Context: an optimization exercise on an open-source flow, tuned for small area, a short achievable clock period and few clock cycles per item. The choices shown serve that exercise and are no tape-out recipe.
RTL that was checked went through simulation tests only; none was proved equivalent to the original.
Some runs may be left out. An edit can pass the tests and still lose a function that they never use.
No functional check of the RTL was part of runs 2 and 6 to 9.

**Run 1: clock wires, drivers and flops**

Drawn at 1 px/micron.
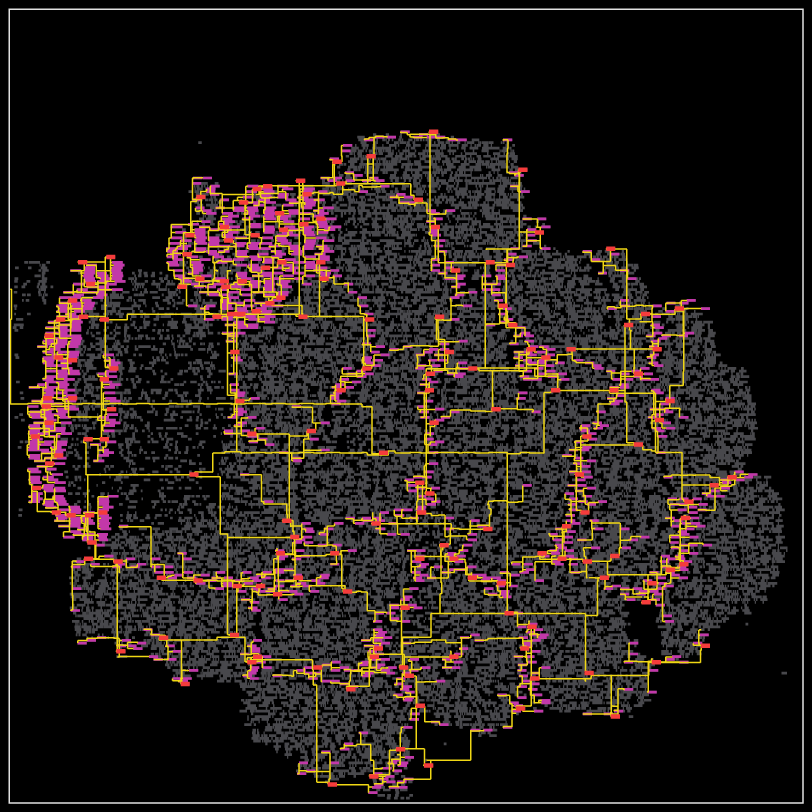
**Run 1: routed metal, one color a layer**

Drawn at 1 px/micron.
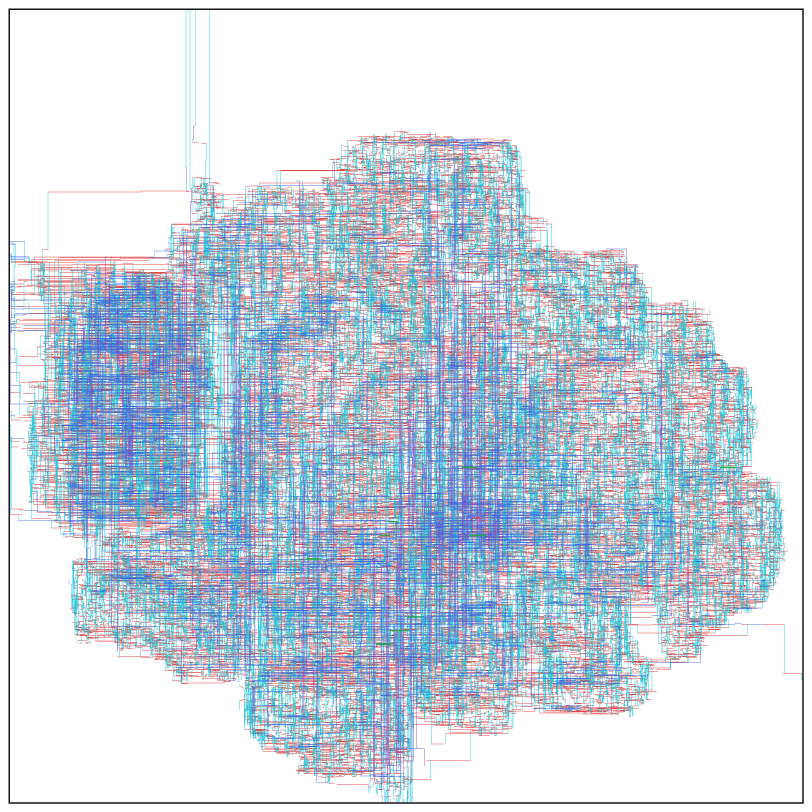
**Run 1: the worst timing path**

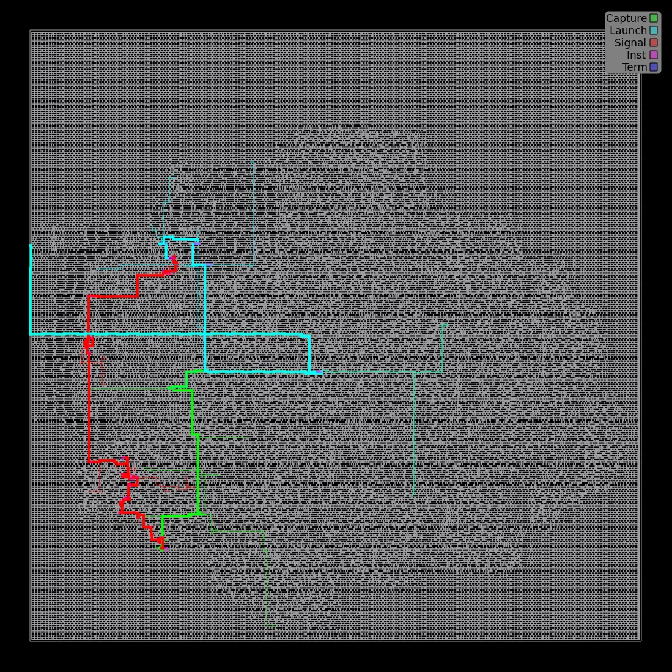
**Run 1: routing congestion**

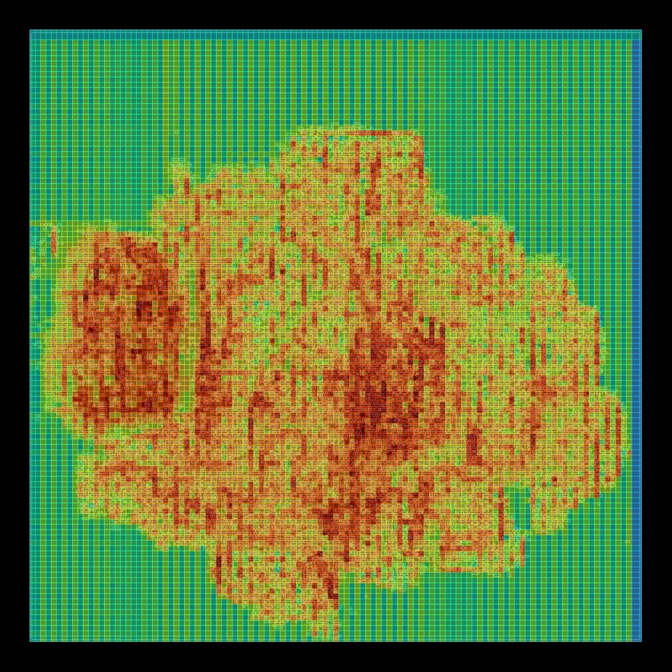
**flow/config.mk**
```make
export PLATFORM = sky130hd
export DESIGN_NAME = systolic_matrix_mult
export DESIGN_NICKNAME = systolic_matrix_mult
export VERILOG_FILES = /design/flow/design.v
export SDC_FILE = /design/flow/constraint.sdc
export NUM_CORES = 4
export LEC_CHECK = 0
export CAP_MARGIN = 20
export CORE_MARGIN = 2
export CORE_UTILIZATION = 30
export SLEW_MARGIN = 20
```
**flow/design.v**
```verilog
`timescale 1ns / 1ps
module PE_v2 #(
    parameter DATA_WIDTH = 16,
    parameter FRAC_WIDTH = 8
)(
    input wire clk,
    input wire rst_n,
    input wire enable,
    input wire clear,
    input wire signed [DATA_WIDTH-1:0] a_in,
    input wire signed [DATA_WIDTH-1:0] b_in,
    output reg signed [DATA_WIDTH-1:0] a_out,
    output reg signed [DATA_WIDTH-1:0] b_out,
    output wire signed [DATA_WIDTH-1:0] c_out
);
    reg signed [2*DATA_WIDTH-1:0] accumulator;
    wire signed [2*DATA_WIDTH-1:0] product;
    assign product = a_in * b_in;
    assign c_out = accumulator[DATA_WIDTH+FRAC_WIDTH-1:FRAC_WIDTH];
    always @(posedge clk or negedge rst_n) begin
        if (!rst_n) begin
            a_out <= 0;
            b_out <= 0;
            accumulator <= 0;
        end else begin
            if (clear) begin
                accumulator <= 0;
            end 
            if (enable) begin
                a_out <= a_in;
                b_out <= b_in;
                accumulator <= accumulator + product;
            end
        end
    end
endmodule
module systolic_matrix_mult #(
    parameter DATA_WIDTH = 16,
    parameter FRAC_WIDTH = 8,
    parameter M = 4,
    parameter N = 4,
    parameter K = 4
)(
    input wire clk,
    input wire rst_n,
    input wire start,
    input wire signed [DATA_WIDTH-1:0] a_data,
    input wire [$clog2(M)-1:0] a_row,
    input wire [$clog2(K)-1:0] a_col,
    input wire a_valid,
    input wire signed [DATA_WIDTH-1:0] b_data,
    input wire [$clog2(K)-1:0] b_row,
    input wire [$clog2(N)-1:0] b_col,
    input wire b_valid,
    output reg signed [DATA_WIDTH-1:0] c_data,
    output reg [$clog2(M)-1:0] c_row,
    output reg [$clog2(N)-1:0] c_col,
    output reg c_valid,
    output reg done
);
    reg signed [DATA_WIDTH-1:0] mat_a [0:M-1][0:K-1];
    reg signed [DATA_WIDTH-1:0] mat_b [0:K-1][0:N-1];
    wire signed [DATA_WIDTH-1:0] a_h [0:M-1][0:N];
    wire signed [DATA_WIDTH-1:0] b_v [0:M][0:N-1];
    wire signed [DATA_WIDTH-1:0] c_results [0:M-1][0:N-1];
    reg compute_enable;
    reg clear_accumulators;
    reg [7:0] cycle_count;
    genvar i, j;
    generate
        for (i = 0; i < M; i = i + 1) begin : row
            for (j = 0; j < N; j = j + 1) begin : col
                PE_v2 #(.DATA_WIDTH(DATA_WIDTH), .FRAC_WIDTH(FRAC_WIDTH)) pe (
                    .clk(clk),
                    .rst_n(rst_n),
                    .enable(compute_enable),
                    .clear(clear_accumulators),
                    .a_in(a_h[i][j]),
                    .a_out(a_h[i][j+1]),
                    .b_in(b_v[i][j]),
                    .b_out(b_v[i+1][j]),
                    .c_out(c_results[i][j])
                );
            end
        end
    endgenerate
    reg signed [DATA_WIDTH-1:0] a_feed [0:M-1];
    reg signed [DATA_WIDTH-1:0] b_feed [0:N-1];
    integer idx;
    always @(*) begin
        for (idx = 0; idx < M; idx = idx + 1) begin
            if (compute_enable && cycle_count >= idx && cycle_count - idx < K) begin
                a_feed[idx] = mat_a[idx][cycle_count - idx];
            end else begin
                a_feed[idx] = 0;
            end
        end
        for (idx = 0; idx < N; idx = idx + 1) begin
            if (compute_enable && cycle_count >= idx && cycle_count - idx < K) begin
                b_feed[idx] = mat_b[cycle_count - idx][idx];
            end else begin
                b_feed[idx] = 0;
            end
        end
    end
    generate
        for (i = 0; i < M; i = i + 1) begin : a_connect
            assign a_h[i][0] = a_feed[i];
        end
        for (j = 0; j < N; j = j + 1) begin : b_connect
            assign b_v[0][j] = b_feed[j];
        end
    endgenerate
    localparam IDLE = 2'b00;
    localparam LOAD = 2'b01;
    localparam COMPUTE = 2'b10;
    localparam OUTPUT = 2'b11;
    reg [1:0] state, next_state;
    reg [$clog2(M*K):0] a_load_count;
    reg [$clog2(K*N):0] b_load_count;
    always @(posedge clk or negedge rst_n) begin
        if (!rst_n) begin
            state <= IDLE;
        end else begin
            state <= next_state;
        end
    end
    always @(*) begin
        next_state = state;
        case (state)
            IDLE: if (start) next_state = LOAD;
            LOAD: if (a_load_count == M*K && b_load_count == K*N) next_state = COMPUTE;
            COMPUTE: if (cycle_count == M + N + K - 1) next_state = OUTPUT;
            OUTPUT: if (out_row == M-1 && out_col == N-1) next_state = IDLE;
        endcase
    end
    always @(posedge clk or negedge rst_n) begin
        if (!rst_n) begin
            a_load_count <= 0;
            b_load_count <= 0;
        end else if (state == IDLE) begin
            a_load_count <= 0;
            b_load_count <= 0;
        end else if (state == LOAD) begin
            if (a_valid && a_load_count < M*K) begin
                mat_a[a_row][a_col] <= a_data;
                a_load_count <= a_load_count + 1;
            end
            if (b_valid && b_load_count < K*N) begin
                mat_b[b_row][b_col] <= b_data;
                b_load_count <= b_load_count + 1;
            end
        end
    end
    always @(posedge clk or negedge rst_n) begin
        if (!rst_n) begin
            cycle_count <= 0;
            compute_enable <= 0;
            clear_accumulators <= 0;
        end else begin
            clear_accumulators <= 0;
            case (state)
                IDLE, LOAD: begin
                    cycle_count <= 0;
                    compute_enable <= 0;
                    if (state == LOAD && next_state == COMPUTE) begin
                        clear_accumulators <= 1;
                    end
                end
                COMPUTE: begin
                    compute_enable <= 1;
                    if (cycle_count < M + N + K - 1 && compute_enable) begin
                        cycle_count <= cycle_count + 1;
                    end
                end
                default: begin
                    compute_enable <= 0;
                end
            endcase
        end
    end
    reg [$clog2(M)-1:0] out_row;
    reg [$clog2(N)-1:0] out_col;
    always @(posedge clk or negedge rst_n) begin
        if (!rst_n) begin
            out_row <= 0;
            out_col <= 0;
            c_data <= 0;
            c_row <= 0;
            c_col <= 0;
            c_valid <= 0;
            done <= 0;
        end else begin
            c_valid <= 0;
            done <= 0;
            if (state == OUTPUT) begin
                c_data <= c_results[out_row][out_col];
                c_row <= out_row;
                c_col <= out_col;
                c_valid <= 1;
                if (out_col == N-1) begin
                    out_col <= 0;
                    if (out_row == M-1) begin
                        out_row <= 0;
                        done <= 1;
                    end else begin
                        out_row <= out_row + 1;
                    end
                end else begin
                    out_col <= out_col + 1;
                end
            end else if (state == IDLE) begin
                out_row <= 0;
                out_col <= 0;
            end
        end
    end
endmodule
```
**flow/constraint.sdc**
```tcl
create_clock -name core_clock -period 10.0 [get_ports {clk}]
set_input_delay 2.0000 -clock core_clock [delete_from_list [all_inputs] [get_ports {clk}]]
set_output_delay 2.0000 -clock core_clock [all_outputs]
set_load 0.01 [all_outputs]
```
**flow/run.sh**
```bash
#!/bin/bash
# synth_recipe.tcl (not shown) runs the flow's synth.tcl, then flattens the netlist and writes it again
# the make line also repeats each setting of config.mk as NAME=value (left out here)
make -C /OpenROAD-flow-scripts/flow DESIGN_CONFIG=/design/flow/config.mk WORK_HOME=/design/flow/orfs CLKGATE_MAP_FILE= SYNTH_SCRIPT=/design/flow/synth_recipe.tcl finish
```
==> results.py, run 1 <==
metrics = {
    "clock_network": {
        "root_buffer": "clkbuf_16",
        "holdBufCountCts": 0,
        "clkTransAtPathRegs_ns": 0.06,
        "cts_made_buffers": 170,
        "cts_tree": "done",
        "clockBufferDepth": 4,
        "htree_levels": 4,
        "postCtsSetupBuffers": 0,
        "clock_sinks": 1328,
    },
    "logic_synthesis": {
        "synth.avg_cell_area_sq_um": 9.81,
        "ys_ff_latch": 1328,
        "dominantRegCellSynth": "dfrtp_1",
        "synth-seq-area-share": 0.192,
        "syn_area_sq_um": 186000,
        "synthTopCellsByArea": "fa_1, dfrtp_1, ha_1",
        "yosysTopAreaCellShare": 0.359,
        "synth_edf_count": 512,
        "synth-simple-area-share": 0.127,
        "synth_warnings": 10,
        "synth_cell_type_count": 104,
        "synth_top_family_by_area": "adder cells",
        "synthArstFlopShare": 0.614,
        "synth_xor_area_frac": 0.0338,
        "synthCells": 19000,
        "synth_top_cell_by_area": "fa_1",
        "synth_compound_area_frac": 0.0776,
        "synthMuxAreaShare": 0.0215,
        "synthAdderAreaFrac": 0.448,
        "syn_nets": 23700,
    },
    "critical_path": {
        "r2r-end": "row[1].col[0].pe.accumulator[23]",
        "r2r_slack_ns": 0.42,
        "path_max_fanout": 17,
        "cp.required_ns": 10.80,
        "cp-end-kind": "flop",
        "cpPeakStageDelay_ns": 0.55,
        "cpMaxStageDelayCell": "fa_1",
        "worst_ep_arrival_time_ns": 10.39,
        "critical_path_class": "flop to flop",
        "cp-start-kind": "flop",
        "rr_worst_depth": 33,
        "crit_end": "row[1].col[0].pe.accumulator[23]",
        "r2r_start": "cycle_count[1]",
        "crit_start": "cycle_count[1]",
    },
    "floorplan": {
        "io-pin-count": 67,
        "die_h_microns": 792,
        "die-area_sq_um": 628000,
        "start_util": 0.301,
        "die_x_microns": 792,
        "core_area_sq_um": 619000,
        "rows": 289,
    },
    "timing": {
        "period_share": 0.958,
        "rsz0062_at_grt": "false",
        "hold_violations": 0,
        "tightest_slew_ns": 1.22,
        "fmax_ghz": 0.104,
        "setup_violations": 0,
        "final-max-slew-violation-count": 0,
        "slew_headroom": 0.189,
        "fin_setup_tns_ns": 0,
        "timing.final.crit_period_ns": 9.58,
    },
    "place": {
        "place.port_buffers": 66,
        "postPlaceCellArea_sq_um": 198000,
        "post-dp-hpwl_microns": 496000,
        "place.gp.congestion": 0.982,
    },
    "route": {
        "routed_wl_microns": 624000,
        "antenna_left": 0,
        "drtIter0Drc": 12700,
        "wl_per_cell_microns": 22.9,
        "drc": 0,
        "first_pass_iters": 10,
        "via_per_inst": 4.97,
        "vias": 135000,
    },
    "min_path": {
        "hold_class": "flop to flop",
    },
    "job": {
        "cap_violations": 0,
    },
    "global_routing": {
        "antenna_found_initial": 53,
        "grt_max_degree": 140,
        "grt_pass1_vias": 143000,
        "grt_pass1_wl_microns": 945000,
        "gr-total-overflow": 0,
    },
    "cells_and_area": {
        "final_util": 0.329,
        "fillCellCount": 63400,
        "layout.nets": 23500,
        "drive_gt1_frac": 0.0634,
        "area_growth_pct": 9.26,
        "post-route-cell-area_sq_um": 204000,
    },
    "status": {
        "status": "complete, no violations",
    },
}
Testbench counts for the RTL of run 1, summed over its fixed seeds: cycles 75,208, items 1,600.
Back to the opening pictures, 'clock wires, drivers and flops':
legend:
  magenta:
    item: flip-flops
    count: 1328
  red:
    item: clock drivers
    count: 170
  yellow:
    item: clock wires
    length: 22.5 mm
routed clock nets: 171
Post-Route Skew: 0.0873 ns
clock latency on the worst-skew pair: 0.93 ns

Back to the opening pictures, 'routed metal, one color a layer':
legend:
  green:
    layer: metal 5
    wire_length: 122 microns
  red:
    layer: metal 1
    wire_length: 259 mm
  blue:
    layer: metal 3
    wire_length: 55.5 mm
  purple:
    layer: metal 4
    wire_length: 35.9 mm
  cyan:
    layer: metal 2
    wire_length: 274 mm

Back to the opening pictures, 'the worst timing path':
Layout Cells excl Fill: 27200
post-route setup slack: 0.417 ns

Back to the opening pictures, 'routing congestion':
met3 Use GR: 0.0438
met2 Resource Use GR: 0.307
gr usage total: 0.199

-- run 1: cell type report --
cell class	instances	area, sq um	area share
well taps	8293	10400	0.0510
repair buffers	513	4230	0.0208
diodes	13	32.5	0.000160
clock inverters	109	1280	0.00627
flip-flops and latches	1328	35800	0.176
inverters	3993	15000	0.0736
clock buffers	194	4430	0.0217
multi-input cells	12800	133000	0.651
-- run 1: cells by family after synthesis --
group / count (synthesis)
and+or+nand+nor: 4986
buffers and inverters: 4903
AOI/OAI and AO/OA: 2065
muxes: 352
xor gates and xnor gates: 706
DFF: 1328
adders and majority gates: 4669
-- run 1: Yosys cell counts (all sizes together), types with 63 or more instances --
master  instances
dfrtp         816
inv          3990
nor2          428
mux2          286
clkbuf        749
a22o          181
xor2          213
a222oi         79
edfxtp        512
and2         1450
and3           63
nand2b        117
nand2        2501
nand3         143
xnor2         488
buf           161
a31oi          89
fa           3344
ha           1325
a21o          235
a21oi         344
a22oi         333
nor3           97
o21ai         385
-- run 1: stage by stage --
step	worst slack [ns]	hold slack, ns	cells
floorplan	0.871	0.456	19000
global placement	0.472	0.464	26900
detailed placement	0.506	0.470	26900
CTS	0.449	0.483	27200
global route	0.00192	0.491	27200
finish	0.417	0.482	27200
-- run 1: cells in the final DEF (no fill, tap or decap), drive strengths merged, types with 143 or more instances in the layout --
| cell type | count |
|---|---|
| buf | 451 |
| inv | 4011 |
| xnor2 | 488 |
| mux2 | 286 |
| a21o | 235 |
| and2 | 1450 |
| clkbuf | 194 |
| a22o | 181 |
| a22oi | 333 |
| nor2 | 428 |
| a21oi | 344 |
| dfrtp | 816 |
| nand2 | 2501 |
| xor2 | 213 |
| edfxtp | 512 |
| o21ai | 385 |
| fa | 3344 |
| nand3 | 143 |
| ha | 1325 |
-- run 1: worst min path at each step --
| stage | from | to | slack (ns) | cells past startpoint |
|---|---|---|---|---|
| after floorplan | row[0].col[0].pe.accumulator[5] | row[0].col[0].pe.accumulator[5] | 0.46 | 2 |
| after global placement | row[1].col[0].pe.a_out[9] | row[1].col[0].pe.a_out[9] | 0.46 | 1 |
| after detailed placement | row[1].col[0].pe.a_out[10] | row[1].col[0].pe.a_out[10] | 0.47 | 1 |
| after CTS | row[1].col[0].pe.a_out[10] | row[1].col[0].pe.a_out[10] | 0.48 | 1 |
| after global routing | row[1].col[0].pe.a_out[10] | row[1].col[0].pe.a_out[10] | 0.49 | 1 |
| final | row[1].col[0].pe.a_out[10] | row[1].col[0].pe.a_out[10] | 0.48 | 1 |
-- run 1: registers in the layout, summed over array words and instances (netlist names) --
register,count
row.col.pe.a_out,192
c_col,2
out_row,2
c_valid,1
mat_b,256
cycle_count,8
compute_enable,1
b_load_count,5
done,1
row.col.pe.accumulator,384
a_load_count,5
out_col,2
c_row,2
c_data,16
state,2
clear_accumulators,1
mat_a,256
row.col.pe.b_out,192
-- run 1: what timing repair did --
action	CTS	global route
resized for setup	0	1
setup endpoints to repair	0	1
endpoints found under the hold margin	0	0
-- run 1: routing by layer --
metal / global-route usage / up-vias / share of wire / routed length [microns]
met5: 0 / - / 0.00020 / 122
met4: 0.0935 / 20 / 0.058 / 35900
met3: 0.0438 / 1219 / 0.089 / 55500
met1: 0.268 / 70100 / 0.42 / 259000
li1: - / 58300 / - / -
met2: 0.307 / 5698 / 0.44 / 274000
-- run 1: worst max-delay path, delay by kind of cell (launching register included) --
family          cells  cell delay (ns)
flops               1             0.49
xor+xnor            2             0.47
fa+ha+maj           8             3.70
simple gates        4             0.56
compound gates     11             3.12
buf+inv             8             1.13
==> run 2: changes to the inputs <==
==> flow/design.v (replaced) <==
`timescale 1ns / 1ps
module systolic_matrix_mult #(
    parameter DATA_WIDTH = 16,
    parameter FRAC_WIDTH = 8,
    parameter M = 4,
    parameter N = 4,
    parameter K = 4
)(
    input wire clk,
    input wire rst_n,
    input wire start,
    input wire signed [DATA_WIDTH-1:0] a_data,
    input wire [$clog2(M)-1:0] a_row,
    input wire [$clog2(K)-1:0] a_col,
    input wire a_valid,
    input wire signed [DATA_WIDTH-1:0] b_data,
    input wire [$clog2(K)-1:0] b_row,
    input wire [$clog2(N)-1:0] b_col,
    input wire b_valid,
    output reg signed [DATA_WIDTH-1:0] c_data,
    output reg [$clog2(M)-1:0] c_row,
    output reg [$clog2(N)-1:0] c_col,
    output reg c_valid,
    output reg done
);
    localparam MB = $clog2(M);
    localparam NB = $clog2(N);
    localparam KB = $clog2(K);
    reg signed [DATA_WIDTH-1:0] mat_a [0:M*K-1];
    reg signed [DATA_WIDTH-1:0] mat_b [0:K*N-1];
    always @(posedge clk) begin
        if (a_valid) mat_a[{a_row, a_col}] <= a_data;
        if (b_valid) mat_b[{b_row, b_col}] <= b_data;
    end
    reg [KB:0] a_cnt [0:M-1];
    reg [KB:0] b_cnt [0:N-1];
    reg [M*N-1:0] issued;
    reg [M-1:0] a_full;
    reg [N-1:0] b_full;
    reg [M*N-1:0] cand;
    reg [M*N-1:0] pick;
    reg pick_v;
    reg [MB-1:0] pick_i;
    reg [NB-1:0] pick_j;
    integer x, y;
    always @(*) begin
        for (x = 0; x < M; x = x + 1)
            a_full[x] = (a_cnt[x] == K) || (a_cnt[x] == K-1 && a_valid && a_row == x);
        for (y = 0; y < N; y = y + 1)
            b_full[y] = (b_cnt[y] == K) || (b_cnt[y] == K-1 && b_valid && b_col == y);
        for (x = 0; x < M; x = x + 1)
            for (y = 0; y < N; y = y + 1)
                cand[x*N+y] = a_full[x] & b_full[y] & ~issued[x*N+y];
        pick = cand & (~cand + 1'b1);
        pick_v = |cand;
        pick_i = 0;
        pick_j = 0;
        for (x = 0; x < M; x = x + 1)
            for (y = 0; y < N; y = y + 1)
                if (pick[x*N+y]) begin
                    pick_i = pick_i | x;
                    pick_j = pick_j | y;
                end
    end
    reg s_v, s_last;
    reg [MB-1:0] s_i;
    reg [NB-1:0] s_j;
    always @(posedge clk or negedge rst_n) begin
        if (!rst_n) begin
            for (x = 0; x < M; x = x + 1) a_cnt[x] <= 0;
            for (y = 0; y < N; y = y + 1) b_cnt[y] <= 0;
            issued <= 0;
            s_v <= 1'b0;
            s_last <= 1'b0;
            s_i <= 0;
            s_j <= 0;
        end else begin
            s_v <= pick_v;
            s_last <= pick_v && ((issued | pick) == {M*N{1'b1}});
            s_i <= pick_i;
            s_j <= pick_j;
            if (start) begin
                for (x = 0; x < M; x = x + 1) a_cnt[x] <= 0;
                for (y = 0; y < N; y = y + 1) b_cnt[y] <= 0;
                issued <= 0;
            end else begin
                for (x = 0; x < M; x = x + 1)
                    if (a_valid && a_row == x) a_cnt[x] <= a_cnt[x] + 1'b1;
                for (y = 0; y < N; y = y + 1)
                    if (b_valid && b_col == y) b_cnt[y] <= b_cnt[y] + 1'b1;
                issued <= issued | pick;
            end
        end
    end
    reg signed [2*DATA_WIDTH-1:0] acc;
    integer k;
    always @(*) begin
        acc = 0;
        for (k = 0; k < K; k = k + 1)
            acc = acc + mat_a[s_i*K + k] * mat_b[k*N + s_j];
    end
    always @(posedge clk or negedge rst_n) begin
        if (!rst_n) begin
            c_data <= 0;
            c_row <= 0;
            c_col <= 0;
            c_valid <= 1'b0;
            done <= 1'b0;
        end else begin
            c_valid <= s_v;
            done <= s_last;
            if (s_v) begin
                c_data <= acc[DATA_WIDTH+FRAC_WIDTH-1:FRAC_WIDTH];
                c_row <= s_i;
                c_col <= s_j;
            end
        end
    end
endmodule
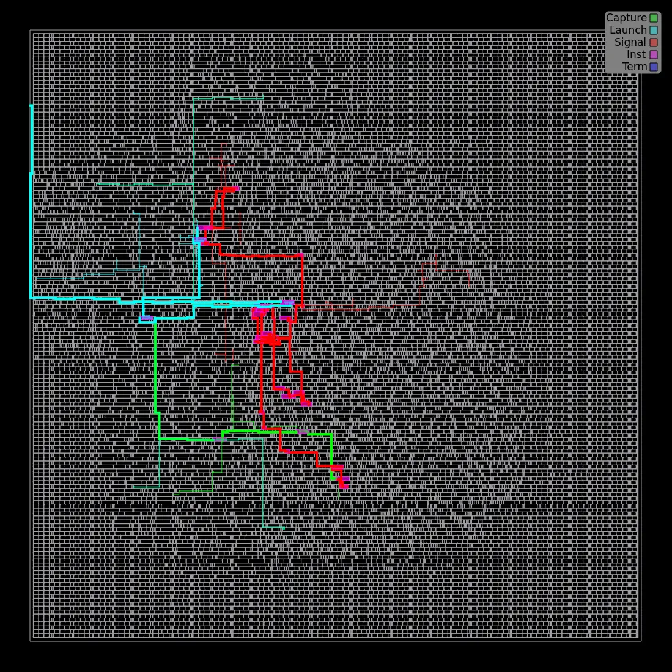
**Above:** run 2 (the worst timing path).
post-route setup slack: 0.209 ns
Fin Setup TNS: 0 ns

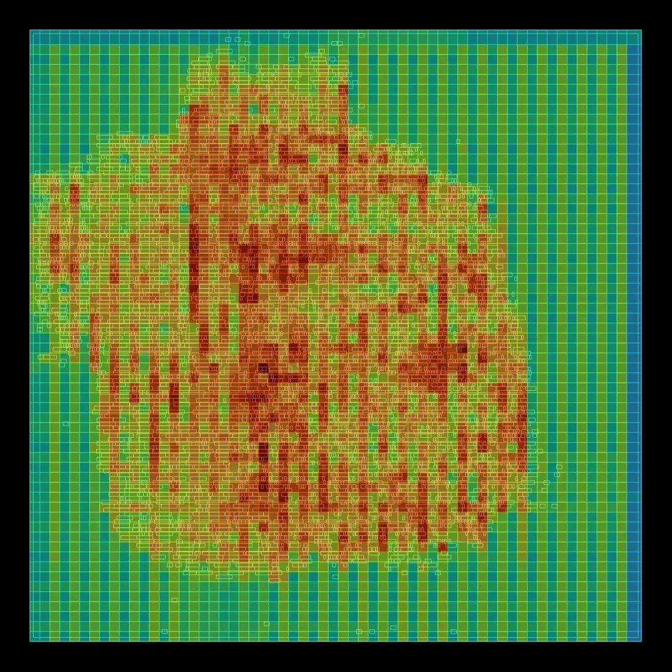
**Above:** run 2 (routing congestion).
met1 Usage GRT: 0.223
met2 Resource Use GR: 0.306
busiest grt layer: met2
gr usage total: 0.175
Routed wire per std cell: 21.8 microns

==> run 2 against run 1 <==
Compared with the run above:
- still clean
- via count decreased by 75%
- critical path type unchanged
==> results.py, run 2 <==
metrics = {
    "timing": {
        "timing.final.crit_period_ns": 9.79,
        "hold_ws_ns": 0.352,
        "period_share": 0.979,
        "fmax_ghz": 0.102,
        "slew_headroom": 0.274,
        "final-max-slew-violation-count": 0,
        "tightest_slew_ns": 1.09,
        "setup_violations": 0,
    },
    "min_path": {
        "min_path_cells": 0,
    },
    "status": {
        "status": "complete, no violations",
    },
    "global_routing": {
        "use_met3": 0.0254,
        "grt_pass1_vias": 35700,
        "antenna_found_initial": 8,
        "grt_pass1_wl_microns": 231000,
    },
    "critical_path": {
        "cpPeakStageDelay_ns": 0.60,
        "path_max_fanout": 14,
        "rr_worst_depth": 33,
        "cp.required_ns": 10.52,
        "cp-start-kind": "flop",
        "r2r-end": "c_data[15]",
        "critical_path_class": "flop to flop",
        "cp-end-kind": "flop",
        "crit_buf_inv": 11,
        "cp_top_family": "adder cells",
        "r2r_start": "s_j[0]",
        "r2r_slack_ns": 0.21,
    },
    "cells_and_area": {
        "final_cell_mix": "inv_1, fa_1, edfxtp_1",
        "layout.nets": 5901,
        "final_util": 0.340,
        "layout_commonest_cell": "inv_1",
        "area_growth_pct": 12.8,
        "fillCellCount": 17600,
    },
    "place": {
        "place.gp.congestion": 0.969,
        "place.port_buffers": 66,
        "post-dp-hpwl_microns": 128000,
    },
    "logic_synthesis": {
        "synth_top_cell_by_area": "fa_1",
        "synthCells": 4559,
        "synth.avg_cell_area_sq_um": 11.6,
        "dominantRegCellSynth": "edfxtp_1",
        "synth-seq-area-share": 0.323,
        "synth_warnings": 3,
        "yosys-top-cells-count": "inv_1, fa_1, edfxtp_1, nand2_1, nor2_1",
        "synthTopCellsByArea": "fa_1, edfxtp_1, inv_1",
        "ys_ff_latch": 580,
    },
    "clock_network": {
        "root_buffer": "clkbuf_16",
        "clock_sinks": 580,
        "clockBufferDepth": 3,
        "cts_made_buffers": 66,
        "clkTransAtPathRegs_ns": 0.07,
        "cts_tree": "done",
    },
    "floorplan": {
        "io-pin-count": 67,
        "die-area_sq_um": 180000,
        "rows": 154,
        "start_util": 0.301,
        "die_h_microns": 424,
    },
    "route": {
        "first_pass_iters": 6,
        "drtIter0Drc": 2987,
        "routed_wl_microns": 156000,
        "drc": 0,
        "vias": 33300,
    },
}
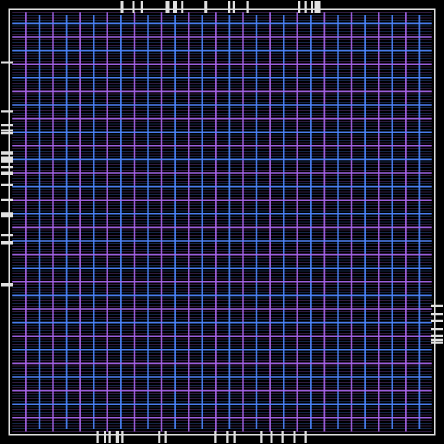
**Above:** run 2 (PDN straps and rails).
Drawn at 1 px/micron. Pins as bars on the die edge.
legend:
  blue:
    net: VDD
  purple:
    net: VSS
signal pins: 67
rows: 154
met1 rails: 155
met4 straps: 30

[run 2: cell count changes after synthesis, sizes merged, moves of 231 or more]
cell and delta:
inv -3006, fa -2475, nand2 -2010, and2 -1333
ha -1075, dfrtp -748, clkbuf -651, xnor2 -386
a22oi -328, a21oi -306, o21ai -302, a21o -231
[run 2: area by class of cell]
| type | instances | area (sq um) | share of cell area |
|---|---|---|---|
| timing repair buffer | 245 | 2120 | 0.0356 |
| clock buffer | 78 | 1750 | 0.0293 |
| antenna | 1 | 2.50 | 0.0000419 |
| clock inverter | 41 | 473 | 0.00792 |
| sequential | 580 | 17100 | 0.286 |
| multi-input combinational | 2860 | 31600 | 0.530 |
| inverter | 984 | 3690 | 0.0619 |
| tap | 2340 | 2930 | 0.0490 |
[run 2: kinds of logic after synthesis]
| family | synth area share |
|---|---|
| multiplexers | 0.0704 |
| AND/OR/NAND/NOR | 0.0943 |
| adder cells (fa/ha/maj) | 0.388 |
| flip-flops | 0.323 |
| buffers and inverters | 0.0813 |
| AO/OA/AOI/OAI | 0.0229 |
| XOR/XNOR | 0.0210 |
[run 2: routing by layer]
metal,share of wire,wire length [microns],up-vias
met3,0.064,10000,207
met2,0.51,78800,1079
met4,0.033,5180,4
met5,0.00016,25,-
li1,-,-,14500
met1,0.40,61600,17500
[run 2: per-stage QoR]
step           worst slack [ns]  area, sq um
3_3_place_gp             0.0337        57300
6_report                  0.209        59700
5_1_grt                 -0.0478        59700
2_1_floorplan             0.328        52900
3_5_place_dp             0.0270        57300
4_1_cts                   0.102        59600
[run 2: repair_timing]
| action | in CTS | in global routing |
|---|---|---|
| gates resized for setup | 1 | 6 |
| buffers inserted | 1 | 5 |
| pin swaps | 0 | 0 |
| endpoints found under the setup margin | 1 | 1 |
[run 2: worst max-delay path by stage]
stage	slack [ns]	cells past startpoint	startpoint	end
after floorplan	0.33	33	s_i[1]	c_data[15]
after global placement	0.03	33	s_j[0]	c_data[15]
after global routing	-0.05	26	s_i[1]	c_data[15]
final	0.21	33	s_j[0]	c_data[15]
after detailed placement	0.03	28	s_i[0]	c_data[15]
after CTS	0.10	33	s_j[0]	c_data[15]
==> run 3: too many edits to list; what changed since run 2 <==
flow/design.v: 119 -> 1985 lines; modules unchanged: 0
  systolic_matrix_mult: edited, 118 -> 1984 lines
--- a/flow/config.mk
+++ b/flow/config.mk
@@ -9,3 +9,4 @@
 export CORE_MARGIN = 2
 export CORE_UTILIZATION = 30
+export SETUP_SLACK_MARGIN = 5
 export SLEW_MARGIN = 20
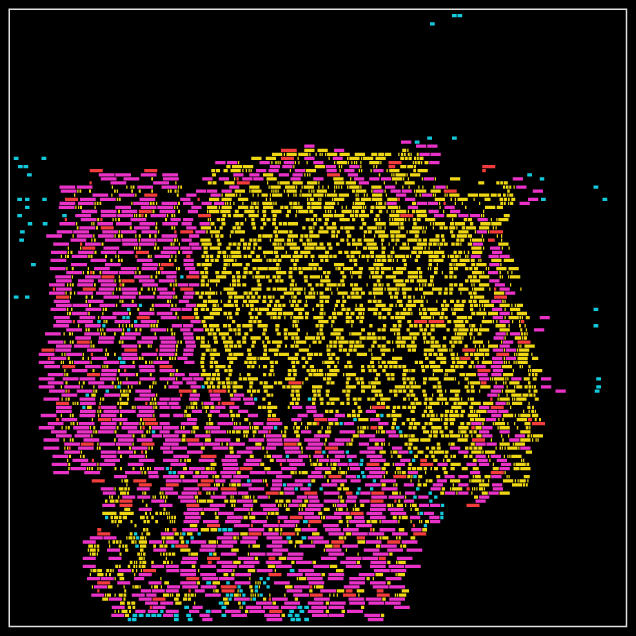
**Above:** run 3 (cell classes on the final placement).
Drawn at 1.5 px/micron.
legend:
  magenta:
    class: sequential cells
    cells: 889
    share_of_their_area: 44%
  yellow:
    class: combinational and other logic
    cells: 3031
    share_of_their_area: 48%
  cyan:
    class: remaining buffers and delay cells
    cells: 153
    share_of_their_area: 2.5%
  red:
    class: clock drivers and dummy loads
    cells: 179
    share_of_their_area: 6.0%
fin area: 55500 sq um
FP Rows: 149
Seq/total area: 0.417
core area: 164000 sq um
Util after Layout: 0.338

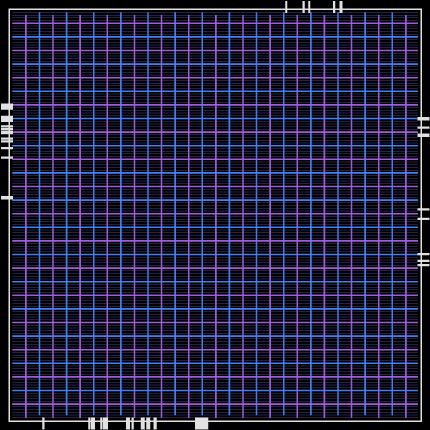
**Above:** run 3 (PDN straps and rails).
Drawn at 1 px/micron. Pins as bars on the die edge.
legend:
  blue:
    net: VDD
  purple:
    net: VSS
met1 rails: 150
rows: 149
met4 straps: 29
met5 straps: 29
signal pins: 67
DIE WIDTH: 410 microns
die height: 410 microns

==> run 3 against run 2 <==
Compared with the run above:
- synthesized area is 6.4% lower
- sequential cell count rose by 309
- via count decreased by 5.0%
- register-to-register slack improved by 5.3 ns
- maximum frequency grew 120%
- critical path depth down 22
- cell area is 7.0% lower
- sequential share of layout area is 13 points higher
- core utilization fell by 0.20 points
- clock skew is 0.034 ns lower
==> results.py, run 3 <==
metrics = {
    "route": {
        "via_per_inst": 4.91,
        "vias": 31700,
        "first_pass_iters": 6,
        "antenna_left": 0,
        "drtIter0Drc": 3211,
        "drc": 0,
    },
    "critical_path": {
        "critical_path_class": "flop to flop",
        "crit_start": "b_cnt[0][2]",
        "cpPeakStageDelay_ns": 0.52,
        "cp.required_ns": 10.62,
        "rr_worst_depth": 11,
        "worst_ep_arrival_time_ns": 5.10,
        "path_max_fanout": 68,
        "cp_top_family": "compound AO/OA/AOI/OAI gates",
        "cp-end-kind": "flop",
        "r2r_start": "b_cnt[0][2]",
        "crit_buf_inv": 2,
        "cp-start-kind": "flop",
        "cpMaxStageDelayCell": "buf_4",
    },
    "timing": {
        "period_share": 0.448,
        "hold_ws_ns": 0.327,
        "final-max-slew-violation-count": 0,
        "fin_setup_tns_ns": 0,
        "hold_violations": 0,
        "tightest_slew_ns": 1.18,
        "timing.final.crit_period_ns": 4.48,
        "skew_ns": 0.0208,
        "slew_headroom": 0.212,
        "worst_slack_ns": 5.52,
        "setup_violations": 0,
    },
    "clock_network": {
        "holdBufCountCts": 0,
        "postCtsSetupBuffers": 0,
        "clock_sinks": 889,
        "htree_levels": 3,
        "cts_made_buffers": 95,
        "cts_resized": 0,
        "clk_latency_ns": 0.68,
        "cts_tree": "done",
        "root_buffer": "clkbuf_16",
    },
    "global_routing": {
        "antenna_found_initial": 2,
        "grt_max_degree": 115,
        "grt_pass1_vias": 32500,
        "grt_pass1_wl_microns": 211000,
    },
    "cells_and_area": {
        "final_cell_mix": "edfxtp_1, inv_1, a22oi_1",
        "layout.nets": 4688,
        "reg_top3": "mat_a (256), mat_b (256)",
        "drive_gt1_frac": 0.0825,
        "antenna_cells_inserted": 0,
        "layout_commonest_cell": "edfxtp_1",
        "area_growth_pct": 12.1,
    },
    "logic_synthesis": {
        "synth_top_cell_by_area": "edfxtp_1",
        "synthAdderAreaFrac": 0.183,
        "synth_compound_area_frac": 0.119,
        "synth-simple-area-share": 0.0538,
        "synth-seq-area-share": 0.467,
        "synth_xor_area_frac": 0.0997,
        "yosys-top-cells-count": "edfxtp_1, inv_1, a22oi_1, fa_1, dfxtp_1",
        "synthTopCellsByArea": "edfxtp_1, fa_1, dfxtp_1",
        "yosysTopAreaCellShare": 0.310,
        "synth_cell_type_count": 57,
        "synth_edf_count": 512,
        "dominantRegCellSynth": "edfxtp_1",
        "synth_top_family_by_area": "adder cells",
        "synthMuxAreaShare": 0.0108,
        "syn_nets": 4779,
        "synthArstFlopShare": 0.0517,
    },
    "floorplan": {
        "start_util": 0.301,
        "io-pin-count": 67,
        "die-area_sq_um": 168000,
    },
    "min_path": {
        "hold_class": "flop to flop",
        "min_from": "p2_i[1]",
    },
    "status": {
        "status": "complete, no violations",
    },
    "place": {
        "place.gp.congestion": 0.919,
        "dp_slack_ns": 5.45,
        "place.port_buffers": 66,
        "post-dp-hpwl_microns": 100000,
    },
    "job": {
        "cap_violations": 0,
    },
}
Testbench counts for the RTL of run 3, summed over its fixed seeds: cycles 49,921, items 1,600.
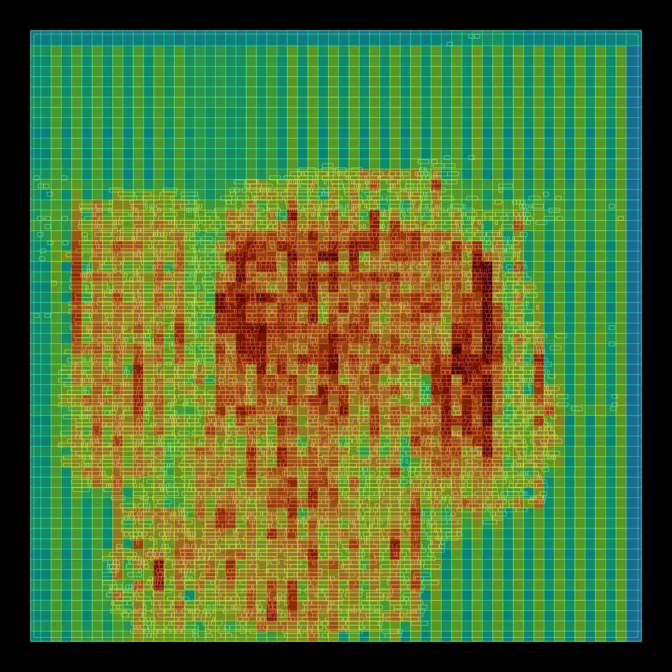
**Above:** run 3 (routing congestion).
Routed wire per std cell: 21.6 microns
gr usage total: 0.166
met2 Resource Use GR: 0.261
met1 Usage GRT: 0.224

## run 3: cell count changes in the layout (fill, tap and decap cells not counted), moves of 142 or more
cell / previous run / this run
o21ai_0: 24 / 166
ha_1: 250 / 56
fa_1: 869 / 417
nor2_1: 426 / 111
inv_1: 983 / 501
xnor2_1: 101 / 283
nand2_1: 488 / 324
a22oi_1: 5 / 464
dfxtp_1: 0 / 330
xor2_1: 16 / 281
## run 3: cell type report
type | count | area [sq um]
well taps | 2189 | 2740
inverters | 526 | 1970
flip-flops and latches | 889 | 23200
fillers | 16300 | 109000
clock inverters | 40 | 392
multi-input cells | 2505 | 23200
clock buffers | 139 | 2760
repair buffers | 153 | 1320
## run 3: path summary, 6_finish.rpt
kind	to	slack [ns]
worst max-delay path	p1_last	5.52
worst min-delay path	c_row[1]	0.33
worst max register to register	p1_last	5.52
worst min register to register	c_row[1]	0.33
min in group asynchronous	a_cnt[3][1]	1.33
max in group asynchronous	issued[1]	8.27
## run 3: worst reg2reg max path: stages, from the launching register on
cell       delay, ns
dfrtp_1         0.44
nor2b_1         0.22
o41a_2          0.50
buf_4           0.33
o21a_1          0.28
o221ai_1        0.46
nand2_4         0.50
nor3_4          0.51
buf_4           0.52
o211ai_1        0.17
a2111oi_2       0.28
and4_1          0.22
## run 3: routing by layer
layer,vias to the layer above,part of all wire
met5,-,0.0000072
met4,2,0.052
met3,343,0.069
met2,1369,0.46
met1,15900,0.42
li1,14100,-
## run 3: through the flow
stage               std cells
finish                   6441
global route             6441
CTS                      6441
detailed placement       6262
global placement         6261
floorplan                4261
## run 3: kinds of logic (layout without fill, tap and decap cells)
logic type	after synthesis	after routing
compound gates	795	795
xor+xnor	564	564
fa+ha+maj	473	473
buf+inv	867	858
flops	889	889
mux	52	52
simple gates	621	621
==> run 4: changes to the inputs <==
--- a/flow/config.mk
+++ b/flow/config.mk
@@ -5,6 +5,7 @@
 export SDC_FILE = /design/flow/constraint.sdc
 export NUM_CORES = 4
 export LEC_CHECK = 0
+export ABC_CLOCK_PERIOD_IN_PS = 3000
 export CAP_MARGIN = 20
 export CORE_MARGIN = 2
 export CORE_UTILIZATION = 30
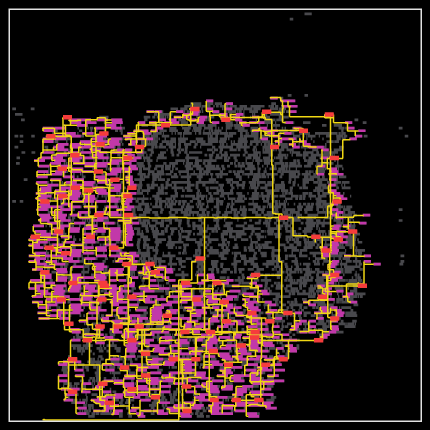
**Above:** run 4 (clock wires, drivers and flops).
Drawn at 1 px/micron.
legend:
  yellow:
    item: clock wires
    length: 10700 microns
  magenta:
    item: flip-flops
    count: 889
  red:
    item: clock drivers
    count: 95
routed clock nets: 96
Post-Route Skew: 0.0208 ns

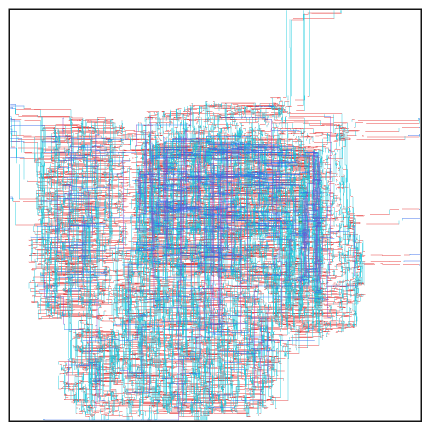
**Above:** run 4 (routed metal, one color a layer).
Drawn at 1 px/micron.
legend:
  blue:
    layer: metal 3
    wire_length: 9590 microns
  purple:
    layer: metal 4
    wire_length: 7180 microns
  red:
    layer: metal 1
    wire_length: 59.2 mm
  cyan:
    layer: metal 2
    wire_length: 63.5 mm
  green:
    layer: metal 5
    wire_length: 1.80 microns

==> run 4 against run 3 <==
Compared with the run above:
- still clean on timing, DRC and antenna
- clock skew unchanged
- critical path depth is the same
- largest cell class unchanged
==> results.py, run 4 <==
metrics = {
    "logic_synthesis": {
        "synth-seq-area-share": 0.467,
        "synth_top_cell_by_area": "edfxtp_1",
        "synthCells": 4261,
        "synthArstFlopShare": 0.0517,
        "dominantRegCellSynth": "edfxtp_1",
        "synth_warnings": 3,
        "post-synth-top-count-cell": "edfxtp_1",
        "synth_cell_type_count": 57,
        "syn_area_sq_um": 49600,
        "yosys-top-cells-count": "edfxtp_1, inv_1, a22oi_1, fa_1, dfxtp_1",
        "synth.avg_cell_area_sq_um": 11.6,
        "synth_edf_count": 512,
        "ys_ff_latch": 889,
        "synthTopCellsByArea": "edfxtp_1, fa_1, dfxtp_1",
        "yosysTopAreaCellShare": 0.310,
        "syn_nets": 4779,
    },
    "timing": {
        "setup_violations": 0,
        "rsz0062_at_grt": "false",
        "slew_headroom": 0.212,
        "fmax_ghz": 0.223,
        "period_share": 0.448,
        "fin_setup_tns_ns": 0,
        "tightest_slew_ns": 1.18,
        "final-max-slew-violation-count": 0,
        "hold_violations": 0,
    },
    "route": {
        "drtIter0Drc": 3211,
        "first_pass_iters": 6,
        "via_per_inst": 4.91,
        "drc": 0,
        "wl_per_cell_microns": 21.6,
        "vias": 31700,
        "wirelength_met1_microns": 59200,
        "antenna_left": 0,
        "wl_met2_microns": 63500,
        "wl_met3_microns": 9590,
        "dr.max_layer_used": "met5",
        "routed_wl_microns": 139000,
    },
    "cells_and_area": {
        "layout.nets": 4688,
        "final_cell_mix": "edfxtp_1, inv_1, a22oi_1",
        "area_growth_pct": 12.1,
        "layout_commonest_cell": "edfxtp_1",
        "reg_top3": "mat_a (256), mat_b (256)",
        "drive_gt1_frac": 0.0825,
        "antenna_cells_inserted": 0,
        "final_util": 0.338,
    },
    "job": {
        "cap_violations": 0,
    },
    "critical_path": {
        "crit_end": "p1_last",
        "cp-start-kind": "flop",
        "critical_path_class": "flop to flop",
        "rr_worst_depth": 11,
        "worst_ep_arrival_time_ns": 5.10,
        "path_common_cell": "buf_4",
        "cp-end-kind": "flop",
        "cp.required_ns": 10.62,
        "cpMaxStageDelayCell": "buf_4",
        "path_cells": "nor2b_1 > o41a_2 > buf_4 > o21a_1 > o221ai_1 > nand2_4 > nor3_4 > buf_4 > o211ai_1 > a2111oi_2 > and4_1",
        "crit_start": "b_cnt[0][2]",
        "path_max_fanout": 68,
        "r2r-end": "p1_last",
        "r2r_slack_ns": 5.52,
        "r2r_start": "b_cnt[0][2]",
        "cpPeakStageDelay_ns": 0.52,
    },
    "place": {
        "place.port_buffers": 66,
        "dp_cells": 6262,
        "dp_slack_ns": 5.45,
        "post-dp-hpwl_microns": 100000,
        "place.gp.congestion": 0.919,
    },
    "global_routing": {
        "antenna_found_initial": 2,
        "grt_max_degree": 115,
        "grt_usage": 0.166,
        "grt_pass1_vias": 32500,
        "gr-total-overflow": 0,
        "grt_pass1_wl_microns": 211000,
    },
    "floorplan": {
        "io-pin-count": 67,
        "die_h_microns": 410,
        "rows": 149,
        "die-area_sq_um": 168000,
        "start_util": 0.301,
        "core_area_sq_um": 164000,
        "die_x_microns": 410,
    },
    "clock_network": {
        "postCtsSetupBuffers": 0,
        "cts_made_buffers": 95,
        "clk_latency_ns": 0.68,
        "clkTransAtPathRegs_ns": 0.06,
        "clock_sinks": 889,
        "htree_levels": 3,
        "clockBufferDepth": 3,
        "cts_resized": 0,
        "root_buffer": "clkbuf_16",
        "holdBufCountCts": 0,
        "cts_tree": "done",
    },
    "min_path": {
        "hold_class": "flop to flop",
    },
    "status": {
        "status": "complete, no violations",
    },
}
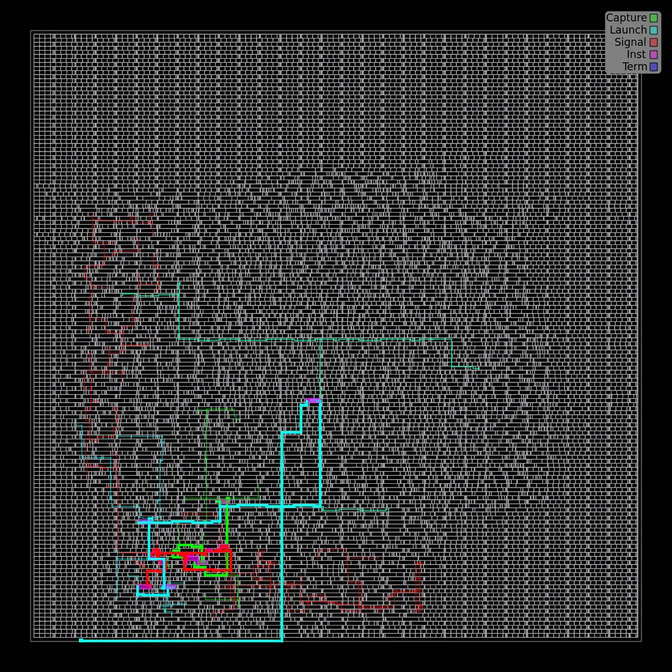
**Above:** run 4 (the worst timing path).
post-route setup slack: 5.52 ns
Layout Cells excl Fill: 6441
minimum clock period: 4.48 ns

run 4: cell counts in the layout (fill, tap and decap cells not counted):
Identical to the previous run, type by type.
run 4: routing by layer:
metal  vias up  GRT usage
met5         -          0
met4         2     0.0754
met3       343     0.0257
met2      1369      0.261
met1     15900      0.224
li1      14100          -
run 4: worst max-delay path, delay by kind of cell (launching register included):
family / cells / cell delay (ns)
AO/OA/AOI/OAI: 5 / 1.69
buffers and inverters: 2 / 0.85
flip-flops: 1 / 0.44
AND/OR/NAND/NOR: 4 / 1.44
run 4: how the worst min path moves through the flow:
stage	from	end	slack (ns)	cells past startpoint
floorplan	p2_j[0]	c_col[0]	0.31	0
global placement	p2_j[1]	c_col[1]	0.31	0
detailed placement	p1_i[0]	p2_i[0]	0.31	0
CTS	p1_i[0]	p2_i[0]	0.33	0
global route	p1_i[0]	p2_i[0]	0.33	0
finish	p2_i[1]	c_row[1]	0.33	0
run 4: kinds of logic after synthesis:
group	synth area share
simple gates	0.0538
fa+ha+maj	0.183
xor+xnor	0.0997
flops	0.467
mux	0.0108
compound gates	0.119
buf+inv	0.0666
run 4: per-stage QoR:
stage | area [sq um] | hold WS, ns
2_1_floorplan | 49600 | 0.310
3_3_place_gp | 52300 | 0.312
3_5_place_dp | 52400 | 0.313
4_1_cts | 55500 | 0.326
5_1_grt | 55500 | 0.333
6_report | 55500 | 0.327
run 4: final cells by class:
class / instances / area, sq um
fill: 16300 / 109000
multi-input combinational: 2505 / 23200
sequential: 889 / 23200
clock buffer: 139 / 2760
tap: 2189 / 2740
inverter: 526 / 1970
timing repair buffer: 153 / 1320
clock inverter: 40 / 392
==> run 5: changes to the inputs <==
==> flow/flow/run.sh (new file) <==
#!/bin/bash
set -euo pipefail
margin=$(cat flow/margin.txt)
bash standard.sh SETUP_SLACK_MARGIN="$margin" finish > standard_flow.log 2>&1
==> flow/flow/margin.txt (new file) <==
6.5
==> flow/standard.sh (new file) <==
#!/bin/bash
# synth_recipe.tcl (not shown) runs the flow's synth.tcl, then flattens the netlist and writes it again
# the make line also repeats each setting of config.mk as NAME=value (left out here)
make -C /OpenROAD-flow-scripts/flow DESIGN_CONFIG=/design/flow/config.mk WORK_HOME=/design/flow/orfs CLKGATE_MAP_FILE= SYNTH_SCRIPT=/design/flow/synth_recipe.tcl "${@:-finish}"
--- a/flow/config.mk
+++ b/flow/config.mk
@@ -5,9 +5,7 @@
 export SDC_FILE = /design/flow/constraint.sdc
 export NUM_CORES = 4
 export LEC_CHECK = 0
-export ABC_CLOCK_PERIOD_IN_PS = 3000
 export CAP_MARGIN = 20
 export CORE_MARGIN = 2
 export CORE_UTILIZATION = 30
-export SETUP_SLACK_MARGIN = 5
 export SLEW_MARGIN = 20
removed: flow/run.sh
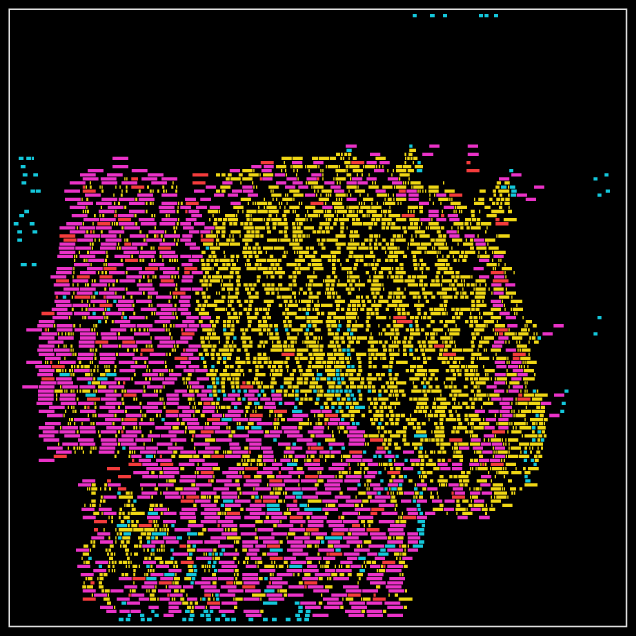
**Above:** run 5 (cell classes on the final placement).
Drawn at 1.5 px/micron.
legend:
  red:
    class: clock drivers and dummy loads
    cells: 173
    share_of_their_area: 5.5%
  yellow:
    class: combinational and other logic
    cells: 3034
    share_of_their_area: 47%
  magenta:
    class: sequential cells
    cells: 889
    share_of_their_area: 42%
  cyan:
    class: remaining buffers and delay cells
    cells: 284
    share_of_their_area: 5.1%

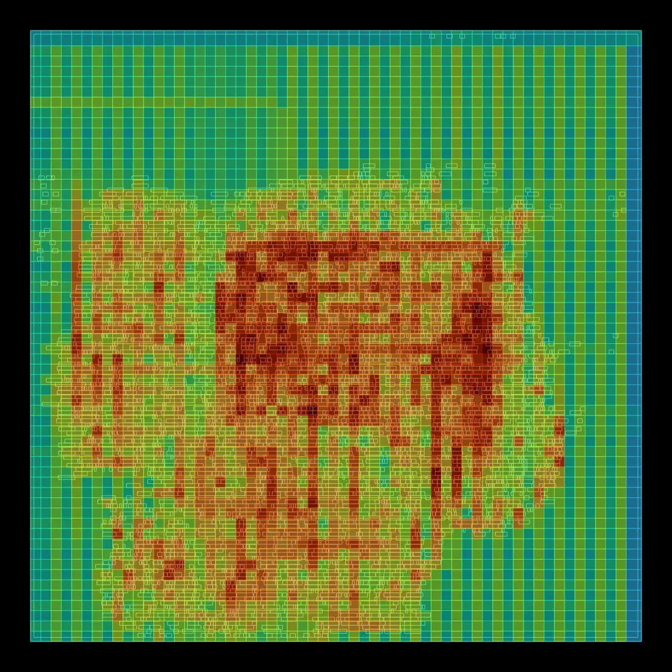
**Above:** run 5 (routing congestion).
met2 Resource Use GR: 0.266
met3 Use GR: 0.0313
gr usage total: 0.171
Util after Layout: 0.353
Routed wire per std cell: 22.4 microns

==> run 5 against run 4 <==
Compared with the run above:
- largest cell class unchanged
- register-to-register slack improved by 0.70 ns
- core utilization rose by 1.5 points
- cell area rose by 4.4%
- clock-buffer cell count fell by 9
- setup slack improved by 0.70 ns
- synthesized area did not move
- maximum frequency rose by 19%
- sequential share of layout area fell by 1.3 points
- first-iteration DRC count rose by 22%
==> results.py, run 5 <==
metrics = {
    "critical_path": {
        "cp_top_family": "adder cells",
        "cp-end-kind": "flop",
        "crit_buf_inv": 3,
        "cpPeakStageDelay_ns": 0.57,
        "cp-start-kind": "flop",
        "cp.required_ns": 10.55,
        "cpMaxStageDelayCell": "fa_2",
        "critical_path_class": "flop to flop",
        "worst_ep_arrival_time_ns": 4.33,
        "path_cells": "inv_2 > fa_1 > inv_2 > fa_2 > fa_2 > ha_4 > nand4_1 > buf_4 > a21o_1 > nand3_4 > a31oi_4 > o21ai_4 > o21a_1 > nor2_1 > xnor2_1",
        "path_max_fanout": 4,
    },
    "place": {
        "place.gp.congestion": 0.935,
        "postPlaceCellArea_sq_um": 52500,
        "post-dp-hpwl_microns": 101000,
        "dp_cells": 6264,
        "place.port_buffers": 66,
    },
    "timing": {
        "period_share": 0.378,
        "timing.final.crit_period_ns": 3.78,
        "slew_headroom": 0.263,
        "tightest_slew_ns": 1.10,
        "final-max-slew-violation-count": 0,
        "hold_violations": 0,
        "setup_violations": 0,
        "rsz0062_at_grt": "true",
        "fin_setup_tns_ns": 0,
        "fmax_ghz": 0.265,
        "skew_ns": 0.0350,
    },
    "logic_synthesis": {
        "synth_edf_count": 512,
        "dominantRegCellSynth": "edfxtp_1",
        "synth_warnings": 3,
        "syn_nets": 4779,
        "synthArstFlopShare": 0.0517,
        "ys_ff_latch": 889,
        "synth_cell_type_count": 57,
        "synthCells": 4261,
        "synth.avg_cell_area_sq_um": 11.6,
        "yosysTopAreaCellShare": 0.310,
        "synth_top_cell_by_area": "edfxtp_1",
        "yosys-top-cells-count": "edfxtp_1, inv_1, a22oi_1, fa_1, dfxtp_1",
        "syn_area_sq_um": 49600,
        "post-synth-top-count-cell": "edfxtp_1",
        "synth-seq-area-share": 0.467,
        "synthTopCellsByArea": "edfxtp_1, fa_1, dfxtp_1",
    },
    "clock_network": {
        "root_buffer": "clkbuf_16",
        "cts_made_buffers": 92,
        "clk_latency_ns": 0.68,
        "cts_tree": "done",
        "clock_sinks": 889,
        "holdBufCountCts": 0,
        "clkTransAtPathRegs_ns": 0.06,
        "htree_levels": 3,
        "clockBufferDepth": 3,
    },
    "floorplan": {
        "die_x_microns": 410,
        "start_util": 0.301,
        "io-pin-count": 67,
        "die_h_microns": 410,
        "die-area_sq_um": 168000,
        "rows": 149,
        "core_area_sq_um": 164000,
    },
    "cells_and_area": {
        "fillCellCount": 16200,
        "final_cell_mix": "edfxtp_1, inv_1, a22oi_1",
        "post-route-cell-area_sq_um": 58000,
        "drive_gt1_frac": 0.167,
        "layout.nets": 4819,
        "area_growth_pct": 17.0,
        "reg_top3": "mat_a (256), mat_b (256)",
        "final_cell_count_no_fill": 6569,
        "layout_commonest_cell": "edfxtp_1",
        "antenna_cells_inserted": 0,
    },
    "route": {
        "wl_met2_microns": 66700,
        "dr.max_layer_used": "met4",
        "routed_wl_microns": 147000,
        "drtIter0Drc": 3921,
        "vias": 32900,
        "wirelength_met1_microns": 60800,
        "via_per_inst": 5.01,
        "drc": 0,
        "antenna_left": 0,
        "first_pass_iters": 7,
        "wl_met3_microns": 13300,
    },
    "job": {
        "cap_violations": 0,
    },
    "global_routing": {
        "grt_max_degree": 112,
        "antenna_found_initial": 1,
        "grt_pass1_vias": 33400,
        "grt_pass1_wl_microns": 217000,
        "gr-total-overflow": 0,
    },
    "min_path": {
        "hold_class": "flop to flop",
    },
    "status": {
        "status": "complete, no violations",
    },
}
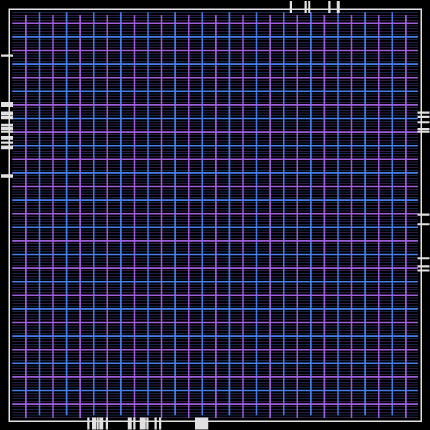
**Above:** run 5 (PDN straps and rails).
Drawn at 1 px/micron. Pins as bars on the die edge.
legend:
  purple:
    net: VSS
  blue:
    net: VDD
met5 straps: 29
met1 rails: 150
signal pins: 67
rows: 149
met4 straps: 29

## run 5: worst paths after layout
path / from / end / slack (ns) / cells past startpoint
setup / recovery: q2_c674 / c_data[14] / 6.22 / 15
min in group asynchronous: rst_n / b_cnt[2][2] / 1.33 / 1
hold reg to reg: p1_i[1] / p2_i[1] / 0.32 / 0
hold / removal: p1_i[1] / p2_i[1] / 0.32 / 0
setup reg to reg: q2_c674 / c_data[14] / 6.22 / 15
max in group asynchronous: rst_n / issued[4] / 8.26 / 1
## run 5: cell families (layout without fill, tap and decap cells)
logic type,Yosys count,after routing,synth area share
xor gates and xnor gates,564,564,0.0997
AOI/OAI and AO/OA,795,795,0.119
DFF,889,889,0.467
adders and majority gates,473,473,0.183
muxes,52,52,0.0108
buffers and inverters,867,983,0.0666
and+or+nand+nor,621,624,0.0538
## run 5: area by class of cell
| class | count | area (sq um) | share of cell area |
|---|---|---|---|
| tap | 2189 | 2740 | 0.0472 |
| inverter | 526 | 1970 | 0.0340 |
| multi-input combinational | 2508 | 24000 | 0.414 |
| sequential | 889 | 23400 | 0.403 |
| clock inverter | 43 | 414 | 0.00714 |
| timing repair buffer | 284 | 2830 | 0.0487 |
| clock buffer | 130 | 2620 | 0.0451 |
## run 5: through the flow
step / worst slack (ns) / util / hold WS (ns)
CTS: 6.23 / 0.345 / 0.327
floorplan: 6.21 / - / 0.310
global placement: 5.43 / 0.319 / 0.311
global route: 6.04 / 0.353 / 0.333
detailed placement: 5.46 / 0.319 / 0.312
finish: 6.22 / 0.353 / 0.324
## run 5: per-layer routing
layer | GRT usage | vias up
li1 | - | 14300
met1 | 0.232 | 16500
met2 | 0.266 | 1705
met3 | 0.0313 | 363
met4 | 0.0730 | 0
met5 | 0 | -
## run 5: what timing repair did
item	CTS	global route
pin swaps	55	68
cloned	4	6
endpoints found under the setup margin	367	199
gates resized for setup	258	157
setup buffers	57	65
==> run 6: changes to the inputs <==
--- a/flow/design.v
+++ b/flow/design.v
@@ -53,22 +53,26 @@
         pick_j = row_cand[0] ? 2'd0 : row_cand[1] ? 2'd1 : row_cand[2] ? 2'd2 : 2'd3;
         pick = pick_v ? (16'd1 << {pick_i, pick_j}) : 16'd0;
     end
-    wire pick_last = pick_v && ((issued | pick) == 16'hffff);
+    reg [3:0] n_issued;      
+    wire pick_last = pick_v && (n_issued == 4'd15);
     always @(posedge clk or negedge rst_n) begin
         if (!rst_n) begin
             for (x = 0; x < 4; x = x + 1) a_cnt[x] <= 3'd0;
             for (y = 0; y < 4; y = y + 1) b_cnt[y] <= 3'd0;
             issued <= 16'd0;
+            n_issued <= 4'd0;
         end else if (start) begin
             for (x = 0; x < 4; x = x + 1) a_cnt[x] <= 3'd0;
             for (y = 0; y < 4; y = y + 1) b_cnt[y] <= 3'd0;
             issued <= 16'd0;
+            n_issued <= 4'd0;
         end else begin
             for (x = 0; x < 4; x = x + 1)
                 if (a_valid && a_row == x) a_cnt[x] <= a_cnt[x] + 1'b1;
             for (y = 0; y < 4; y = y + 1)
                 if (b_valid && b_col == y) b_cnt[y] <= b_cnt[y] + 1'b1;
             issued <= issued | pick;
+            if (pick_v) n_issued <= n_issued + 1'b1;
         end
     end
     wire [15:0] a0 = mat_a[{pick_i, 2'd0}];
--- a/flow/config.mk
+++ b/flow/config.mk
@@ -7,5 +7,5 @@
 export LEC_CHECK = 0
 export CAP_MARGIN = 20
 export CORE_MARGIN = 2
-export CORE_UTILIZATION = 30
+export CORE_UTILIZATION = 60
 export SLEW_MARGIN = 20
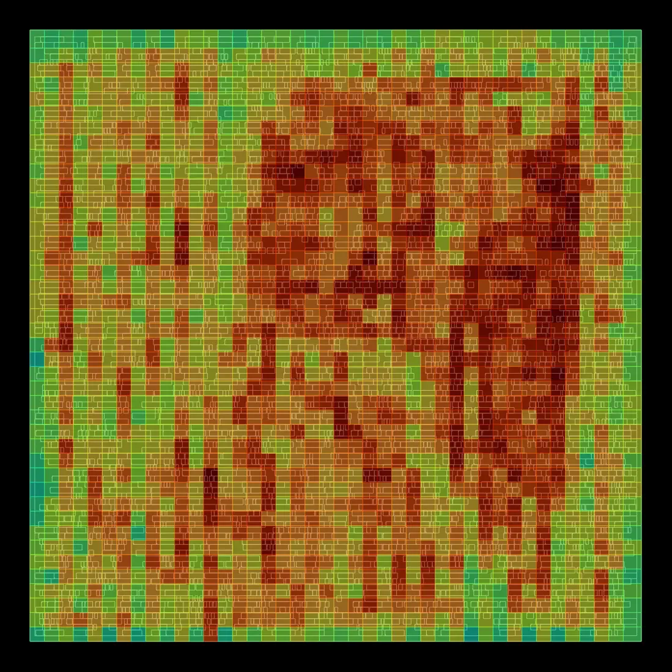
**Above:** run 6 (routing congestion).
met2 Resource Use GR: 0.580
Util after Layout: 0.695
met3 Use GR: 0.0783

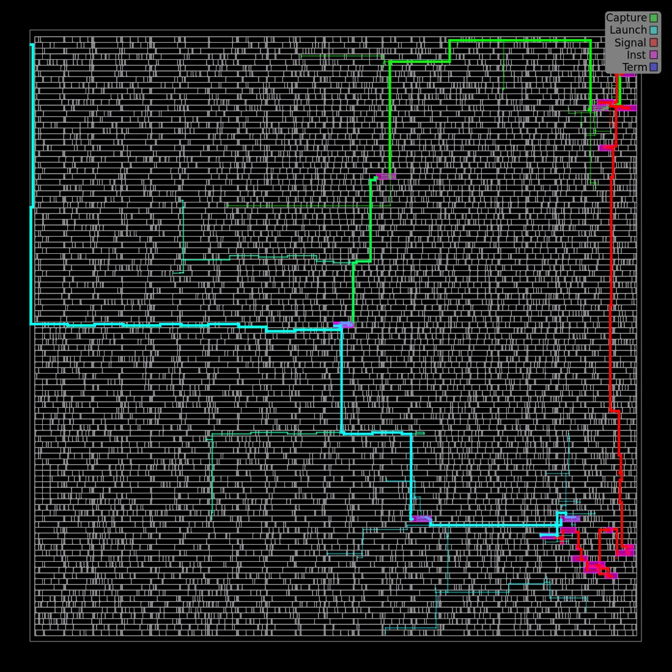
**Above:** run 6 (the worst timing path).
minimum clock period: 3.84 ns
post-route setup slack: 6.16 ns

==> run 6 against run 5 <==
Compared with the run above:
- clock skew increased by 0.0051 ns
- sequential share of layout area rose by 0.86 points
- cell area fell by 1.8%
- non-clock buffer count down 19
- critical path depth unchanged
- core utilization is 34 points higher
- still clean
- via count grew 4.2%
- largest cell class unchanged
- clock-buffer cell count increased by 3
==> results.py, run 6 <==
metrics = {
    "status": {
        "status": "complete, no violations",
    },
    "min_path": {
        "min_path_cells": 0,
        "hold_end": "p2_j[1]",
        "hold_class": "flop to flop",
        "min_from": "p1_j[1]",
    },
    "job": {
        "cap_violations": 0,
    },
    "clock_network": {
        "clk_latency_ns": 0.67,
        "clock_sinks": 893,
        "htree_levels": 3,
        "holdBufCountCts": 0,
        "root_buffer": "clkbuf_16",
        "cts_made_buffers": 92,
        "clockBufferDepth": 3,
        "clkTransAtPathRegs_ns": 0.06,
        "cts_tree": "done",
    },
    "place": {
        "place.port_buffers": 66,
        "place.gp.congestion": 1.00,
        "dp_slack_ns": 5.38,
        "post-dp-hpwl_microns": 102000,
        "postPlaceCellArea_sq_um": 51100,
    },
    "cells_and_area": {
        "area_growth_pct": 14.8,
        "layout.nets": 4735,
        "reg_top3": "mat_a (256), mat_b (256)",
        "final_cell_mix": "edfxtp_1, inv_1, a22oi_1",
        "layout_commonest_cell": "edfxtp_1",
        "antenna_cells_inserted": 0,
        "post-route-cell-area_sq_um": 56900,
        "drive_gt1_frac": 0.152,
    },
    "logic_synthesis": {
        "syn_area_sq_um": 49600,
        "synthCells": 4207,
        "synth_warnings": 3,
        "dominantRegCellSynth": "edfxtp_1",
        "yosys-top-cells-count": "edfxtp_1, inv_1, a22oi_1, fa_1, dfxtp_1",
        "synth-seq-area-share": 0.469,
        "syn_nets": 4726,
        "synth_cell_type_count": 63,
        "post-synth-top-count-cell": "edfxtp_1",
        "yosysTopAreaCellShare": 0.310,
        "synth.avg_cell_area_sq_um": 11.8,
        "synth_top_cell_by_area": "edfxtp_1",
        "synthTopCellsByArea": "edfxtp_1, fa_1, dfxtp_1",
        "synth_edf_count": 512,
        "synthArstFlopShare": 0.0560,
        "ys_ff_latch": 893,
    },
    "global_routing": {
        "antenna_found_initial": 2,
        "grt_pass1_vias": 35800,
        "grt_usage": 0.364,
        "grt_pass1_wl_microns": 228000,
        "grt_max_degree": 98,
        "gr-total-overflow": 0,
    },
    "critical_path": {
        "path_cells": "inv_1 > fa_1 > inv_1 > fa_1 > fa_1 > ha_4 > a21oi_4 > o21ai_2 > nor4b_4 > buf_6 > o21bai_4 > a2111oi_4 > o31ai_4 > a21oi_2 > xnor2_1",
        "cpPeakStageDelay_ns": 0.56,
        "path_max_fanout": 3,
        "r2r_start": "q2_c646",
        "critical_path_class": "flop to flop",
        "crit_buf_inv": 3,
        "rr_worst_depth": 15,
        "worst_ep_arrival_time_ns": 4.44,
        "cp.depth": 15,
        "r2r_slack_ns": 6.16,
        "cp.required_ns": 10.60,
        "cp-start-kind": "flop",
        "path_common_cell": "fa_1",
        "cp-end-kind": "flop",
        "cpMaxStageDelayCell": "fa_1",
        "r2r-end": "c_data[10]",
        "cp_top_family": "adder cells",
    },
    "timing": {
        "hold_violations": 0,
        "skew_ns": 0.0400,
        "slew_headroom": 0.333,
        "fmax_ghz": 0.260,
        "final-max-slew-violation-count": 0,
        "rsz0062_at_grt": "true",
        "hold_ws_ns": 0.327,
        "period_share": 0.384,
        "setup_violations": 0,
        "fin_setup_tns_ns": 0,
        "tightest_slew_ns": 0.999,
    },
    "floorplan": {
        "rows": 105,
        "die_h_microns": 292,
        "start_util": 0.605,
        "io-pin-count": 67,
        "die-area_sq_um": 85000,
        "die_x_microns": 292,
        "core_area_sq_um": 82000,
    },
    "route": {
        "vias": 34300,
        "drc": 0,
        "first_pass_iters": 8,
        "drtIter0Drc": 3830,
        "antenna_left": 0,
        "routed_wl_microns": 154000,
        "wl_per_cell_microns": 28.6,
        "via_per_inst": 6.40,
    },
}
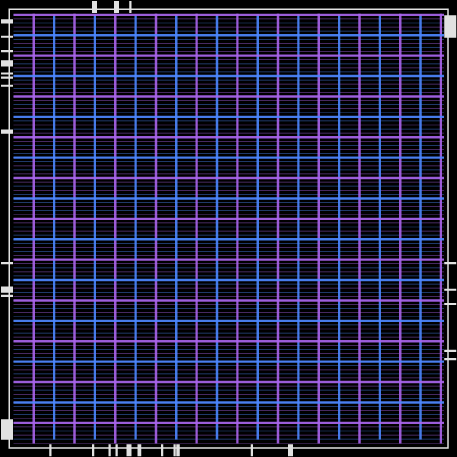
**Above:** run 6 (PDN straps and rails).
Drawn at 1.5 px/micron. Pins as bars on the die edge.
legend:
  blue:
    net: VDD
  purple:
    net: VSS
rows: 105
met5 straps: 21
met1 rails: 106
met4 straps: 21

==> run 6: cell types whose count changed in the layout (fill, tap and decap cells not counted), moves of 29 or more <==
cell      before  now
buf_4        163  134
a21oi_1       25  101
a22o_1        33    0
nand3_1       71    8
o211ai_1       1   42
inv_2         52   19
o221ai_1       0   64
nor3_1        39    2
nand2_1      324  155
a31oi_1        1   68
o21ai_0      156   27
nor2_1       103  213
==> run 6: cell type report <==
class,instances,area [sq um]
repair buffers,265,2890
flip-flops and latches,893,23500
well taps,1070,1340
clock buffers,133,2700
inverters,501,1880
clock inverters,41,462
multi-input cells,2463,24200
fillers,5780,25000
==> run 6: repair_timing <==
action,4_1_cts,5_1_grt
setup buffers,60,33
endpoints found under the setup margin,244,96
gates cloned,13,0
pin swaps,49,67
resized for setup,306,132
==> run 6: layer usage <==
layer | vias up | GRT usage | wire length, microns
li1 | 14400 | - | -
met1 | 17200 | 0.471 | 57200
met2 | 2162 | 0.580 | 71700
met3 | 555 | 0.0783 | 15700
met4 | 4 | 0.190 | 8920
met5 | - | 0 | 27
==> run 6: logic make-up after synthesis <==
group                    synth area share
AO/OA/AOI/OAI                       0.130
buffers and inverters              0.0650
flip-flops                          0.469
multiplexers                       0.0106
XOR/XNOR                            0.101
adder cells (fa/ha/maj)             0.183
AND/OR/NAND/NOR                    0.0422
==> run 6: worst max-delay path by stage <==
stage | startpoint | to | slack (ns)
final | q2_c646 | c_data[10] | 6.16
after global routing | q2_c658 | c_data[10] | 5.97
after CTS | q2_s469 | c_data[10] | 6.12
after detailed placement | q2_c658 | c_data[10] | 5.38
after global placement | b_cnt[0][2] | bt2_7 | 5.40
after floorplan | b_col[1] | mat_b[4][0] | 6.21
==> run 6: worst register-to-register path, stage by stage (launching register included) <==
cell and delay, ns:
dfxtp_1 0.31, inv_1 0.05, fa_1 0.53, inv_1 0.05, fa_1 0.46, fa_1 0.56
ha_4 0.22, a21oi_4 0.13, o21ai_2 0.09, nor4b_4 0.28, buf_6 0.18, o21bai_4 0.10
a2111oi_4 0.39, o31ai_4 0.14, a21oi_2 0.15, xnor2_1 0.12
==> run 6: metrics by stage <==
stage	util	instances
after floorplan	-	4207
after global placement	0.623	5086
after detailed placement	0.624	5086
after CTS	0.685	5333
after global routing	0.695	5366
final	0.695	5366
==> run 7: changes to the inputs <==
--- a/flow/config.mk
+++ b/flow/config.mk
@@ -7,5 +7,7 @@
 export LEC_CHECK = 0
 export CAP_MARGIN = 20
 export CORE_MARGIN = 2
-export CORE_UTILIZATION = 60
+export CORE_UTILIZATION = 40
+export CTS_BUF_LIST = sky130_fd_sc_hd__clkbuf_8
+export CTS_CLUSTER_SIZE = 30
 export SLEW_MARGIN = 20
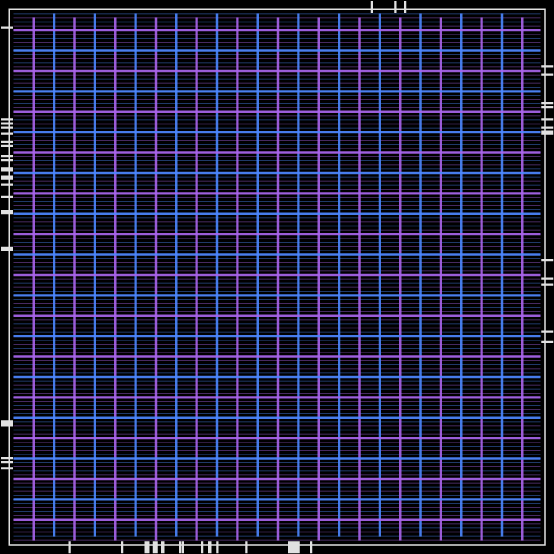
**Above:** run 7 (PDN straps and rails).
Drawn at 1.5 px/micron. Pins as bars on the die edge.
legend:
  blue:
    net: VDD
  purple:
    net: VSS
rows: 129
signal pins: 67
met4 straps: 25
met1 rails: 130
met5 straps: 25
die height: 356 microns
core area: 123000 sq um
DIE WIDTH: 356 microns

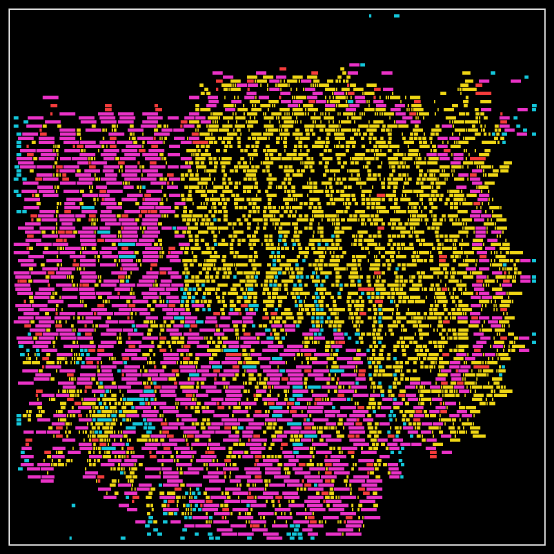
**Above:** run 7 (cell classes on the final placement).
Drawn at 1.5 px/micron.
legend:
  red:
    class: clock drivers and dummy loads
    cells: 275
    share_of_their_area: 5.4%
  cyan:
    class: remaining buffers and delay cells
    cells: 290
    share_of_their_area: 5.1%
  yellow:
    class: combinational and other logic
    cells: 2963
    share_of_their_area: 47%
  magenta:
    class: sequential cells
    cells: 893
    share_of_their_area: 42%
Util after Layout: 0.465
Seq/total area: 0.410
fin area: 57300 sq um
FP Rows: 129

==> run 7 against run 6 <==
Compared with the run above:
- still clean on timing, DRC and antenna
- synthesized area is the same
- clock skew up 0.0091 ns
- global-route usage is 13 points lower
- worst hold slack got worse by 0.0022 ns
- cell area increased by 0.72%
- sequential cell count stayed put
- critical path type unchanged
==> results.py, run 7 <==
metrics = {
    "timing": {
        "timing.final.crit_period_ns": 3.84,
        "fmax_ghz": 0.260,
        "slew_headroom": 0.276,
        "rsz0062_at_grt": "true",
        "period_share": 0.384,
        "final-max-slew-violation-count": 0,
        "hold_violations": 0,
        "skew_ns": 0.0491,
        "setup_violations": 0,
        "hold_ws_ns": 0.325,
        "tightest_slew_ns": 1.08,
        "fin_setup_tns_ns": 0,
    },
    "logic_synthesis": {
        "post-synth-top-count-cell": "edfxtp_1",
        "synth-seq-area-share": 0.469,
        "yosys-top-cells-count": "edfxtp_1, inv_1, a22oi_1, fa_1, dfxtp_1",
        "synth_warnings": 3,
        "dominantRegCellSynth": "edfxtp_1",
        "synth_top_cell_by_area": "edfxtp_1",
        "synth_edf_count": 512,
        "syn_area_sq_um": 49600,
        "syn_nets": 4726,
        "synthArstFlopShare": 0.0560,
        "synthCells": 4207,
        "synthTopCellsByArea": "edfxtp_1, fa_1, dfxtp_1",
        "synth_cell_type_count": 63,
        "yosysTopAreaCellShare": 0.310,
        "synth.avg_cell_area_sq_um": 11.8,
        "ys_ff_latch": 893,
    },
    "cells_and_area": {
        "layout.nets": 4814,
        "final_cell_mix": "inv_1, edfxtp_1, a22oi_1",
        "final_cell_count_no_fill": 6059,
        "reg_top3": "mat_a (256), mat_b (256)",
        "area_growth_pct": 15.6,
        "layout_commonest_cell": "inv_1",
        "drive_gt1_frac": 0.171,
    },
    "status": {
        "status": "complete, no violations",
    },
    "critical_path": {
        "cpPeakStageDelay_ns": 0.54,
        "rr_worst_depth": 15,
        "r2r_slack_ns": 6.16,
        "crit_buf_inv": 3,
        "cp-end-kind": "flop",
        "crit_end": "c_data[10]",
        "cp.required_ns": 10.71,
        "path_cells": "fa_1 > inv_1 > fa_1 > inv_1 > fa_1 > ha_4 > a21oi_4 > a211oi_2 > nor4b_2 > buf_4 > o21bai_4 > a2111oi_4 > o31ai_4 > a21oi_2 > xnor2_1",
        "worst_ep_arrival_time_ns": 4.55,
        "cp.depth": 15,
        "cpMaxStageDelayCell": "fa_1",
        "r2r_start": "q2_s469",
        "path_common_cell": "fa_1",
        "path_max_fanout": 3,
        "r2r-end": "c_data[10]",
        "crit_start": "q2_s469",
        "cp_top_family": "adder cells",
        "critical_path_class": "flop to flop",
        "cp-start-kind": "flop",
    },
    "global_routing": {
        "antenna_found_initial": 5,
        "grt_pass1_wl_microns": 223000,
        "grt_max_degree": 76,
        "grt_pass1_vias": 34700,
        "gr-total-overflow": 0,
    },
    "clock_network": {
        "clkTransAtPathRegs_ns": 0.06,
        "cts_tree": "done",
        "htree_levels": 4,
        "clock_sinks": 893,
        "clk_latency_ns": 0.85,
        "clockBufferDepth": 3,
        "cts_made_buffers": 147,
        "root_buffer": "clkbuf_8",
    },
    "min_path": {
        "hold_class": "flop to flop",
    },
    "job": {
        "cap_violations": 0,
    },
    "place": {
        "place.gp.congestion": 0.951,
        "postPlaceCellArea_sq_um": 51800,
        "post-dp-hpwl_microns": 101000,
        "dp_cells": 5656,
        "place.port_buffers": 66,
    },
    "route": {
        "routed_wl_microns": 151000,
        "via_per_inst": 5.57,
        "antenna_left": 0,
        "drtIter0Drc": 3646,
        "first_pass_iters": 6,
        "drc": 0,
    },
    "floorplan": {
        "die-area_sq_um": 127000,
        "io-pin-count": 67,
        "start_util": 0.402,
    },
}
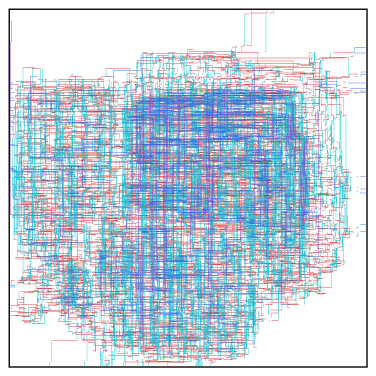
**Above:** run 7 (routed metal, one color a layer).
Drawn at 1 px/micron.
legend:
  blue:
    layer: metal 3
    wire_length: 14100 microns
  cyan:
    layer: metal 2
    wire_length: 68.7 mm
  purple:
    layer: metal 4
    wire_length: 7930 microns
  red:
    layer: metal 1
    wire_length: 60.5 mm
  green:
    layer: metal 5
    wire_length: 9.20 microns
gr usage total: 0.237
Routed wire per std cell: 25.0 microns
total number of vias: 33700

run 7: cell counts after synthesis:
No cell type changed its count.
run 7: layer usage:
metal	global-route usage	wire, microns
met5	0.00111	9
met4	0.121	7930
met3	0.0481	14100
met2	0.368	68700
met1	0.316	60500
run 7: repair_timing:
action,CTS,global route
setup buffers,76,40
cloned,6,5
setup endpoints to repair,194,107
hold buffers,0,0
gates resized for setup,271,158
pin swaps,34,71
run 7: final cells by class:
| class | count | area [sq um] |
|---|---|---|
| flip-flops and latches | 893 | 23500 |
| repair buffers | 290 | 2820 |
| fillers | 11200 | 66000 |
| clock inverters | 105 | 659 |
| inverters | 501 | 1880 |
| well taps | 1637 | 2050 |
| diodes | 1 | 2.50 |
| clock buffers | 170 | 2340 |
| multi-input cells | 2462 | 24100 |
run 7: how the worst min path moves through the flow:
| stage | from | end | slack [ns] | depth (start not counted) |
|---|---|---|---|---|
| 3_3_place_gp | p2_j[1] | c_col[1] | 0.31 | 0 |
| 4_1_cts | p1_i[0] | p2_i[0] | 0.33 | 0 |
| 3_5_place_dp | p1_i[0] | p2_i[0] | 0.31 | 0 |
| 6_report | p1_i[0] | p2_i[0] | 0.32 | 0 |
| 5_1_grt | p1_i[0] | p2_i[0] | 0.33 | 0 |
| 2_1_floorplan | p2_j[0] | c_col[0] | 0.31 | 0 |
run 7: logic make-up after synthesis:
kind of cell               share of synthesized area
DFF                                            0.469
buffers and inverters                         0.0650
and+or+nand+nor                               0.0422
muxes                                         0.0106
xor gates and xnor gates                       0.101
adders and majority gates                      0.183
AOI/OAI and AO/OA                              0.130
run 7: metrics by stage:
stage	worst slack [ns]
4_1_cts	6.12
2_1_floorplan	6.21
5_1_grt	6.01
3_5_place_dp	5.33
3_3_place_gp	5.37
6_report	6.16
--- run 8: outline of the changes from run 7 ---
flow/design.v: 1989 -> 2439 lines; modules unchanged: 0
  systolic_matrix_mult: edited, 1988 -> 2438 lines
--- a/flow/config.mk
+++ b/flow/config.mk
@@ -8,6 +8,4 @@
 export CAP_MARGIN = 20
 export CORE_MARGIN = 2
-export CORE_UTILIZATION = 40
-export CTS_BUF_LIST = sky130_fd_sc_hd__clkbuf_8
-export CTS_CLUSTER_SIZE = 30
+export CORE_UTILIZATION = 30
 export SLEW_MARGIN = 20
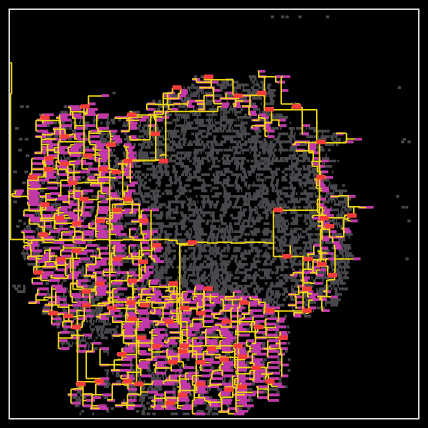
**Above:** run 8 (clock wires, drivers and flops).
Drawn at 1 px/micron.
legend:
  red:
    item: clock drivers
    count: 93
  magenta:
    item: flip-flops
    count: 893
  yellow:
    item: clock wires
    length: 10600 microns
routed clock nets: 94
Post-Route Skew: 0.0462 ns
clock latency on the worst-skew pair: 0.69 ns

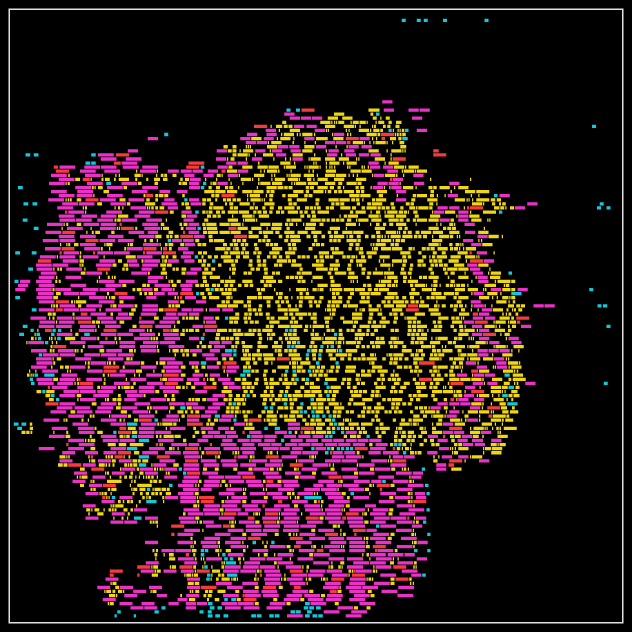
**Above:** run 8 (cell classes on the final placement).
Drawn at 1.5 px/micron.
legend:
  magenta:
    class: sequential cells
    cells: 893
    share_of_their_area: 44%
  red:
    class: clock drivers and dummy loads
    cells: 175
    share_of_their_area: 5.9%
  cyan:
    class: remaining buffers and delay cells
    cells: 220
    share_of_their_area: 3.7%
  yellow:
    class: combinational and other logic
    cells: 2801
    share_of_their_area: 47%

==> run 8 against run 7 <==
Compared with the run above:
- maximum frequency fell by 2.4%
- global-route usage fell by 7.2 points
- critical path depth fell by 1
- largest cell class unchanged
- worst hold slack barely moved
- cell area fell by 1.7%
- first-iteration DRC count fell by 14%
==> results.py, run 8 <==
metrics = {
    "logic_synthesis": {
        "dominantRegCellSynth": "edfxtp_1",
        "synthMuxAreaShare": 0.0108,
        "synthTopCellsByArea": "edfxtp_1, fa_1, dfxtp_1",
        "yosys-top-cells-count": "edfxtp_1, a22oi_1, fa_1, xor2_1, inv_1",
        "synth_warnings": 3,
        "synth_top_family_by_area": "adder cells",
        "synthArstFlopShare": 0.0560,
        "synth_top_cell_by_area": "edfxtp_1",
        "synth-simple-area-share": 0.0497,
        "yosysTopAreaCellShare": 0.314,
        "synth_compound_area_frac": 0.120,
        "ys_ff_latch": 893,
        "synthAdderAreaFrac": 0.185,
    },
    "floorplan": {
        "die_x_microns": 408,
        "io-pin-count": 67,
        "rows": 148,
        "die_h_microns": 408,
        "core_area_sq_um": 162000,
    },
    "critical_path": {
        "cp-start-kind": "flop",
        "r2r_slack_ns": 6.06,
        "path_max_fanout": 3,
        "critical_path_class": "flop to flop",
        "r2r-end": "c_data[15]",
        "worst_ep_arrival_time_ns": 4.50,
        "crit_start": "q2_c1035",
        "r2r_start": "q2_c1035",
    },
    "global_routing": {
        "grt_pass1_wl_microns": 210000,
        "top_usage_layer": "met2",
        "gr-usage-met1": 0.218,
        "use_met3": 0.0227,
        "grt_max_degree": 94,
        "grt_pass1_vias": 32200,
        "grt_usage": 0.165,
        "antenna_found_initial": 2,
    },
    "clock_network": {
        "clockBufferDepth": 3,
        "cts_made_buffers": 93,
        "clock_sinks": 893,
        "root_buffer": "clkbuf_16",
    },
    "cells_and_area": {
        "final_cell_mix": "edfxtp_1, a22oi_1, xor2_1",
        "fillCellCount": 15800,
        "drive_gt1_frac": 0.140,
        "reg_top3": "mat_a (256), mat_b (256)",
        "layout.nets": 4528,
        "layout_commonest_cell": "edfxtp_1",
        "antenna_cells_inserted": 0,
    },
    "timing": {
        "final-max-slew-violation-count": 0,
        "hold_violations": 0,
        "period_share": 0.394,
        "slew_headroom": 0.363,
        "fin_setup_tns_ns": 0,
        "tightest_slew_ns": 0.955,
        "setup_violations": 0,
        "fmax_ghz": 0.254,
        "rsz0062_at_grt": "true",
    },
    "place": {
        "place.port_buffers": 66,
        "place.gp.congestion": 0.914,
        "post-dp-hpwl_microns": 98200,
    },
    "route": {
        "antenna_left": 0,
        "via_per_inst": 5.00,
        "wl_per_cell_microns": 22.2,
        "drtIter0Drc": 3132,
    },
    "job": {
        "cap_violations": 0,
    },
    "min_path": {
        "min_path_cells": 0,
        "hold_class": "flop to flop",
    },
    "status": {
        "status": "complete, no violations",
    },
}
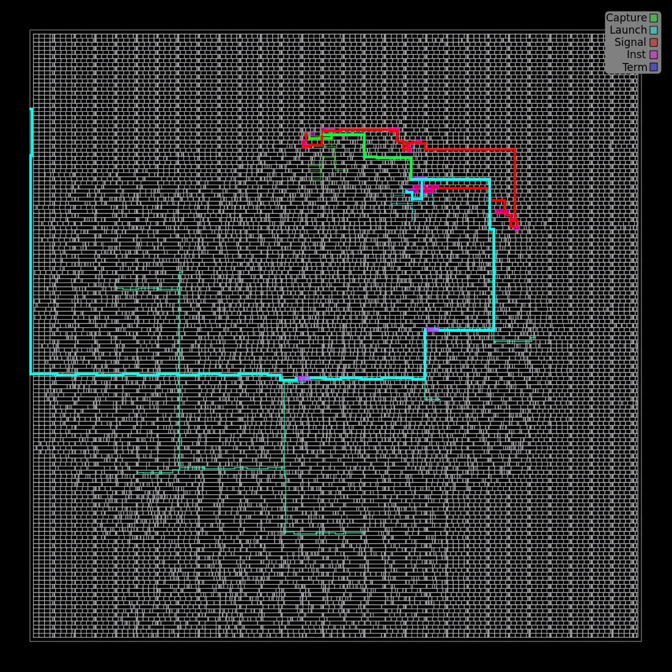
**Above:** run 8 (the worst timing path).
minimum clock period: 3.94 ns
Layout Cells excl Fill: 6264

-- run 8: logic make-up after synthesis --
group | Yosys count
buffers and inverters | 731
AND/OR/NAND/NOR | 543
multiplexers | 52
AO/OA/AOI/OAI | 781
adder cells (fa/ha/maj) | 474
flip-flops | 893
XOR/XNOR | 569
-- run 8: what timing repair did --
action / in CTS / in global routing
hold buffers: 0 / 0
buffers inserted: 55 / 21
gates cloned: 2 / 0
resized for setup: 247 / 80
setup endpoints to repair: 287 / 104
pin swaps: 46 / 62
-- run 8: routing by layer --
layer  up-vias  share of wire  routed length (microns)
li1      13800              -                        -
met1     15900           0.41                    56900
met2      1334           0.48                    66200
met3       300          0.064                     8900
met4         4          0.048                     6710
met5         -        0.00022                       30
-- run 8: critical path, stage by stage, from the launching register on --
cell and delay (ns):
dfxtp_2 0.32, fa_1 0.52, inv_1 0.05, fa_1 0.47, fa_1 0.57, inv_2 0.06
ha_4 0.22, and3_4 0.15, a221o_1 0.38, or3_4 0.39, o211ai_1 0.18, buf_4 0.16
a31oi_4 0.11, a21oi_2 0.16, xnor2_1 0.08
-- run 8: how the worst max path moves through the flow --
stage,slack [ns],to
after floorplan,6.21,mat_b[8][0]
after global placement,5.43,c_data[15]
after detailed placement,5.41,c_data[15]
after CTS,5.98,c_data[15]
after global routing,5.87,c_data[15]
final,6.06,c_data[15]
-- run 8: layout make-up --
cell class | count | area, sq um | share of cell area
Clock buffer | 132 | 2680 | 0.0475
Sequential cell | 893 | 23500 | 0.417
Tap cell | 2175 | 2720 | 0.0483
Multi-Input combinational cell | 2420 | 23600 | 0.418
Timing Repair Buffer | 220 | 2000 | 0.0355
Inverter | 381 | 1430 | 0.0254
Clock inverter | 43 | 489 | 0.00868
-- run 8: stage by stage --
| stage | area [sq um] | utilization | hold WS (ns) | cells | worst slack (ns) |
|---|---|---|---|---|---|
| finish | 56400 | 0.347 | 0.325 | 6264 | 6.06 |
| global route | 56400 | 0.347 | 0.334 | 6264 | 5.87 |
| CTS | 55900 | 0.344 | 0.326 | 6243 | 5.98 |
| detailed placement | 51700 | 0.318 | 0.312 | 6011 | 5.41 |
| global placement | 51700 | 0.318 | 0.313 | 6011 | 5.43 |
| floorplan | 49300 | - | 0.310 | 4043 | 6.21 |
==> run 9: changes to the inputs <==
--- a/flow/design.v
+++ b/flow/design.v
@@ -2401,8 +2401,104 @@
     wire c1398 = (s1252 & c1324) | (t1399 & s1326);
     wire t1402 = s1258 ^ c1327;
     wire s1400 = t1402 ^ s1329;
-    wire [23:0] sum_a = {c1398, c1395, c1392, c1389, c1386, c1383, c1380, c1377, c1374, c1371, c1368, c1365, c1362, c1359, c1356, c1353, c1350, c1347, c1344, c1341, c1338, c1335, c1333, s1261};
-    wire [23:0] sum_b = {s1400, s1397, s1394, s1391, s1388, s1385, s1382, s1379, s1376, s1373, s1370, s1367, s1364, s1361, s1358, s1355, s1352, s1349, s1346, s1343, s1340, s1337, s1334, s1332};
+    reg q3_s1261;
+    always @(posedge clk) q3_s1261 <= s1261;
+    reg q3_s1332;
+    always @(posedge clk) q3_s1332 <= s1332;
+    reg q3_c1333;
+    always @(posedge clk) q3_c1333 <= c1333;
+    reg q3_s1334;
+    always @(posedge clk) q3_s1334 <= s1334;
+    reg q3_c1335;
+    always @(posedge clk) q3_c1335 <= c1335;
+    reg q3_s1337;
+    always @(posedge clk) q3_s1337 <= s1337;
+    reg q3_c1338;
+    always @(posedge clk) q3_c1338 <= c1338;
+    reg q3_s1340;
+    always @(posedge clk) q3_s1340 <= s1340;
+    reg q3_c1341;
+    always @(posedge clk) q3_c1341 <= c1341;
+    reg q3_s1343;
+    always @(posedge clk) q3_s1343 <= s1343;
+    reg q3_c1344;
+    always @(posedge clk) q3_c1344 <= c1344;
+    reg q3_s1346;
+    always @(posedge clk) q3_s1346 <= s1346;
+    reg q3_c1347;
+    always @(posedge clk) q3_c1347 <= c1347;
+    reg q3_s1349;
+    always @(posedge clk) q3_s1349 <= s1349;
+    reg q3_c1350;
+    always @(posedge clk) q3_c1350 <= c1350;
+    reg q3_s1352;
+    always @(posedge clk) q3_s1352 <= s1352;
+    reg q3_c1353;
+    always @(posedge clk) q3_c1353 <= c1353;
+    reg q3_s1355;
+    always @(posedge clk) q3_s1355 <= s1355;
+    reg q3_c1356;
+    always @(posedge clk) q3_c1356 <= c1356;
+    reg q3_s1358;
+    always @(posedge clk) q3_s1358 <= s1358;
+    reg q3_c1359;
+    always @(posedge clk) q3_c1359 <= c1359;
+    reg q3_s1361;
+    always @(posedge clk) q3_s1361 <= s1361;
+    reg q3_c1362;
+    always @(posedge clk) q3_c1362 <= c1362;
+    reg q3_s1364;
+    always @(posedge clk) q3_s1364 <= s1364;
+    reg q3_c1365;
+    always @(posedge clk) q3_c1365 <= c1365;
+    reg q3_s1367;
+    always @(posedge clk) q3_s1367 <= s1367;
+    reg q3_c1368;
+    always @(posedge clk) q3_c1368 <= c1368;
+    reg q3_s1370;
+    always @(posedge clk) q3_s1370 <= s1370;
+    reg q3_c1371;
+    always @(posedge clk) q3_c1371 <= c1371;
+    reg q3_s1373;
+    always @(posedge clk) q3_s1373 <= s1373;
+    reg q3_c1374;
+    always @(posedge clk) q3_c1374 <= c1374;
+    reg q3_s1376;
+    always @(posedge clk) q3_s1376 <= s1376;
+    reg q3_c1377;
+    always @(posedge clk) q3_c1377 <= c1377;
+    reg q3_s1379;
+    always @(posedge clk) q3_s1379 <= s1379;
+    reg q3_c1380;
+    always @(posedge clk) q3_c1380 <= c1380;
+    reg q3_s1382;
+    always @(posedge clk) q3_s1382 <= s1382;
+    reg q3_c1383;
+    always @(posedge clk) q3_c1383 <= c1383;
+    reg q3_s1385;
+    always @(posedge clk) q3_s1385 <= s1385;
+    reg q3_c1386;
+    always @(posedge clk) q3_c1386 <= c1386;
+    reg q3_s1388;
+    always @(posedge clk) q3_s1388 <= s1388;
+    reg q3_c1389;
+    always @(posedge clk) q3_c1389 <= c1389;
+    reg q3_s1391;
+    always @(posedge clk) q3_s1391 <= s1391;
+    reg q3_c1392;
+    always @(posedge clk) q3_c1392 <= c1392;
+    reg q3_s1394;
+    always @(posedge clk) q3_s1394 <= s1394;
+    reg q3_c1395;
+    always @(posedge clk) q3_c1395 <= c1395;
+    reg q3_s1397;
+    always @(posedge clk) q3_s1397 <= s1397;
+    reg q3_c1398;
+    always @(posedge clk) q3_c1398 <= c1398;
+    reg q3_s1400;
+    always @(posedge clk) q3_s1400 <= s1400;
+    wire [23:0] sum_a = {q3_c1398, q3_c1395, q3_c1392, q3_c1389, q3_c1386, q3_c1383, q3_c1380, q3_c1377, q3_c1374, q3_c1371, q3_c1368, q3_c1365, q3_c1362, q3_c1359, q3_c1356, q3_c1353, q3_c1350, q3_c1347, q3_c1344, q3_c1341, q3_c1338, q3_c1335, q3_c1333, q3_s1261};
+    wire [23:0] sum_b = {q3_s1400, q3_s1397, q3_s1394, q3_s1391, q3_s1388, q3_s1385, q3_s1382, q3_s1379, q3_s1376, q3_s1373, q3_s1370, q3_s1367, q3_s1364, q3_s1361, q3_s1358, q3_s1355, q3_s1352, q3_s1349, q3_s1346, q3_s1343, q3_s1340, q3_s1337, q3_s1334, q3_s1332};
     wire [23:0] dot = sum_a + sum_b;
     reg p1_v, p1_last;
     reg [1:0] p1_i, p1_j;
@@ -2422,18 +2518,27 @@
     always @(posedge clk) begin
         p2_i <= p1_i; p2_j <= p1_j;
     end
+    reg p3_v, p3_last;
+    reg [1:0] p3_i, p3_j;
+    always @(posedge clk or negedge rst_n) begin
+        if (!rst_n) begin p3_v <= 1'b0; p3_last <= 1'b0; end
+        else begin p3_v <= p2_v; p3_last <= p2_last; end
+    end
+    always @(posedge clk) begin
+        p3_i <= p2_i; p3_j <= p2_j;
+    end
     always @(posedge clk or negedge rst_n) begin
         if (!rst_n) begin
             c_valid <= 1'b0;
             done <= 1'b0;
         end else begin
-            c_valid <= p2_v;
-            done <= p2_last;
+            c_valid <= p3_v;
+            done <= p3_last;
         end
     end
     always @(posedge clk) begin
         c_data <= dot[DATA_WIDTH+FRAC_WIDTH-1:FRAC_WIDTH];
-        c_row <= p2_i;
-        c_col <= p2_j;
+        c_row <= p3_i;
+        c_col <= p3_j;
     end
 endmodule
==> flow/flow/margin.txt (replaced) <==
6.6
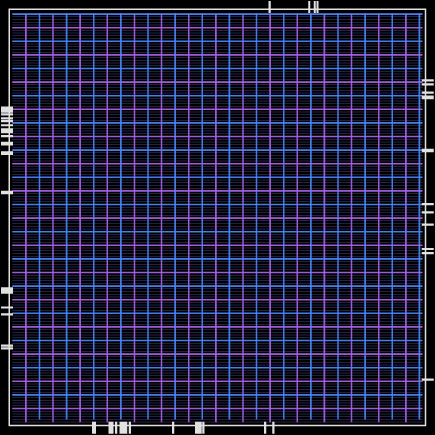
**Above:** run 9 (PDN straps and rails).
Drawn at 1 px/micron. Pins as bars on the die edge.
legend:
  blue:
    net: VDD
  purple:
    net: VSS
met1 rails: 151
met5 straps: 30
rows: 150
signal pins: 67
met4 straps: 30

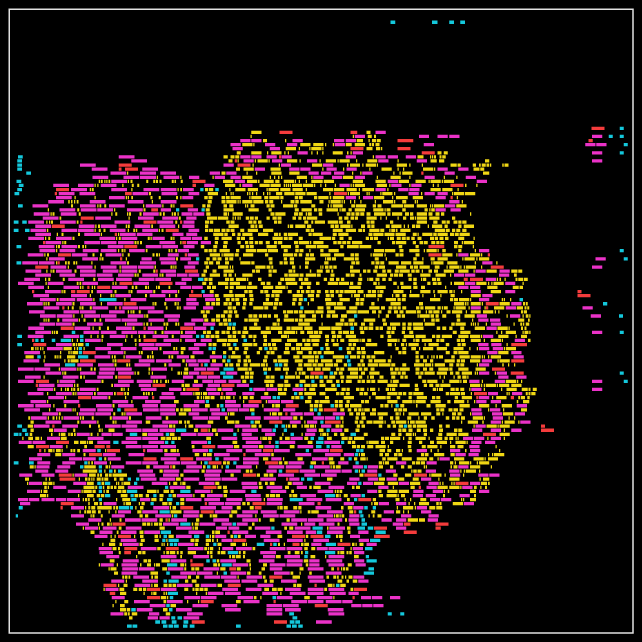
**Above:** run 9 (cell classes on the final placement).
Drawn at 1.5 px/micron.
legend:
  cyan:
    class: remaining buffers and delay cells
    cells: 275
    share_of_their_area: 4.8%
  red:
    class: clock drivers and dummy loads
    cells: 182
    share_of_their_area: 5.8%
  yellow:
    class: combinational and other logic
    cells: 2940
    share_of_their_area: 46%
  magenta:
    class: sequential cells
    cells: 947
    share_of_their_area: 44%
FP Rows: 150
fin area: 58800 sq um
Seq/total area: 0.417

==> run 9 against run 8 <==
Compared with the run above:
- die area increased by 3.3%
- critical path type unchanged
- synthesized area grew 3.4%
- clock-buffer cell count rose by 4
- first-iteration DRC count up 15%
- global-route usage up 0.71 points
- sequential cell count rose by 54
- highest routed layer is now met4
- critical path depth is 5 lower
==> results.py, run 9 <==
metrics = {
    "status": {
        "status": "complete, no violations",
    },
    "clock_network": {
        "clockBufferDepth": 3,
        "root_buffer": "clkbuf_16",
        "clock_sinks": 947,
        "htree_levels": 3,
        "cts_made_buffers": 97,
        "clkTransAtPathRegs_ns": 0.06,
        "holdBufCountCts": 0,
        "cts_tree": "done",
        "clk_latency_ns": 0.75,
    },
    "critical_path": {
        "crit_start": "bt0_1",
        "path_max_fanout": 7,
        "path_cells": "buf_12 > a22oi_2 > xor2_1 > fa_2 > fa_2 > fa_1 > fa_2 > inv_2 > fa_2",
        "cpMaxStageDelayCell": "fa_2",
        "rr_worst_depth": 9,
        "crit_buf_inv": 2,
        "cp-end-kind": "flop",
        "r2r-end": "q2_s1067",
        "cp_top_family": "adder cells",
        "critical_path_class": "flop to flop",
        "path_common_cell": "fa_2",
        "cpPeakStageDelay_ns": 0.57,
        "r2r_slack_ns": 6.50,
        "worst_ep_arrival_time_ns": 4.13,
        "cp-start-kind": "flop",
        "cp.required_ns": 10.63,
        "r2r_start": "bt0_1",
    },
    "global_routing": {
        "antenna_found_initial": 2,
        "grt_pass1_vias": 33900,
        "grt_usage": 0.172,
        "grt_pass1_wl_microns": 224000,
        "gr-total-overflow": 0,
        "grt_max_degree": 129,
    },
    "route": {
        "drtIter0Drc": 3600,
        "antenna_left": 0,
        "routed_wl_microns": 151000,
        "first_pass_iters": 6,
        "wl_per_cell_microns": 23.0,
        "via_per_inst": 5.09,
        "drc": 0,
        "vias": 33300,
    },
    "floorplan": {
        "core_area_sq_um": 167000,
        "die_h_microns": 415,
        "die-area_sq_um": 172000,
        "start_util": 0.302,
        "die_x_microns": 415,
        "io-pin-count": 67,
    },
    "logic_synthesis": {
        "syn_nets": 4756,
        "synth_edf_count": 512,
        "yosysTopAreaCellShare": 0.304,
        "synth-seq-area-share": 0.481,
        "synth.avg_cell_area_sq_um": 11.9,
        "synthCells": 4237,
        "synth_warnings": 3,
        "syn_area_sq_um": 50600,
        "dominantRegCellSynth": "edfxtp_1",
        "synthTopCellsByArea": "edfxtp_1, fa_1, dfxtp_1",
        "post-synth-top-count-cell": "edfxtp_1",
        "synthArstFlopShare": 0.0549,
        "synth_cell_type_count": 78,
        "ys_ff_latch": 947,
        "synth_top_cell_by_area": "edfxtp_1",
        "yosys-top-cells-count": "edfxtp_1, a22oi_1, fa_1, inv_1, xor2_1",
    },
    "cells_and_area": {
        "layout.nets": 4780,
        "reg_top3": "mat_a (256), mat_b (256)",
        "layout_commonest_cell": "edfxtp_1",
        "drive_gt1_frac": 0.152,
        "area_growth_pct": 16.2,
        "final_util": 0.351,
        "final_cell_mix": "edfxtp_1, a22oi_1, inv_1",
    },
    "place": {
        "place.gp.congestion": 0.947,
        "place.port_buffers": 66,
        "post-dp-hpwl_microns": 103000,
    },
    "timing": {
        "skew_ns": 0.0679,
        "fmax_ghz": 0.286,
        "tightest_slew_ns": 1.10,
        "setup_violations": 0,
        "hold_violations": 0,
        "rsz0062_at_grt": "true",
        "final-max-slew-violation-count": 0,
        "slew_headroom": 0.262,
        "timing.final.crit_period_ns": 3.50,
        "fin_setup_tns_ns": 0,
        "hold_ws_ns": 0.325,
        "period_share": 0.350,
    },
    "min_path": {
        "hold_end": "c_col[1]",
        "hold_class": "flop to flop",
        "min_from": "p3_j[1]",
        "min_path_cells": 0,
    },
    "job": {
        "cap_violations": 0,
    },
}
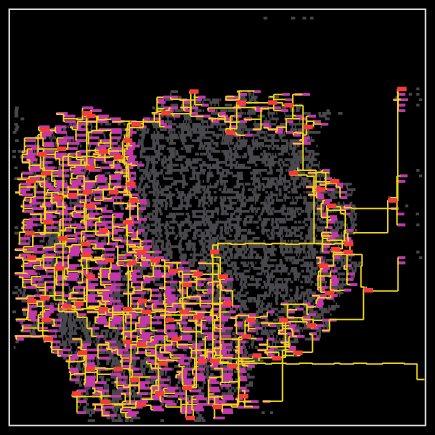
**Above:** run 9 (clock wires, drivers and flops).
Drawn at 1 px/micron.
legend:
  magenta:
    item: flip-flops
    count: 947
  yellow:
    item: clock wires
    length: 11600 microns
  red:
    item: clock drivers
    count: 97
routed clock nets: 98

==> run 9: cell count changes in the layout (fill, tap and decap cells not counted), moves of 56 or more <==
| cell | change |
|---|---|
| dfxtp_1 | +68 |
| o221ai_1 | -67 |
| nand2_1 | +113 |
| nand3_1 | +56 |
| nor2_1 | -103 |
| o21ai_0 | +135 |
==> run 9: repair_timing <==
action | CTS | global route
setup endpoints to repair | 376 | 233
hold endpoints to repair | 0 | 0
cloned | 1 | 2
gates resized for setup | 260 | 84
setup buffers | 71 | 35
pin swaps | 66 | 49
==> run 9: layout make-up <==
| type | instances | area [sq um] |
|---|---|---|
| clock inverters | 46 | 474 |
| inverters | 410 | 1550 |
| clock buffers | 136 | 2760 |
| fillers | 16400 | 109000 |
| multi-input cells | 2530 | 24000 |
| diodes | 2 | 5.00 |
| well taps | 2204 | 2760 |
| flip-flops and latches | 947 | 24600 |
| repair buffers | 275 | 2670 |
==> run 9: how the worst max path moves through the flow <==
stage               cells after the start  slack [ns]          end
floorplan                               3        6.36  mat_a[1][0]
global placement                        3        5.55  mat_b[9][0]
detailed placement                      3        5.62  mat_b[9][0]
CTS                                     3        6.40  mat_b[9][0]
global route                           13        6.43     q2_s1049
finish                                  9        6.50     q2_s1067
==> run 9: cells by family after synthesis <==
group / count (synthesis) / share of synthesized area
flops: 947 / 0.481
compound gates: 841 / 0.119
buf+inv: 761 / 0.0578
simple gates: 579 / 0.0517
xor+xnor: 567 / 0.0981
fa+ha+maj: 474 / 0.179
mux: 68 / 0.0139
==> run 9: worst reg2reg max path, delay by kind of cell (launching register included) <==
kind | cells | cell delay, ns
buffers and inverters | 2 | 0.18
AO/OA/AOI/OAI | 1 | 0.19
flip-flops | 1 | 0.32
adder cells (fa/ha/maj) | 5 | 2.49
XOR/XNOR | 1 | 0.22
==> run 9: layer usage <==
metal  track usage  wire length [microns]
met1         0.231                  62200
met2         0.266                  67800
met3        0.0368                  13500
met4        0.0794                   7380
met5             0                      0
==> run 9: metrics by stage <==
| step | area (sq um) | worst slack, ns | cells |
|---|---|---|---|
| finish | 58800 | 6.50 | 6550 |
| global route | 58800 | 6.43 | 6548 |
| CTS | 58100 | 6.40 | 6511 |
| detailed placement | 53600 | 5.62 | 6257 |
| global placement | 53600 | 5.55 | 6257 |
| floorplan | 51100 | 6.36 | 4237 |
==> run 10: too many edits to list; what changed since run 9 <==
flow/design.v: 2544 -> 2592 lines; modules unchanged: 0
  systolic_matrix_mult: edited, 2543 -> 2591 lines
--- a/flow/config.mk
+++ b/flow/config.mk
@@ -8,4 +8,5 @@
 export CAP_MARGIN = 20
 export CORE_MARGIN = 2
-export CORE_UTILIZATION = 30
+export CORE_UTILIZATION = 45
+export CTS_BUF_LIST = sky130_fd_sc_hd__clkbuf_4
 export SLEW_MARGIN = 20
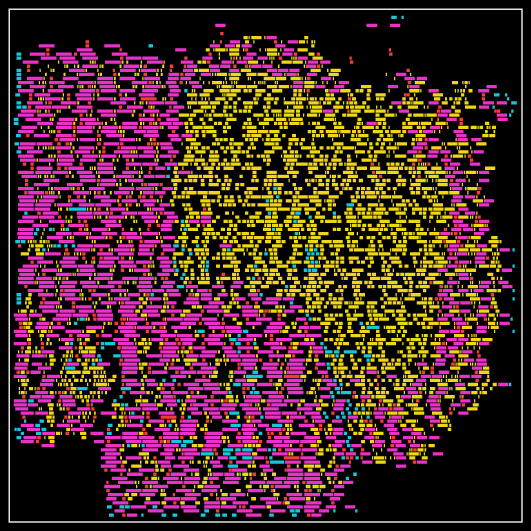
**Above:** run 10 (cell classes on the final placement).
Drawn at 1.5 px/micron.
legend:
  red:
    class: clock drivers and dummy loads
    cells: 467
    share_of_their_area: 6.0%
  cyan:
    class: remaining buffers and delay cells
    cells: 230
    share_of_their_area: 4.0%
  yellow:
    class: combinational and other logic
    cells: 2958
    share_of_their_area: 45%
  magenta:
    class: sequential cells
    cells: 971
    share_of_their_area: 45%
Util after Layout: 0.516
FP Rows: 123
fin area: 58100 sq um
Seq/total area: 0.432

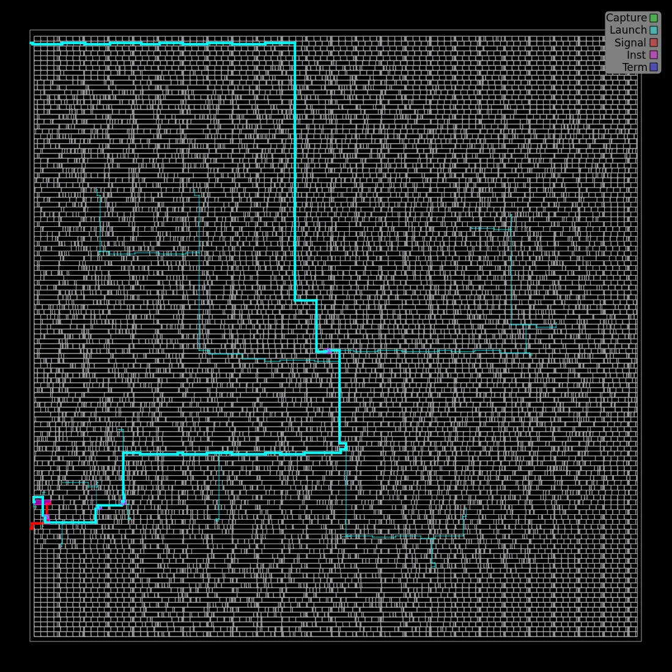
**Above:** run 10 (the worst timing path).
Layout Cells excl Fill: 6131
post-route setup slack: 6.40 ns
minimum clock period: 3.60 ns

==> run 10 against run 9 <==
Compared with the run above:
- cell count is 6.4% lower
- non-clock buffer count is 45 lower
- clock-buffer cell count is 268 higher
==> results.py, run 10 <==
metrics = {
    "global_routing": {
        "grt_max_degree": 129,
        "antenna_found_initial": 6,
        "grt_usage": 0.254,
        "grt_pass1_wl_microns": 219000,
        "gr-total-overflow": 0,
        "grt_pass1_vias": 34900,
    },
    "timing": {
        "hold_ws_ns": 0.327,
        "fmax_ghz": 0.277,
        "skew_ns": 0.140,
        "tightest_slew_ns": 1.10,
        "fin_setup_tns_ns": 0,
        "period_share": 0.360,
        "rsz0062_at_grt": "true",
        "setup_violations": 0,
        "slew_headroom": 0.261,
        "final-max-slew-violation-count": 0,
        "hold_violations": 0,
    },
    "logic_synthesis": {
        "synth.avg_cell_area_sq_um": 12.0,
        "synth_cell_type_count": 64,
        "synth_top_cell_by_area": "edfxtp_1",
        "syn_area_sq_um": 51000,
        "post-synth-top-count-cell": "edfxtp_1",
        "yosys-top-cells-count": "edfxtp_1, inv_1, a22oi_1, fa_1, dfxtp_1",
        "dominantRegCellSynth": "edfxtp_1",
        "synthTopCellsByArea": "edfxtp_1, fa_1, dfxtp_1",
        "syn_nets": 4790,
        "synth_edf_count": 512,
        "synthArstFlopShare": 0.0536,
        "synthCells": 4271,
        "ys_ff_latch": 971,
        "synth-seq-area-share": 0.486,
        "yosysTopAreaCellShare": 0.301,
    },
    "cells_and_area": {
        "final_cell_mix": "edfxtp_1, inv_1, clkbuf_4",
        "multi_input_area_sq_um": 23800,
        "seqCellArea_sq_um": 25100,
        "layout_commonest_cell": "edfxtp_1",
        "drive_gt1_frac": 0.202,
        "layout.nets": 4956,
        "area_growth_pct": 13.8,
        "reg_top3": "mat_a (256), mat_b (256)",
        "fillCellCount": 9825,
    },
    "place": {
        "place.gp.congestion": 0.923,
        "place.port_buffers": 66,
        "dp_slack_ns": 5.34,
        "post-dp-hpwl_microns": 98500,
    },
    "critical_path": {
        "worst_ep_arrival_time_ns": 1.60,
        "cpPeakStageDelay_ns": 0.36,
        "cp_top_family": "flip-flops",
        "cpMaxStageDelayCell": "dfrtp_1",
        "cp.required_ns": 8.00,
        "path_cells": "buf_2",
        "critical_path_class": "flop to output pin",
    },
    "route": {
        "drtIter0Drc": 3230,
        "wl_per_cell_microns": 23.9,
        "routed_wl_microns": 147000,
        "vias": 33600,
        "first_pass_iters": 6,
        "via_per_inst": 5.49,
        "drc": 0,
        "antenna_left": 0,
    },
    "clock_network": {
        "cts_made_buffers": 276,
        "clockBufferDepth": 4,
        "htree_levels": 5,
        "root_buffer": "clkbuf_4",
        "cts_tree": "done",
        "clock_sinks": 971,
    },
    "min_path": {
        "hold_class": "flop to flop",
    },
    "status": {
        "status": "complete, no violations",
    },
    "floorplan": {
        "start_util": 0.454,
        "io-pin-count": 67,
        "die-area_sq_um": 116000,
    },
    "job": {
        "cap_violations": 0,
    },
}
Testbench counts for the RTL of run 10, summed over its fixed seeds: cycles 51,521, items 1,600.
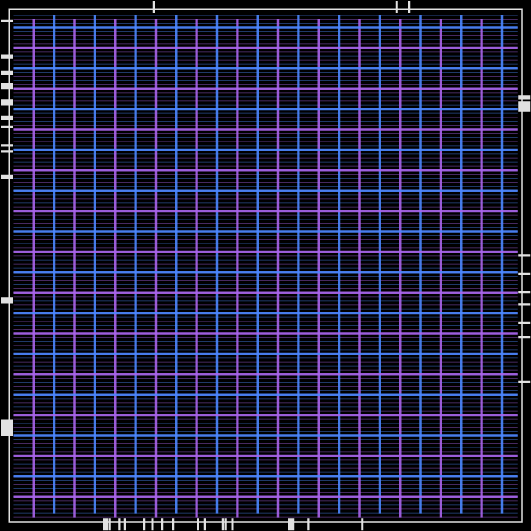
**Above:** run 10 (PDN straps and rails).
Drawn at 1.5 px/micron. Pins as bars on the die edge.
legend:
  blue:
    net: VDD
  purple:
    net: VSS
met4 straps: 24
met1 rails: 124
signal pins: 67
rows: 123
core area: 112000 sq um
die height: 341 microns
DIE WIDTH: 341 microns

## run 10: logic make-up after synthesis
logic type / synth area share
AO/OA/AOI/OAI: 0.107
XOR/XNOR: 0.0963
adder cells (fa/ha/maj): 0.178
buffers and inverters: 0.0598
flip-flops: 0.486
multiplexers: 0.0172
AND/OR/NAND/NOR: 0.0559
## run 10: final timing paths
path / startpoint / to / slack, ns / depth (start not counted)
worst max-delay path: done / done / 6.40 / 1
worst min-delay path: p1_j[1] / p2_j[1] / 0.33 / 0
worst max register to register: bt1_1 / q2_s1067 / 6.41 / 10
worst min register to register: p1_j[1] / p2_j[1] / 0.33 / 0
max in group asynchronous: rst_n / b_cnt[0][2] / 8.55 / 2
min in group asynchronous: rst_n / issued[3] / 0.99 / 2
## run 10: what timing repair did
action | 4_1_cts | 5_1_grt
gates resized for setup | 337 | 110
hold endpoints to repair | 0 | 0
pin swaps | 47 | 57
endpoints found under the setup margin | 208 | 117
gates cloned | 2 | 3
hold buffers | 0 | 0
buffers inserted | 55 | 11
## run 10: layout make-up
cell class,instances,share of cell area
antenna,5,0.000215
inverter,447,0.0292
sequential,971,0.432
clock inverter,63,0.00612
timing repair buffer,230,0.0383
multi-input combinational,2511,0.410
clock buffer,404,0.0522
tap,1500,0.0323
## run 10: metal layers
layer | vias up | share of wire | track usage
li1 | 14800 | - | -
met1 | 16600 | 0.41 | 0.336
met2 | 1772 | 0.45 | 0.385
met3 | 468 | 0.089 | 0.0600
met4 | 2 | 0.056 | 0.145
met5 | - | 0.000089 | 0
## run 10: stage by stage
step,area (sq um),std cells,utilization
after floorplan,51600,4271,-
after global placement,53100,5587,0.472
after detailed placement,53100,5588,0.472
after CTS,57600,6112,0.512
after global routing,58100,6130,0.516
final,58100,6131,0.516
==> run 11: changes to the inputs <==
--- a/flow/config.mk
+++ b/flow/config.mk
@@ -8,5 +8,4 @@
 export CAP_MARGIN = 20
 export CORE_MARGIN = 2
 export CORE_UTILIZATION = 45
-export CTS_BUF_LIST = sky130_fd_sc_hd__clkbuf_4
 export SLEW_MARGIN = 20
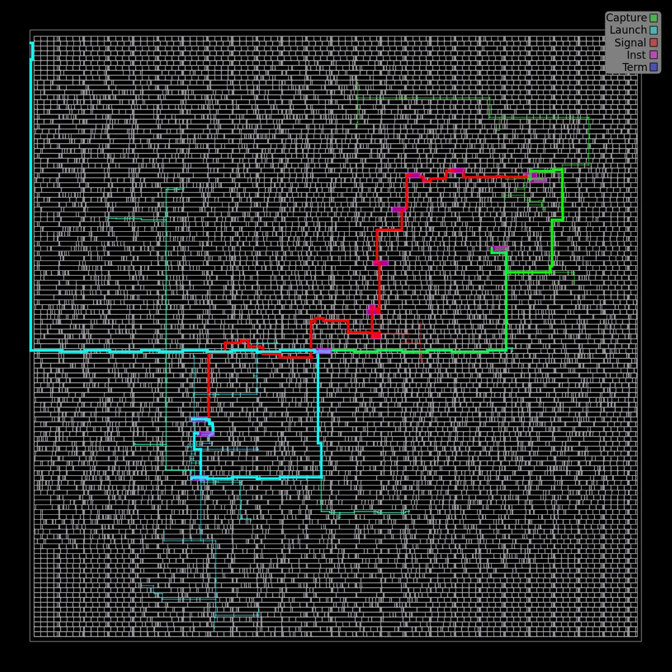
**Above:** run 11 (the worst timing path).
post-route setup slack: 6.46 ns
Util after Layout: 0.519
minimum clock period: 3.54 ns
Layout Cells excl Fill: 5861

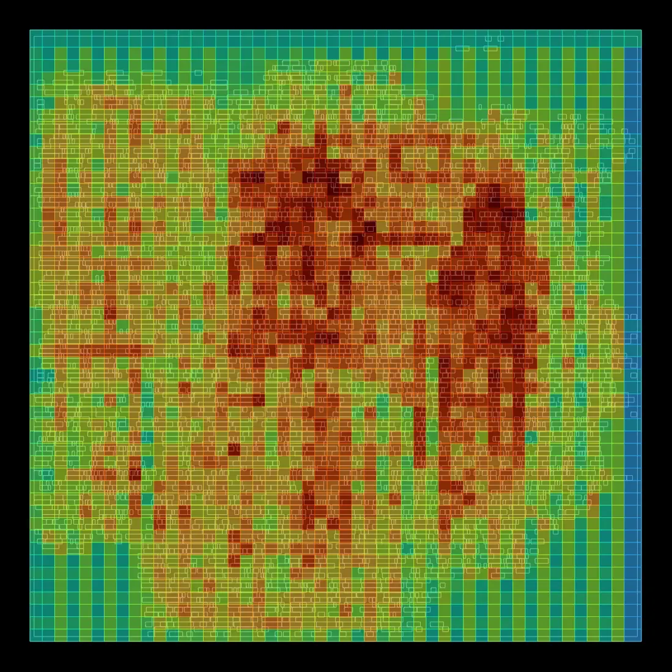
**Above:** run 11 (routing congestion).
met2 Resource Use GR: 0.382
met3 Use GR: 0.0495
met1 Usage GRT: 0.341
Routed wire per std cell: 24.7 microns

==> run 11 against run 10 <==
Compared with the run above:
- cell area is 0.42% higher
- global-route usage shrank 0.49 points
- clock skew down 0.074 ns
- critical endpoint is now q2_s1058
==> results.py, run 11 <==
metrics = {
    "status": {
        "status": "complete, no violations",
    },
    "floorplan": {
        "rows": 123,
        "die_h_microns": 341,
        "start_util": 0.454,
        "core_area_sq_um": 112000,
        "io-pin-count": 67,
        "die-area_sq_um": 116000,
        "die_x_microns": 341,
    },
    "cells_and_area": {
        "final_cell_mix": "edfxtp_1, inv_1, xor2_1",
        "post-route-cell-area_sq_um": 58300,
        "layout.nets": 4794,
        "reg_top3": "mat_a (256), mat_b (256)",
        "layout_commonest_cell": "edfxtp_1",
        "antenna_cells_inserted": 0,
        "drive_gt1_frac": 0.148,
        "area_growth_pct": 14.3,
    },
    "min_path": {
        "hold_class": "flop to flop",
    },
    "timing": {
        "slew_headroom": 0.274,
        "period_share": 0.354,
        "tightest_slew_ns": 1.09,
        "rsz0062_at_grt": "true",
        "final-max-slew-violation-count": 0,
        "hold_violations": 0,
        "setup_violations": 0,
        "fin_setup_tns_ns": 0,
        "fmax_ghz": 0.283,
    },
    "route": {
        "routed_wl_microns": 145000,
        "drtIter0Drc": 3362,
        "drc": 0,
        "vias": 32500,
        "first_pass_iters": 6,
        "via_per_inst": 5.55,
        "antenna_left": 0,
    },
    "clock_network": {
        "cts_made_buffers": 101,
        "clock_sinks": 971,
        "clockBufferDepth": 3,
        "htree_levels": 3,
        "root_buffer": "clkbuf_16",
        "clkTransAtPathRegs_ns": 0.06,
        "holdBufCountCts": 0,
        "cts_tree": "done",
    },
    "logic_synthesis": {
        "synthArstFlopShare": 0.0536,
        "synthCells": 4271,
        "yosysTopAreaCellShare": 0.301,
        "synth_edf_count": 512,
        "synth_top_cell_by_area": "edfxtp_1",
        "synth_warnings": 3,
        "dominantRegCellSynth": "edfxtp_1",
        "ys_ff_latch": 971,
        "synth-seq-area-share": 0.486,
        "post-synth-top-count-cell": "edfxtp_1",
        "yosys-top-cells-count": "edfxtp_1, inv_1, a22oi_1, fa_1, dfxtp_1",
        "syn_area_sq_um": 51000,
        "synthTopCellsByArea": "edfxtp_1, fa_1, dfxtp_1",
        "syn_nets": 4790,
        "synth_cell_type_count": 64,
        "synth.avg_cell_area_sq_um": 12.0,
    },
    "global_routing": {
        "grt_pass1_wl_microns": 215000,
        "gr-total-overflow": 0,
        "grt_max_degree": 129,
        "antenna_found_initial": 2,
        "grt_usage": 0.249,
        "grt_pass1_vias": 33200,
    },
    "critical_path": {
        "path_common_cell": "fa_1",
        "path_cells": "a22oi_2 > xor2_1 > fa_1 > fa_2 > fa_1 > fa_1 > inv_2 > fa_1",
        "cp-start-kind": "flop",
        "path_max_fanout": 15,
        "critical_path_class": "flop to flop",
        "cp-end-kind": "flop",
        "crit_buf_inv": 1,
        "cpPeakStageDelay_ns": 0.54,
        "cp.required_ns": 10.55,
        "worst_ep_arrival_time_ns": 4.08,
        "cp_top_family": "adder cells",
        "cpMaxStageDelayCell": "fa_1",
    },
    "place": {
        "place.port_buffers": 66,
        "post-dp-hpwl_microns": 98500,
        "place.gp.congestion": 0.923,
        "postPlaceCellArea_sq_um": 53100,
    },
    "job": {
        "cap_violations": 0,
    },
}
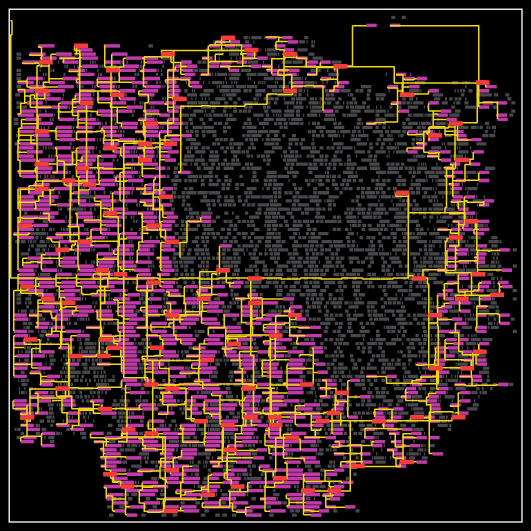
**Above:** run 11 (clock wires, drivers and flops).
Drawn at 1.5 px/micron.
legend:
  magenta:
    item: flip-flops
    count: 971
  red:
    item: clock drivers
    count: 101
  yellow:
    item: clock wires
    length: 11500 microns
routed clock nets: 102
Post-Route Skew: 0.0654 ns
clock latency on the worst-skew pair: 0.72 ns

-- run 11: cell counts after synthesis --
No cell type changed its count.
-- run 11: logic make-up after synthesis --
logic type | after synthesis | share of synthesized area
AOI/OAI and AO/OA | 764 | 0.107
xor gates and xnor gates | 561 | 0.0963
adders and majority gates | 474 | 0.178
buffers and inverters | 789 | 0.0598
DFF | 971 | 0.486
muxes | 86 | 0.0172
and+or+nand+nor | 626 | 0.0559
-- run 11: final timing paths --
kind / start / end / slack (ns) / cells past startpoint
max in group asynchronous: rst_n / b_cnt[0][2] / 8.11 / 2
hold reg to reg: p3_j[0] / c_col[0] / 0.32 / 0
setup reg to reg: bt0_4 / q2_s1058 / 6.46 / 8
min in group asynchronous: rst_n / issued[3] / 1.41 / 2
setup / recovery: bt0_4 / q2_s1058 / 6.46 / 8
hold / removal: p3_j[0] / c_col[0] / 0.32 / 0
-- run 11: cell type report --
cell class	instances	area (sq um)
multi-input combinational	2511	23800
timing repair buffer	243	2430
tap	1500	1880
sequential	971	25100
clock inverter	50	566
clock buffer	139	2890
inverter	447	1690
fill	9608	54200
-- run 11: metal layers --
layer | GRT usage | routed length (microns)
met5 | 0 | 0
met3 | 0.0495 | 12700
met2 | 0.382 | 64700
met1 | 0.341 | 59800
met4 | 0.120 | 7400
-- run 11: timing repair --
action,in CTS,in global routing
endpoints found under the hold margin,0,0
pin swaps,42,75
cloned,1,2
gates resized for setup,246,101
setup buffers,51,30
endpoints found under the setup margin,347,268
-- run 11: worst reg2reg max path, cell delays in order (launching register included) --
cell and delay (ns):
dfxtp_4 0.43, a22oi_2 0.20, xor2_1 0.22, fa_1 0.50, fa_2 0.44, fa_1 0.49, fa_1 0.54, inv_2 0.05
fa_1 0.52
-- run 11: stage by stage --
step,hold slack [ns],instances,worst slack (ns)
global route,0.332,5861,6.44
floorplan,0.310,4271,6.36
finish,0.323,5861,6.46
detailed placement,0.315,5588,5.34
global placement,0.311,5587,5.35
CTS,0.324,5829,6.39

[what the ideal ports hide]
How much do the figures lean on ideal ports? The routed layouts below were timed once more, with nothing changed but the port constraints. Step 1: set_driving_cell puts a clkbuf_16 on clk and a buf_2 on each other input, an assumption about the parent block. Step 2 also shifts input and output timing later by t, the mid clock arrival at the registers, as if the neighbouring blocks saw the same clock. Slacks: ideal / step 1 / step 2; pairs: ideal / step 1.
run	t, ns	setup slack, ns	worst setup path at the end
run 1	0.999	0.417 / 0.417 / 0.417	register to register
run 2	0.715	0.208 / 0.208 / 0.208	register to register
run 3	0.740	5.520 / 5.520 / 5.520	register to register
run 4	0.740	5.520 / 5.520 / 5.520	register to register
run 5	0.742	6.223 / 6.223 / 5.850	input to register
run 6	0.722	6.158 / 6.158 / 5.923	input to register
run 7	0.893	6.157 / 6.157 / 5.718	input to register
run 8	0.740	6.064 / 6.064 / 5.866	input to register
run 9	0.788	6.503 / 6.503 / 5.916	input to register
run 10	1.183	6.395 / 6.326 / 5.632	input to register
run 11	0.756	6.464 / 6.464 / 5.958	input to register
After both steps every run listed still meets setup and hold. The setup slack of run 10, which loses most, moves by -0.069 ns with the drivers and by -0.763 ns with both steps.
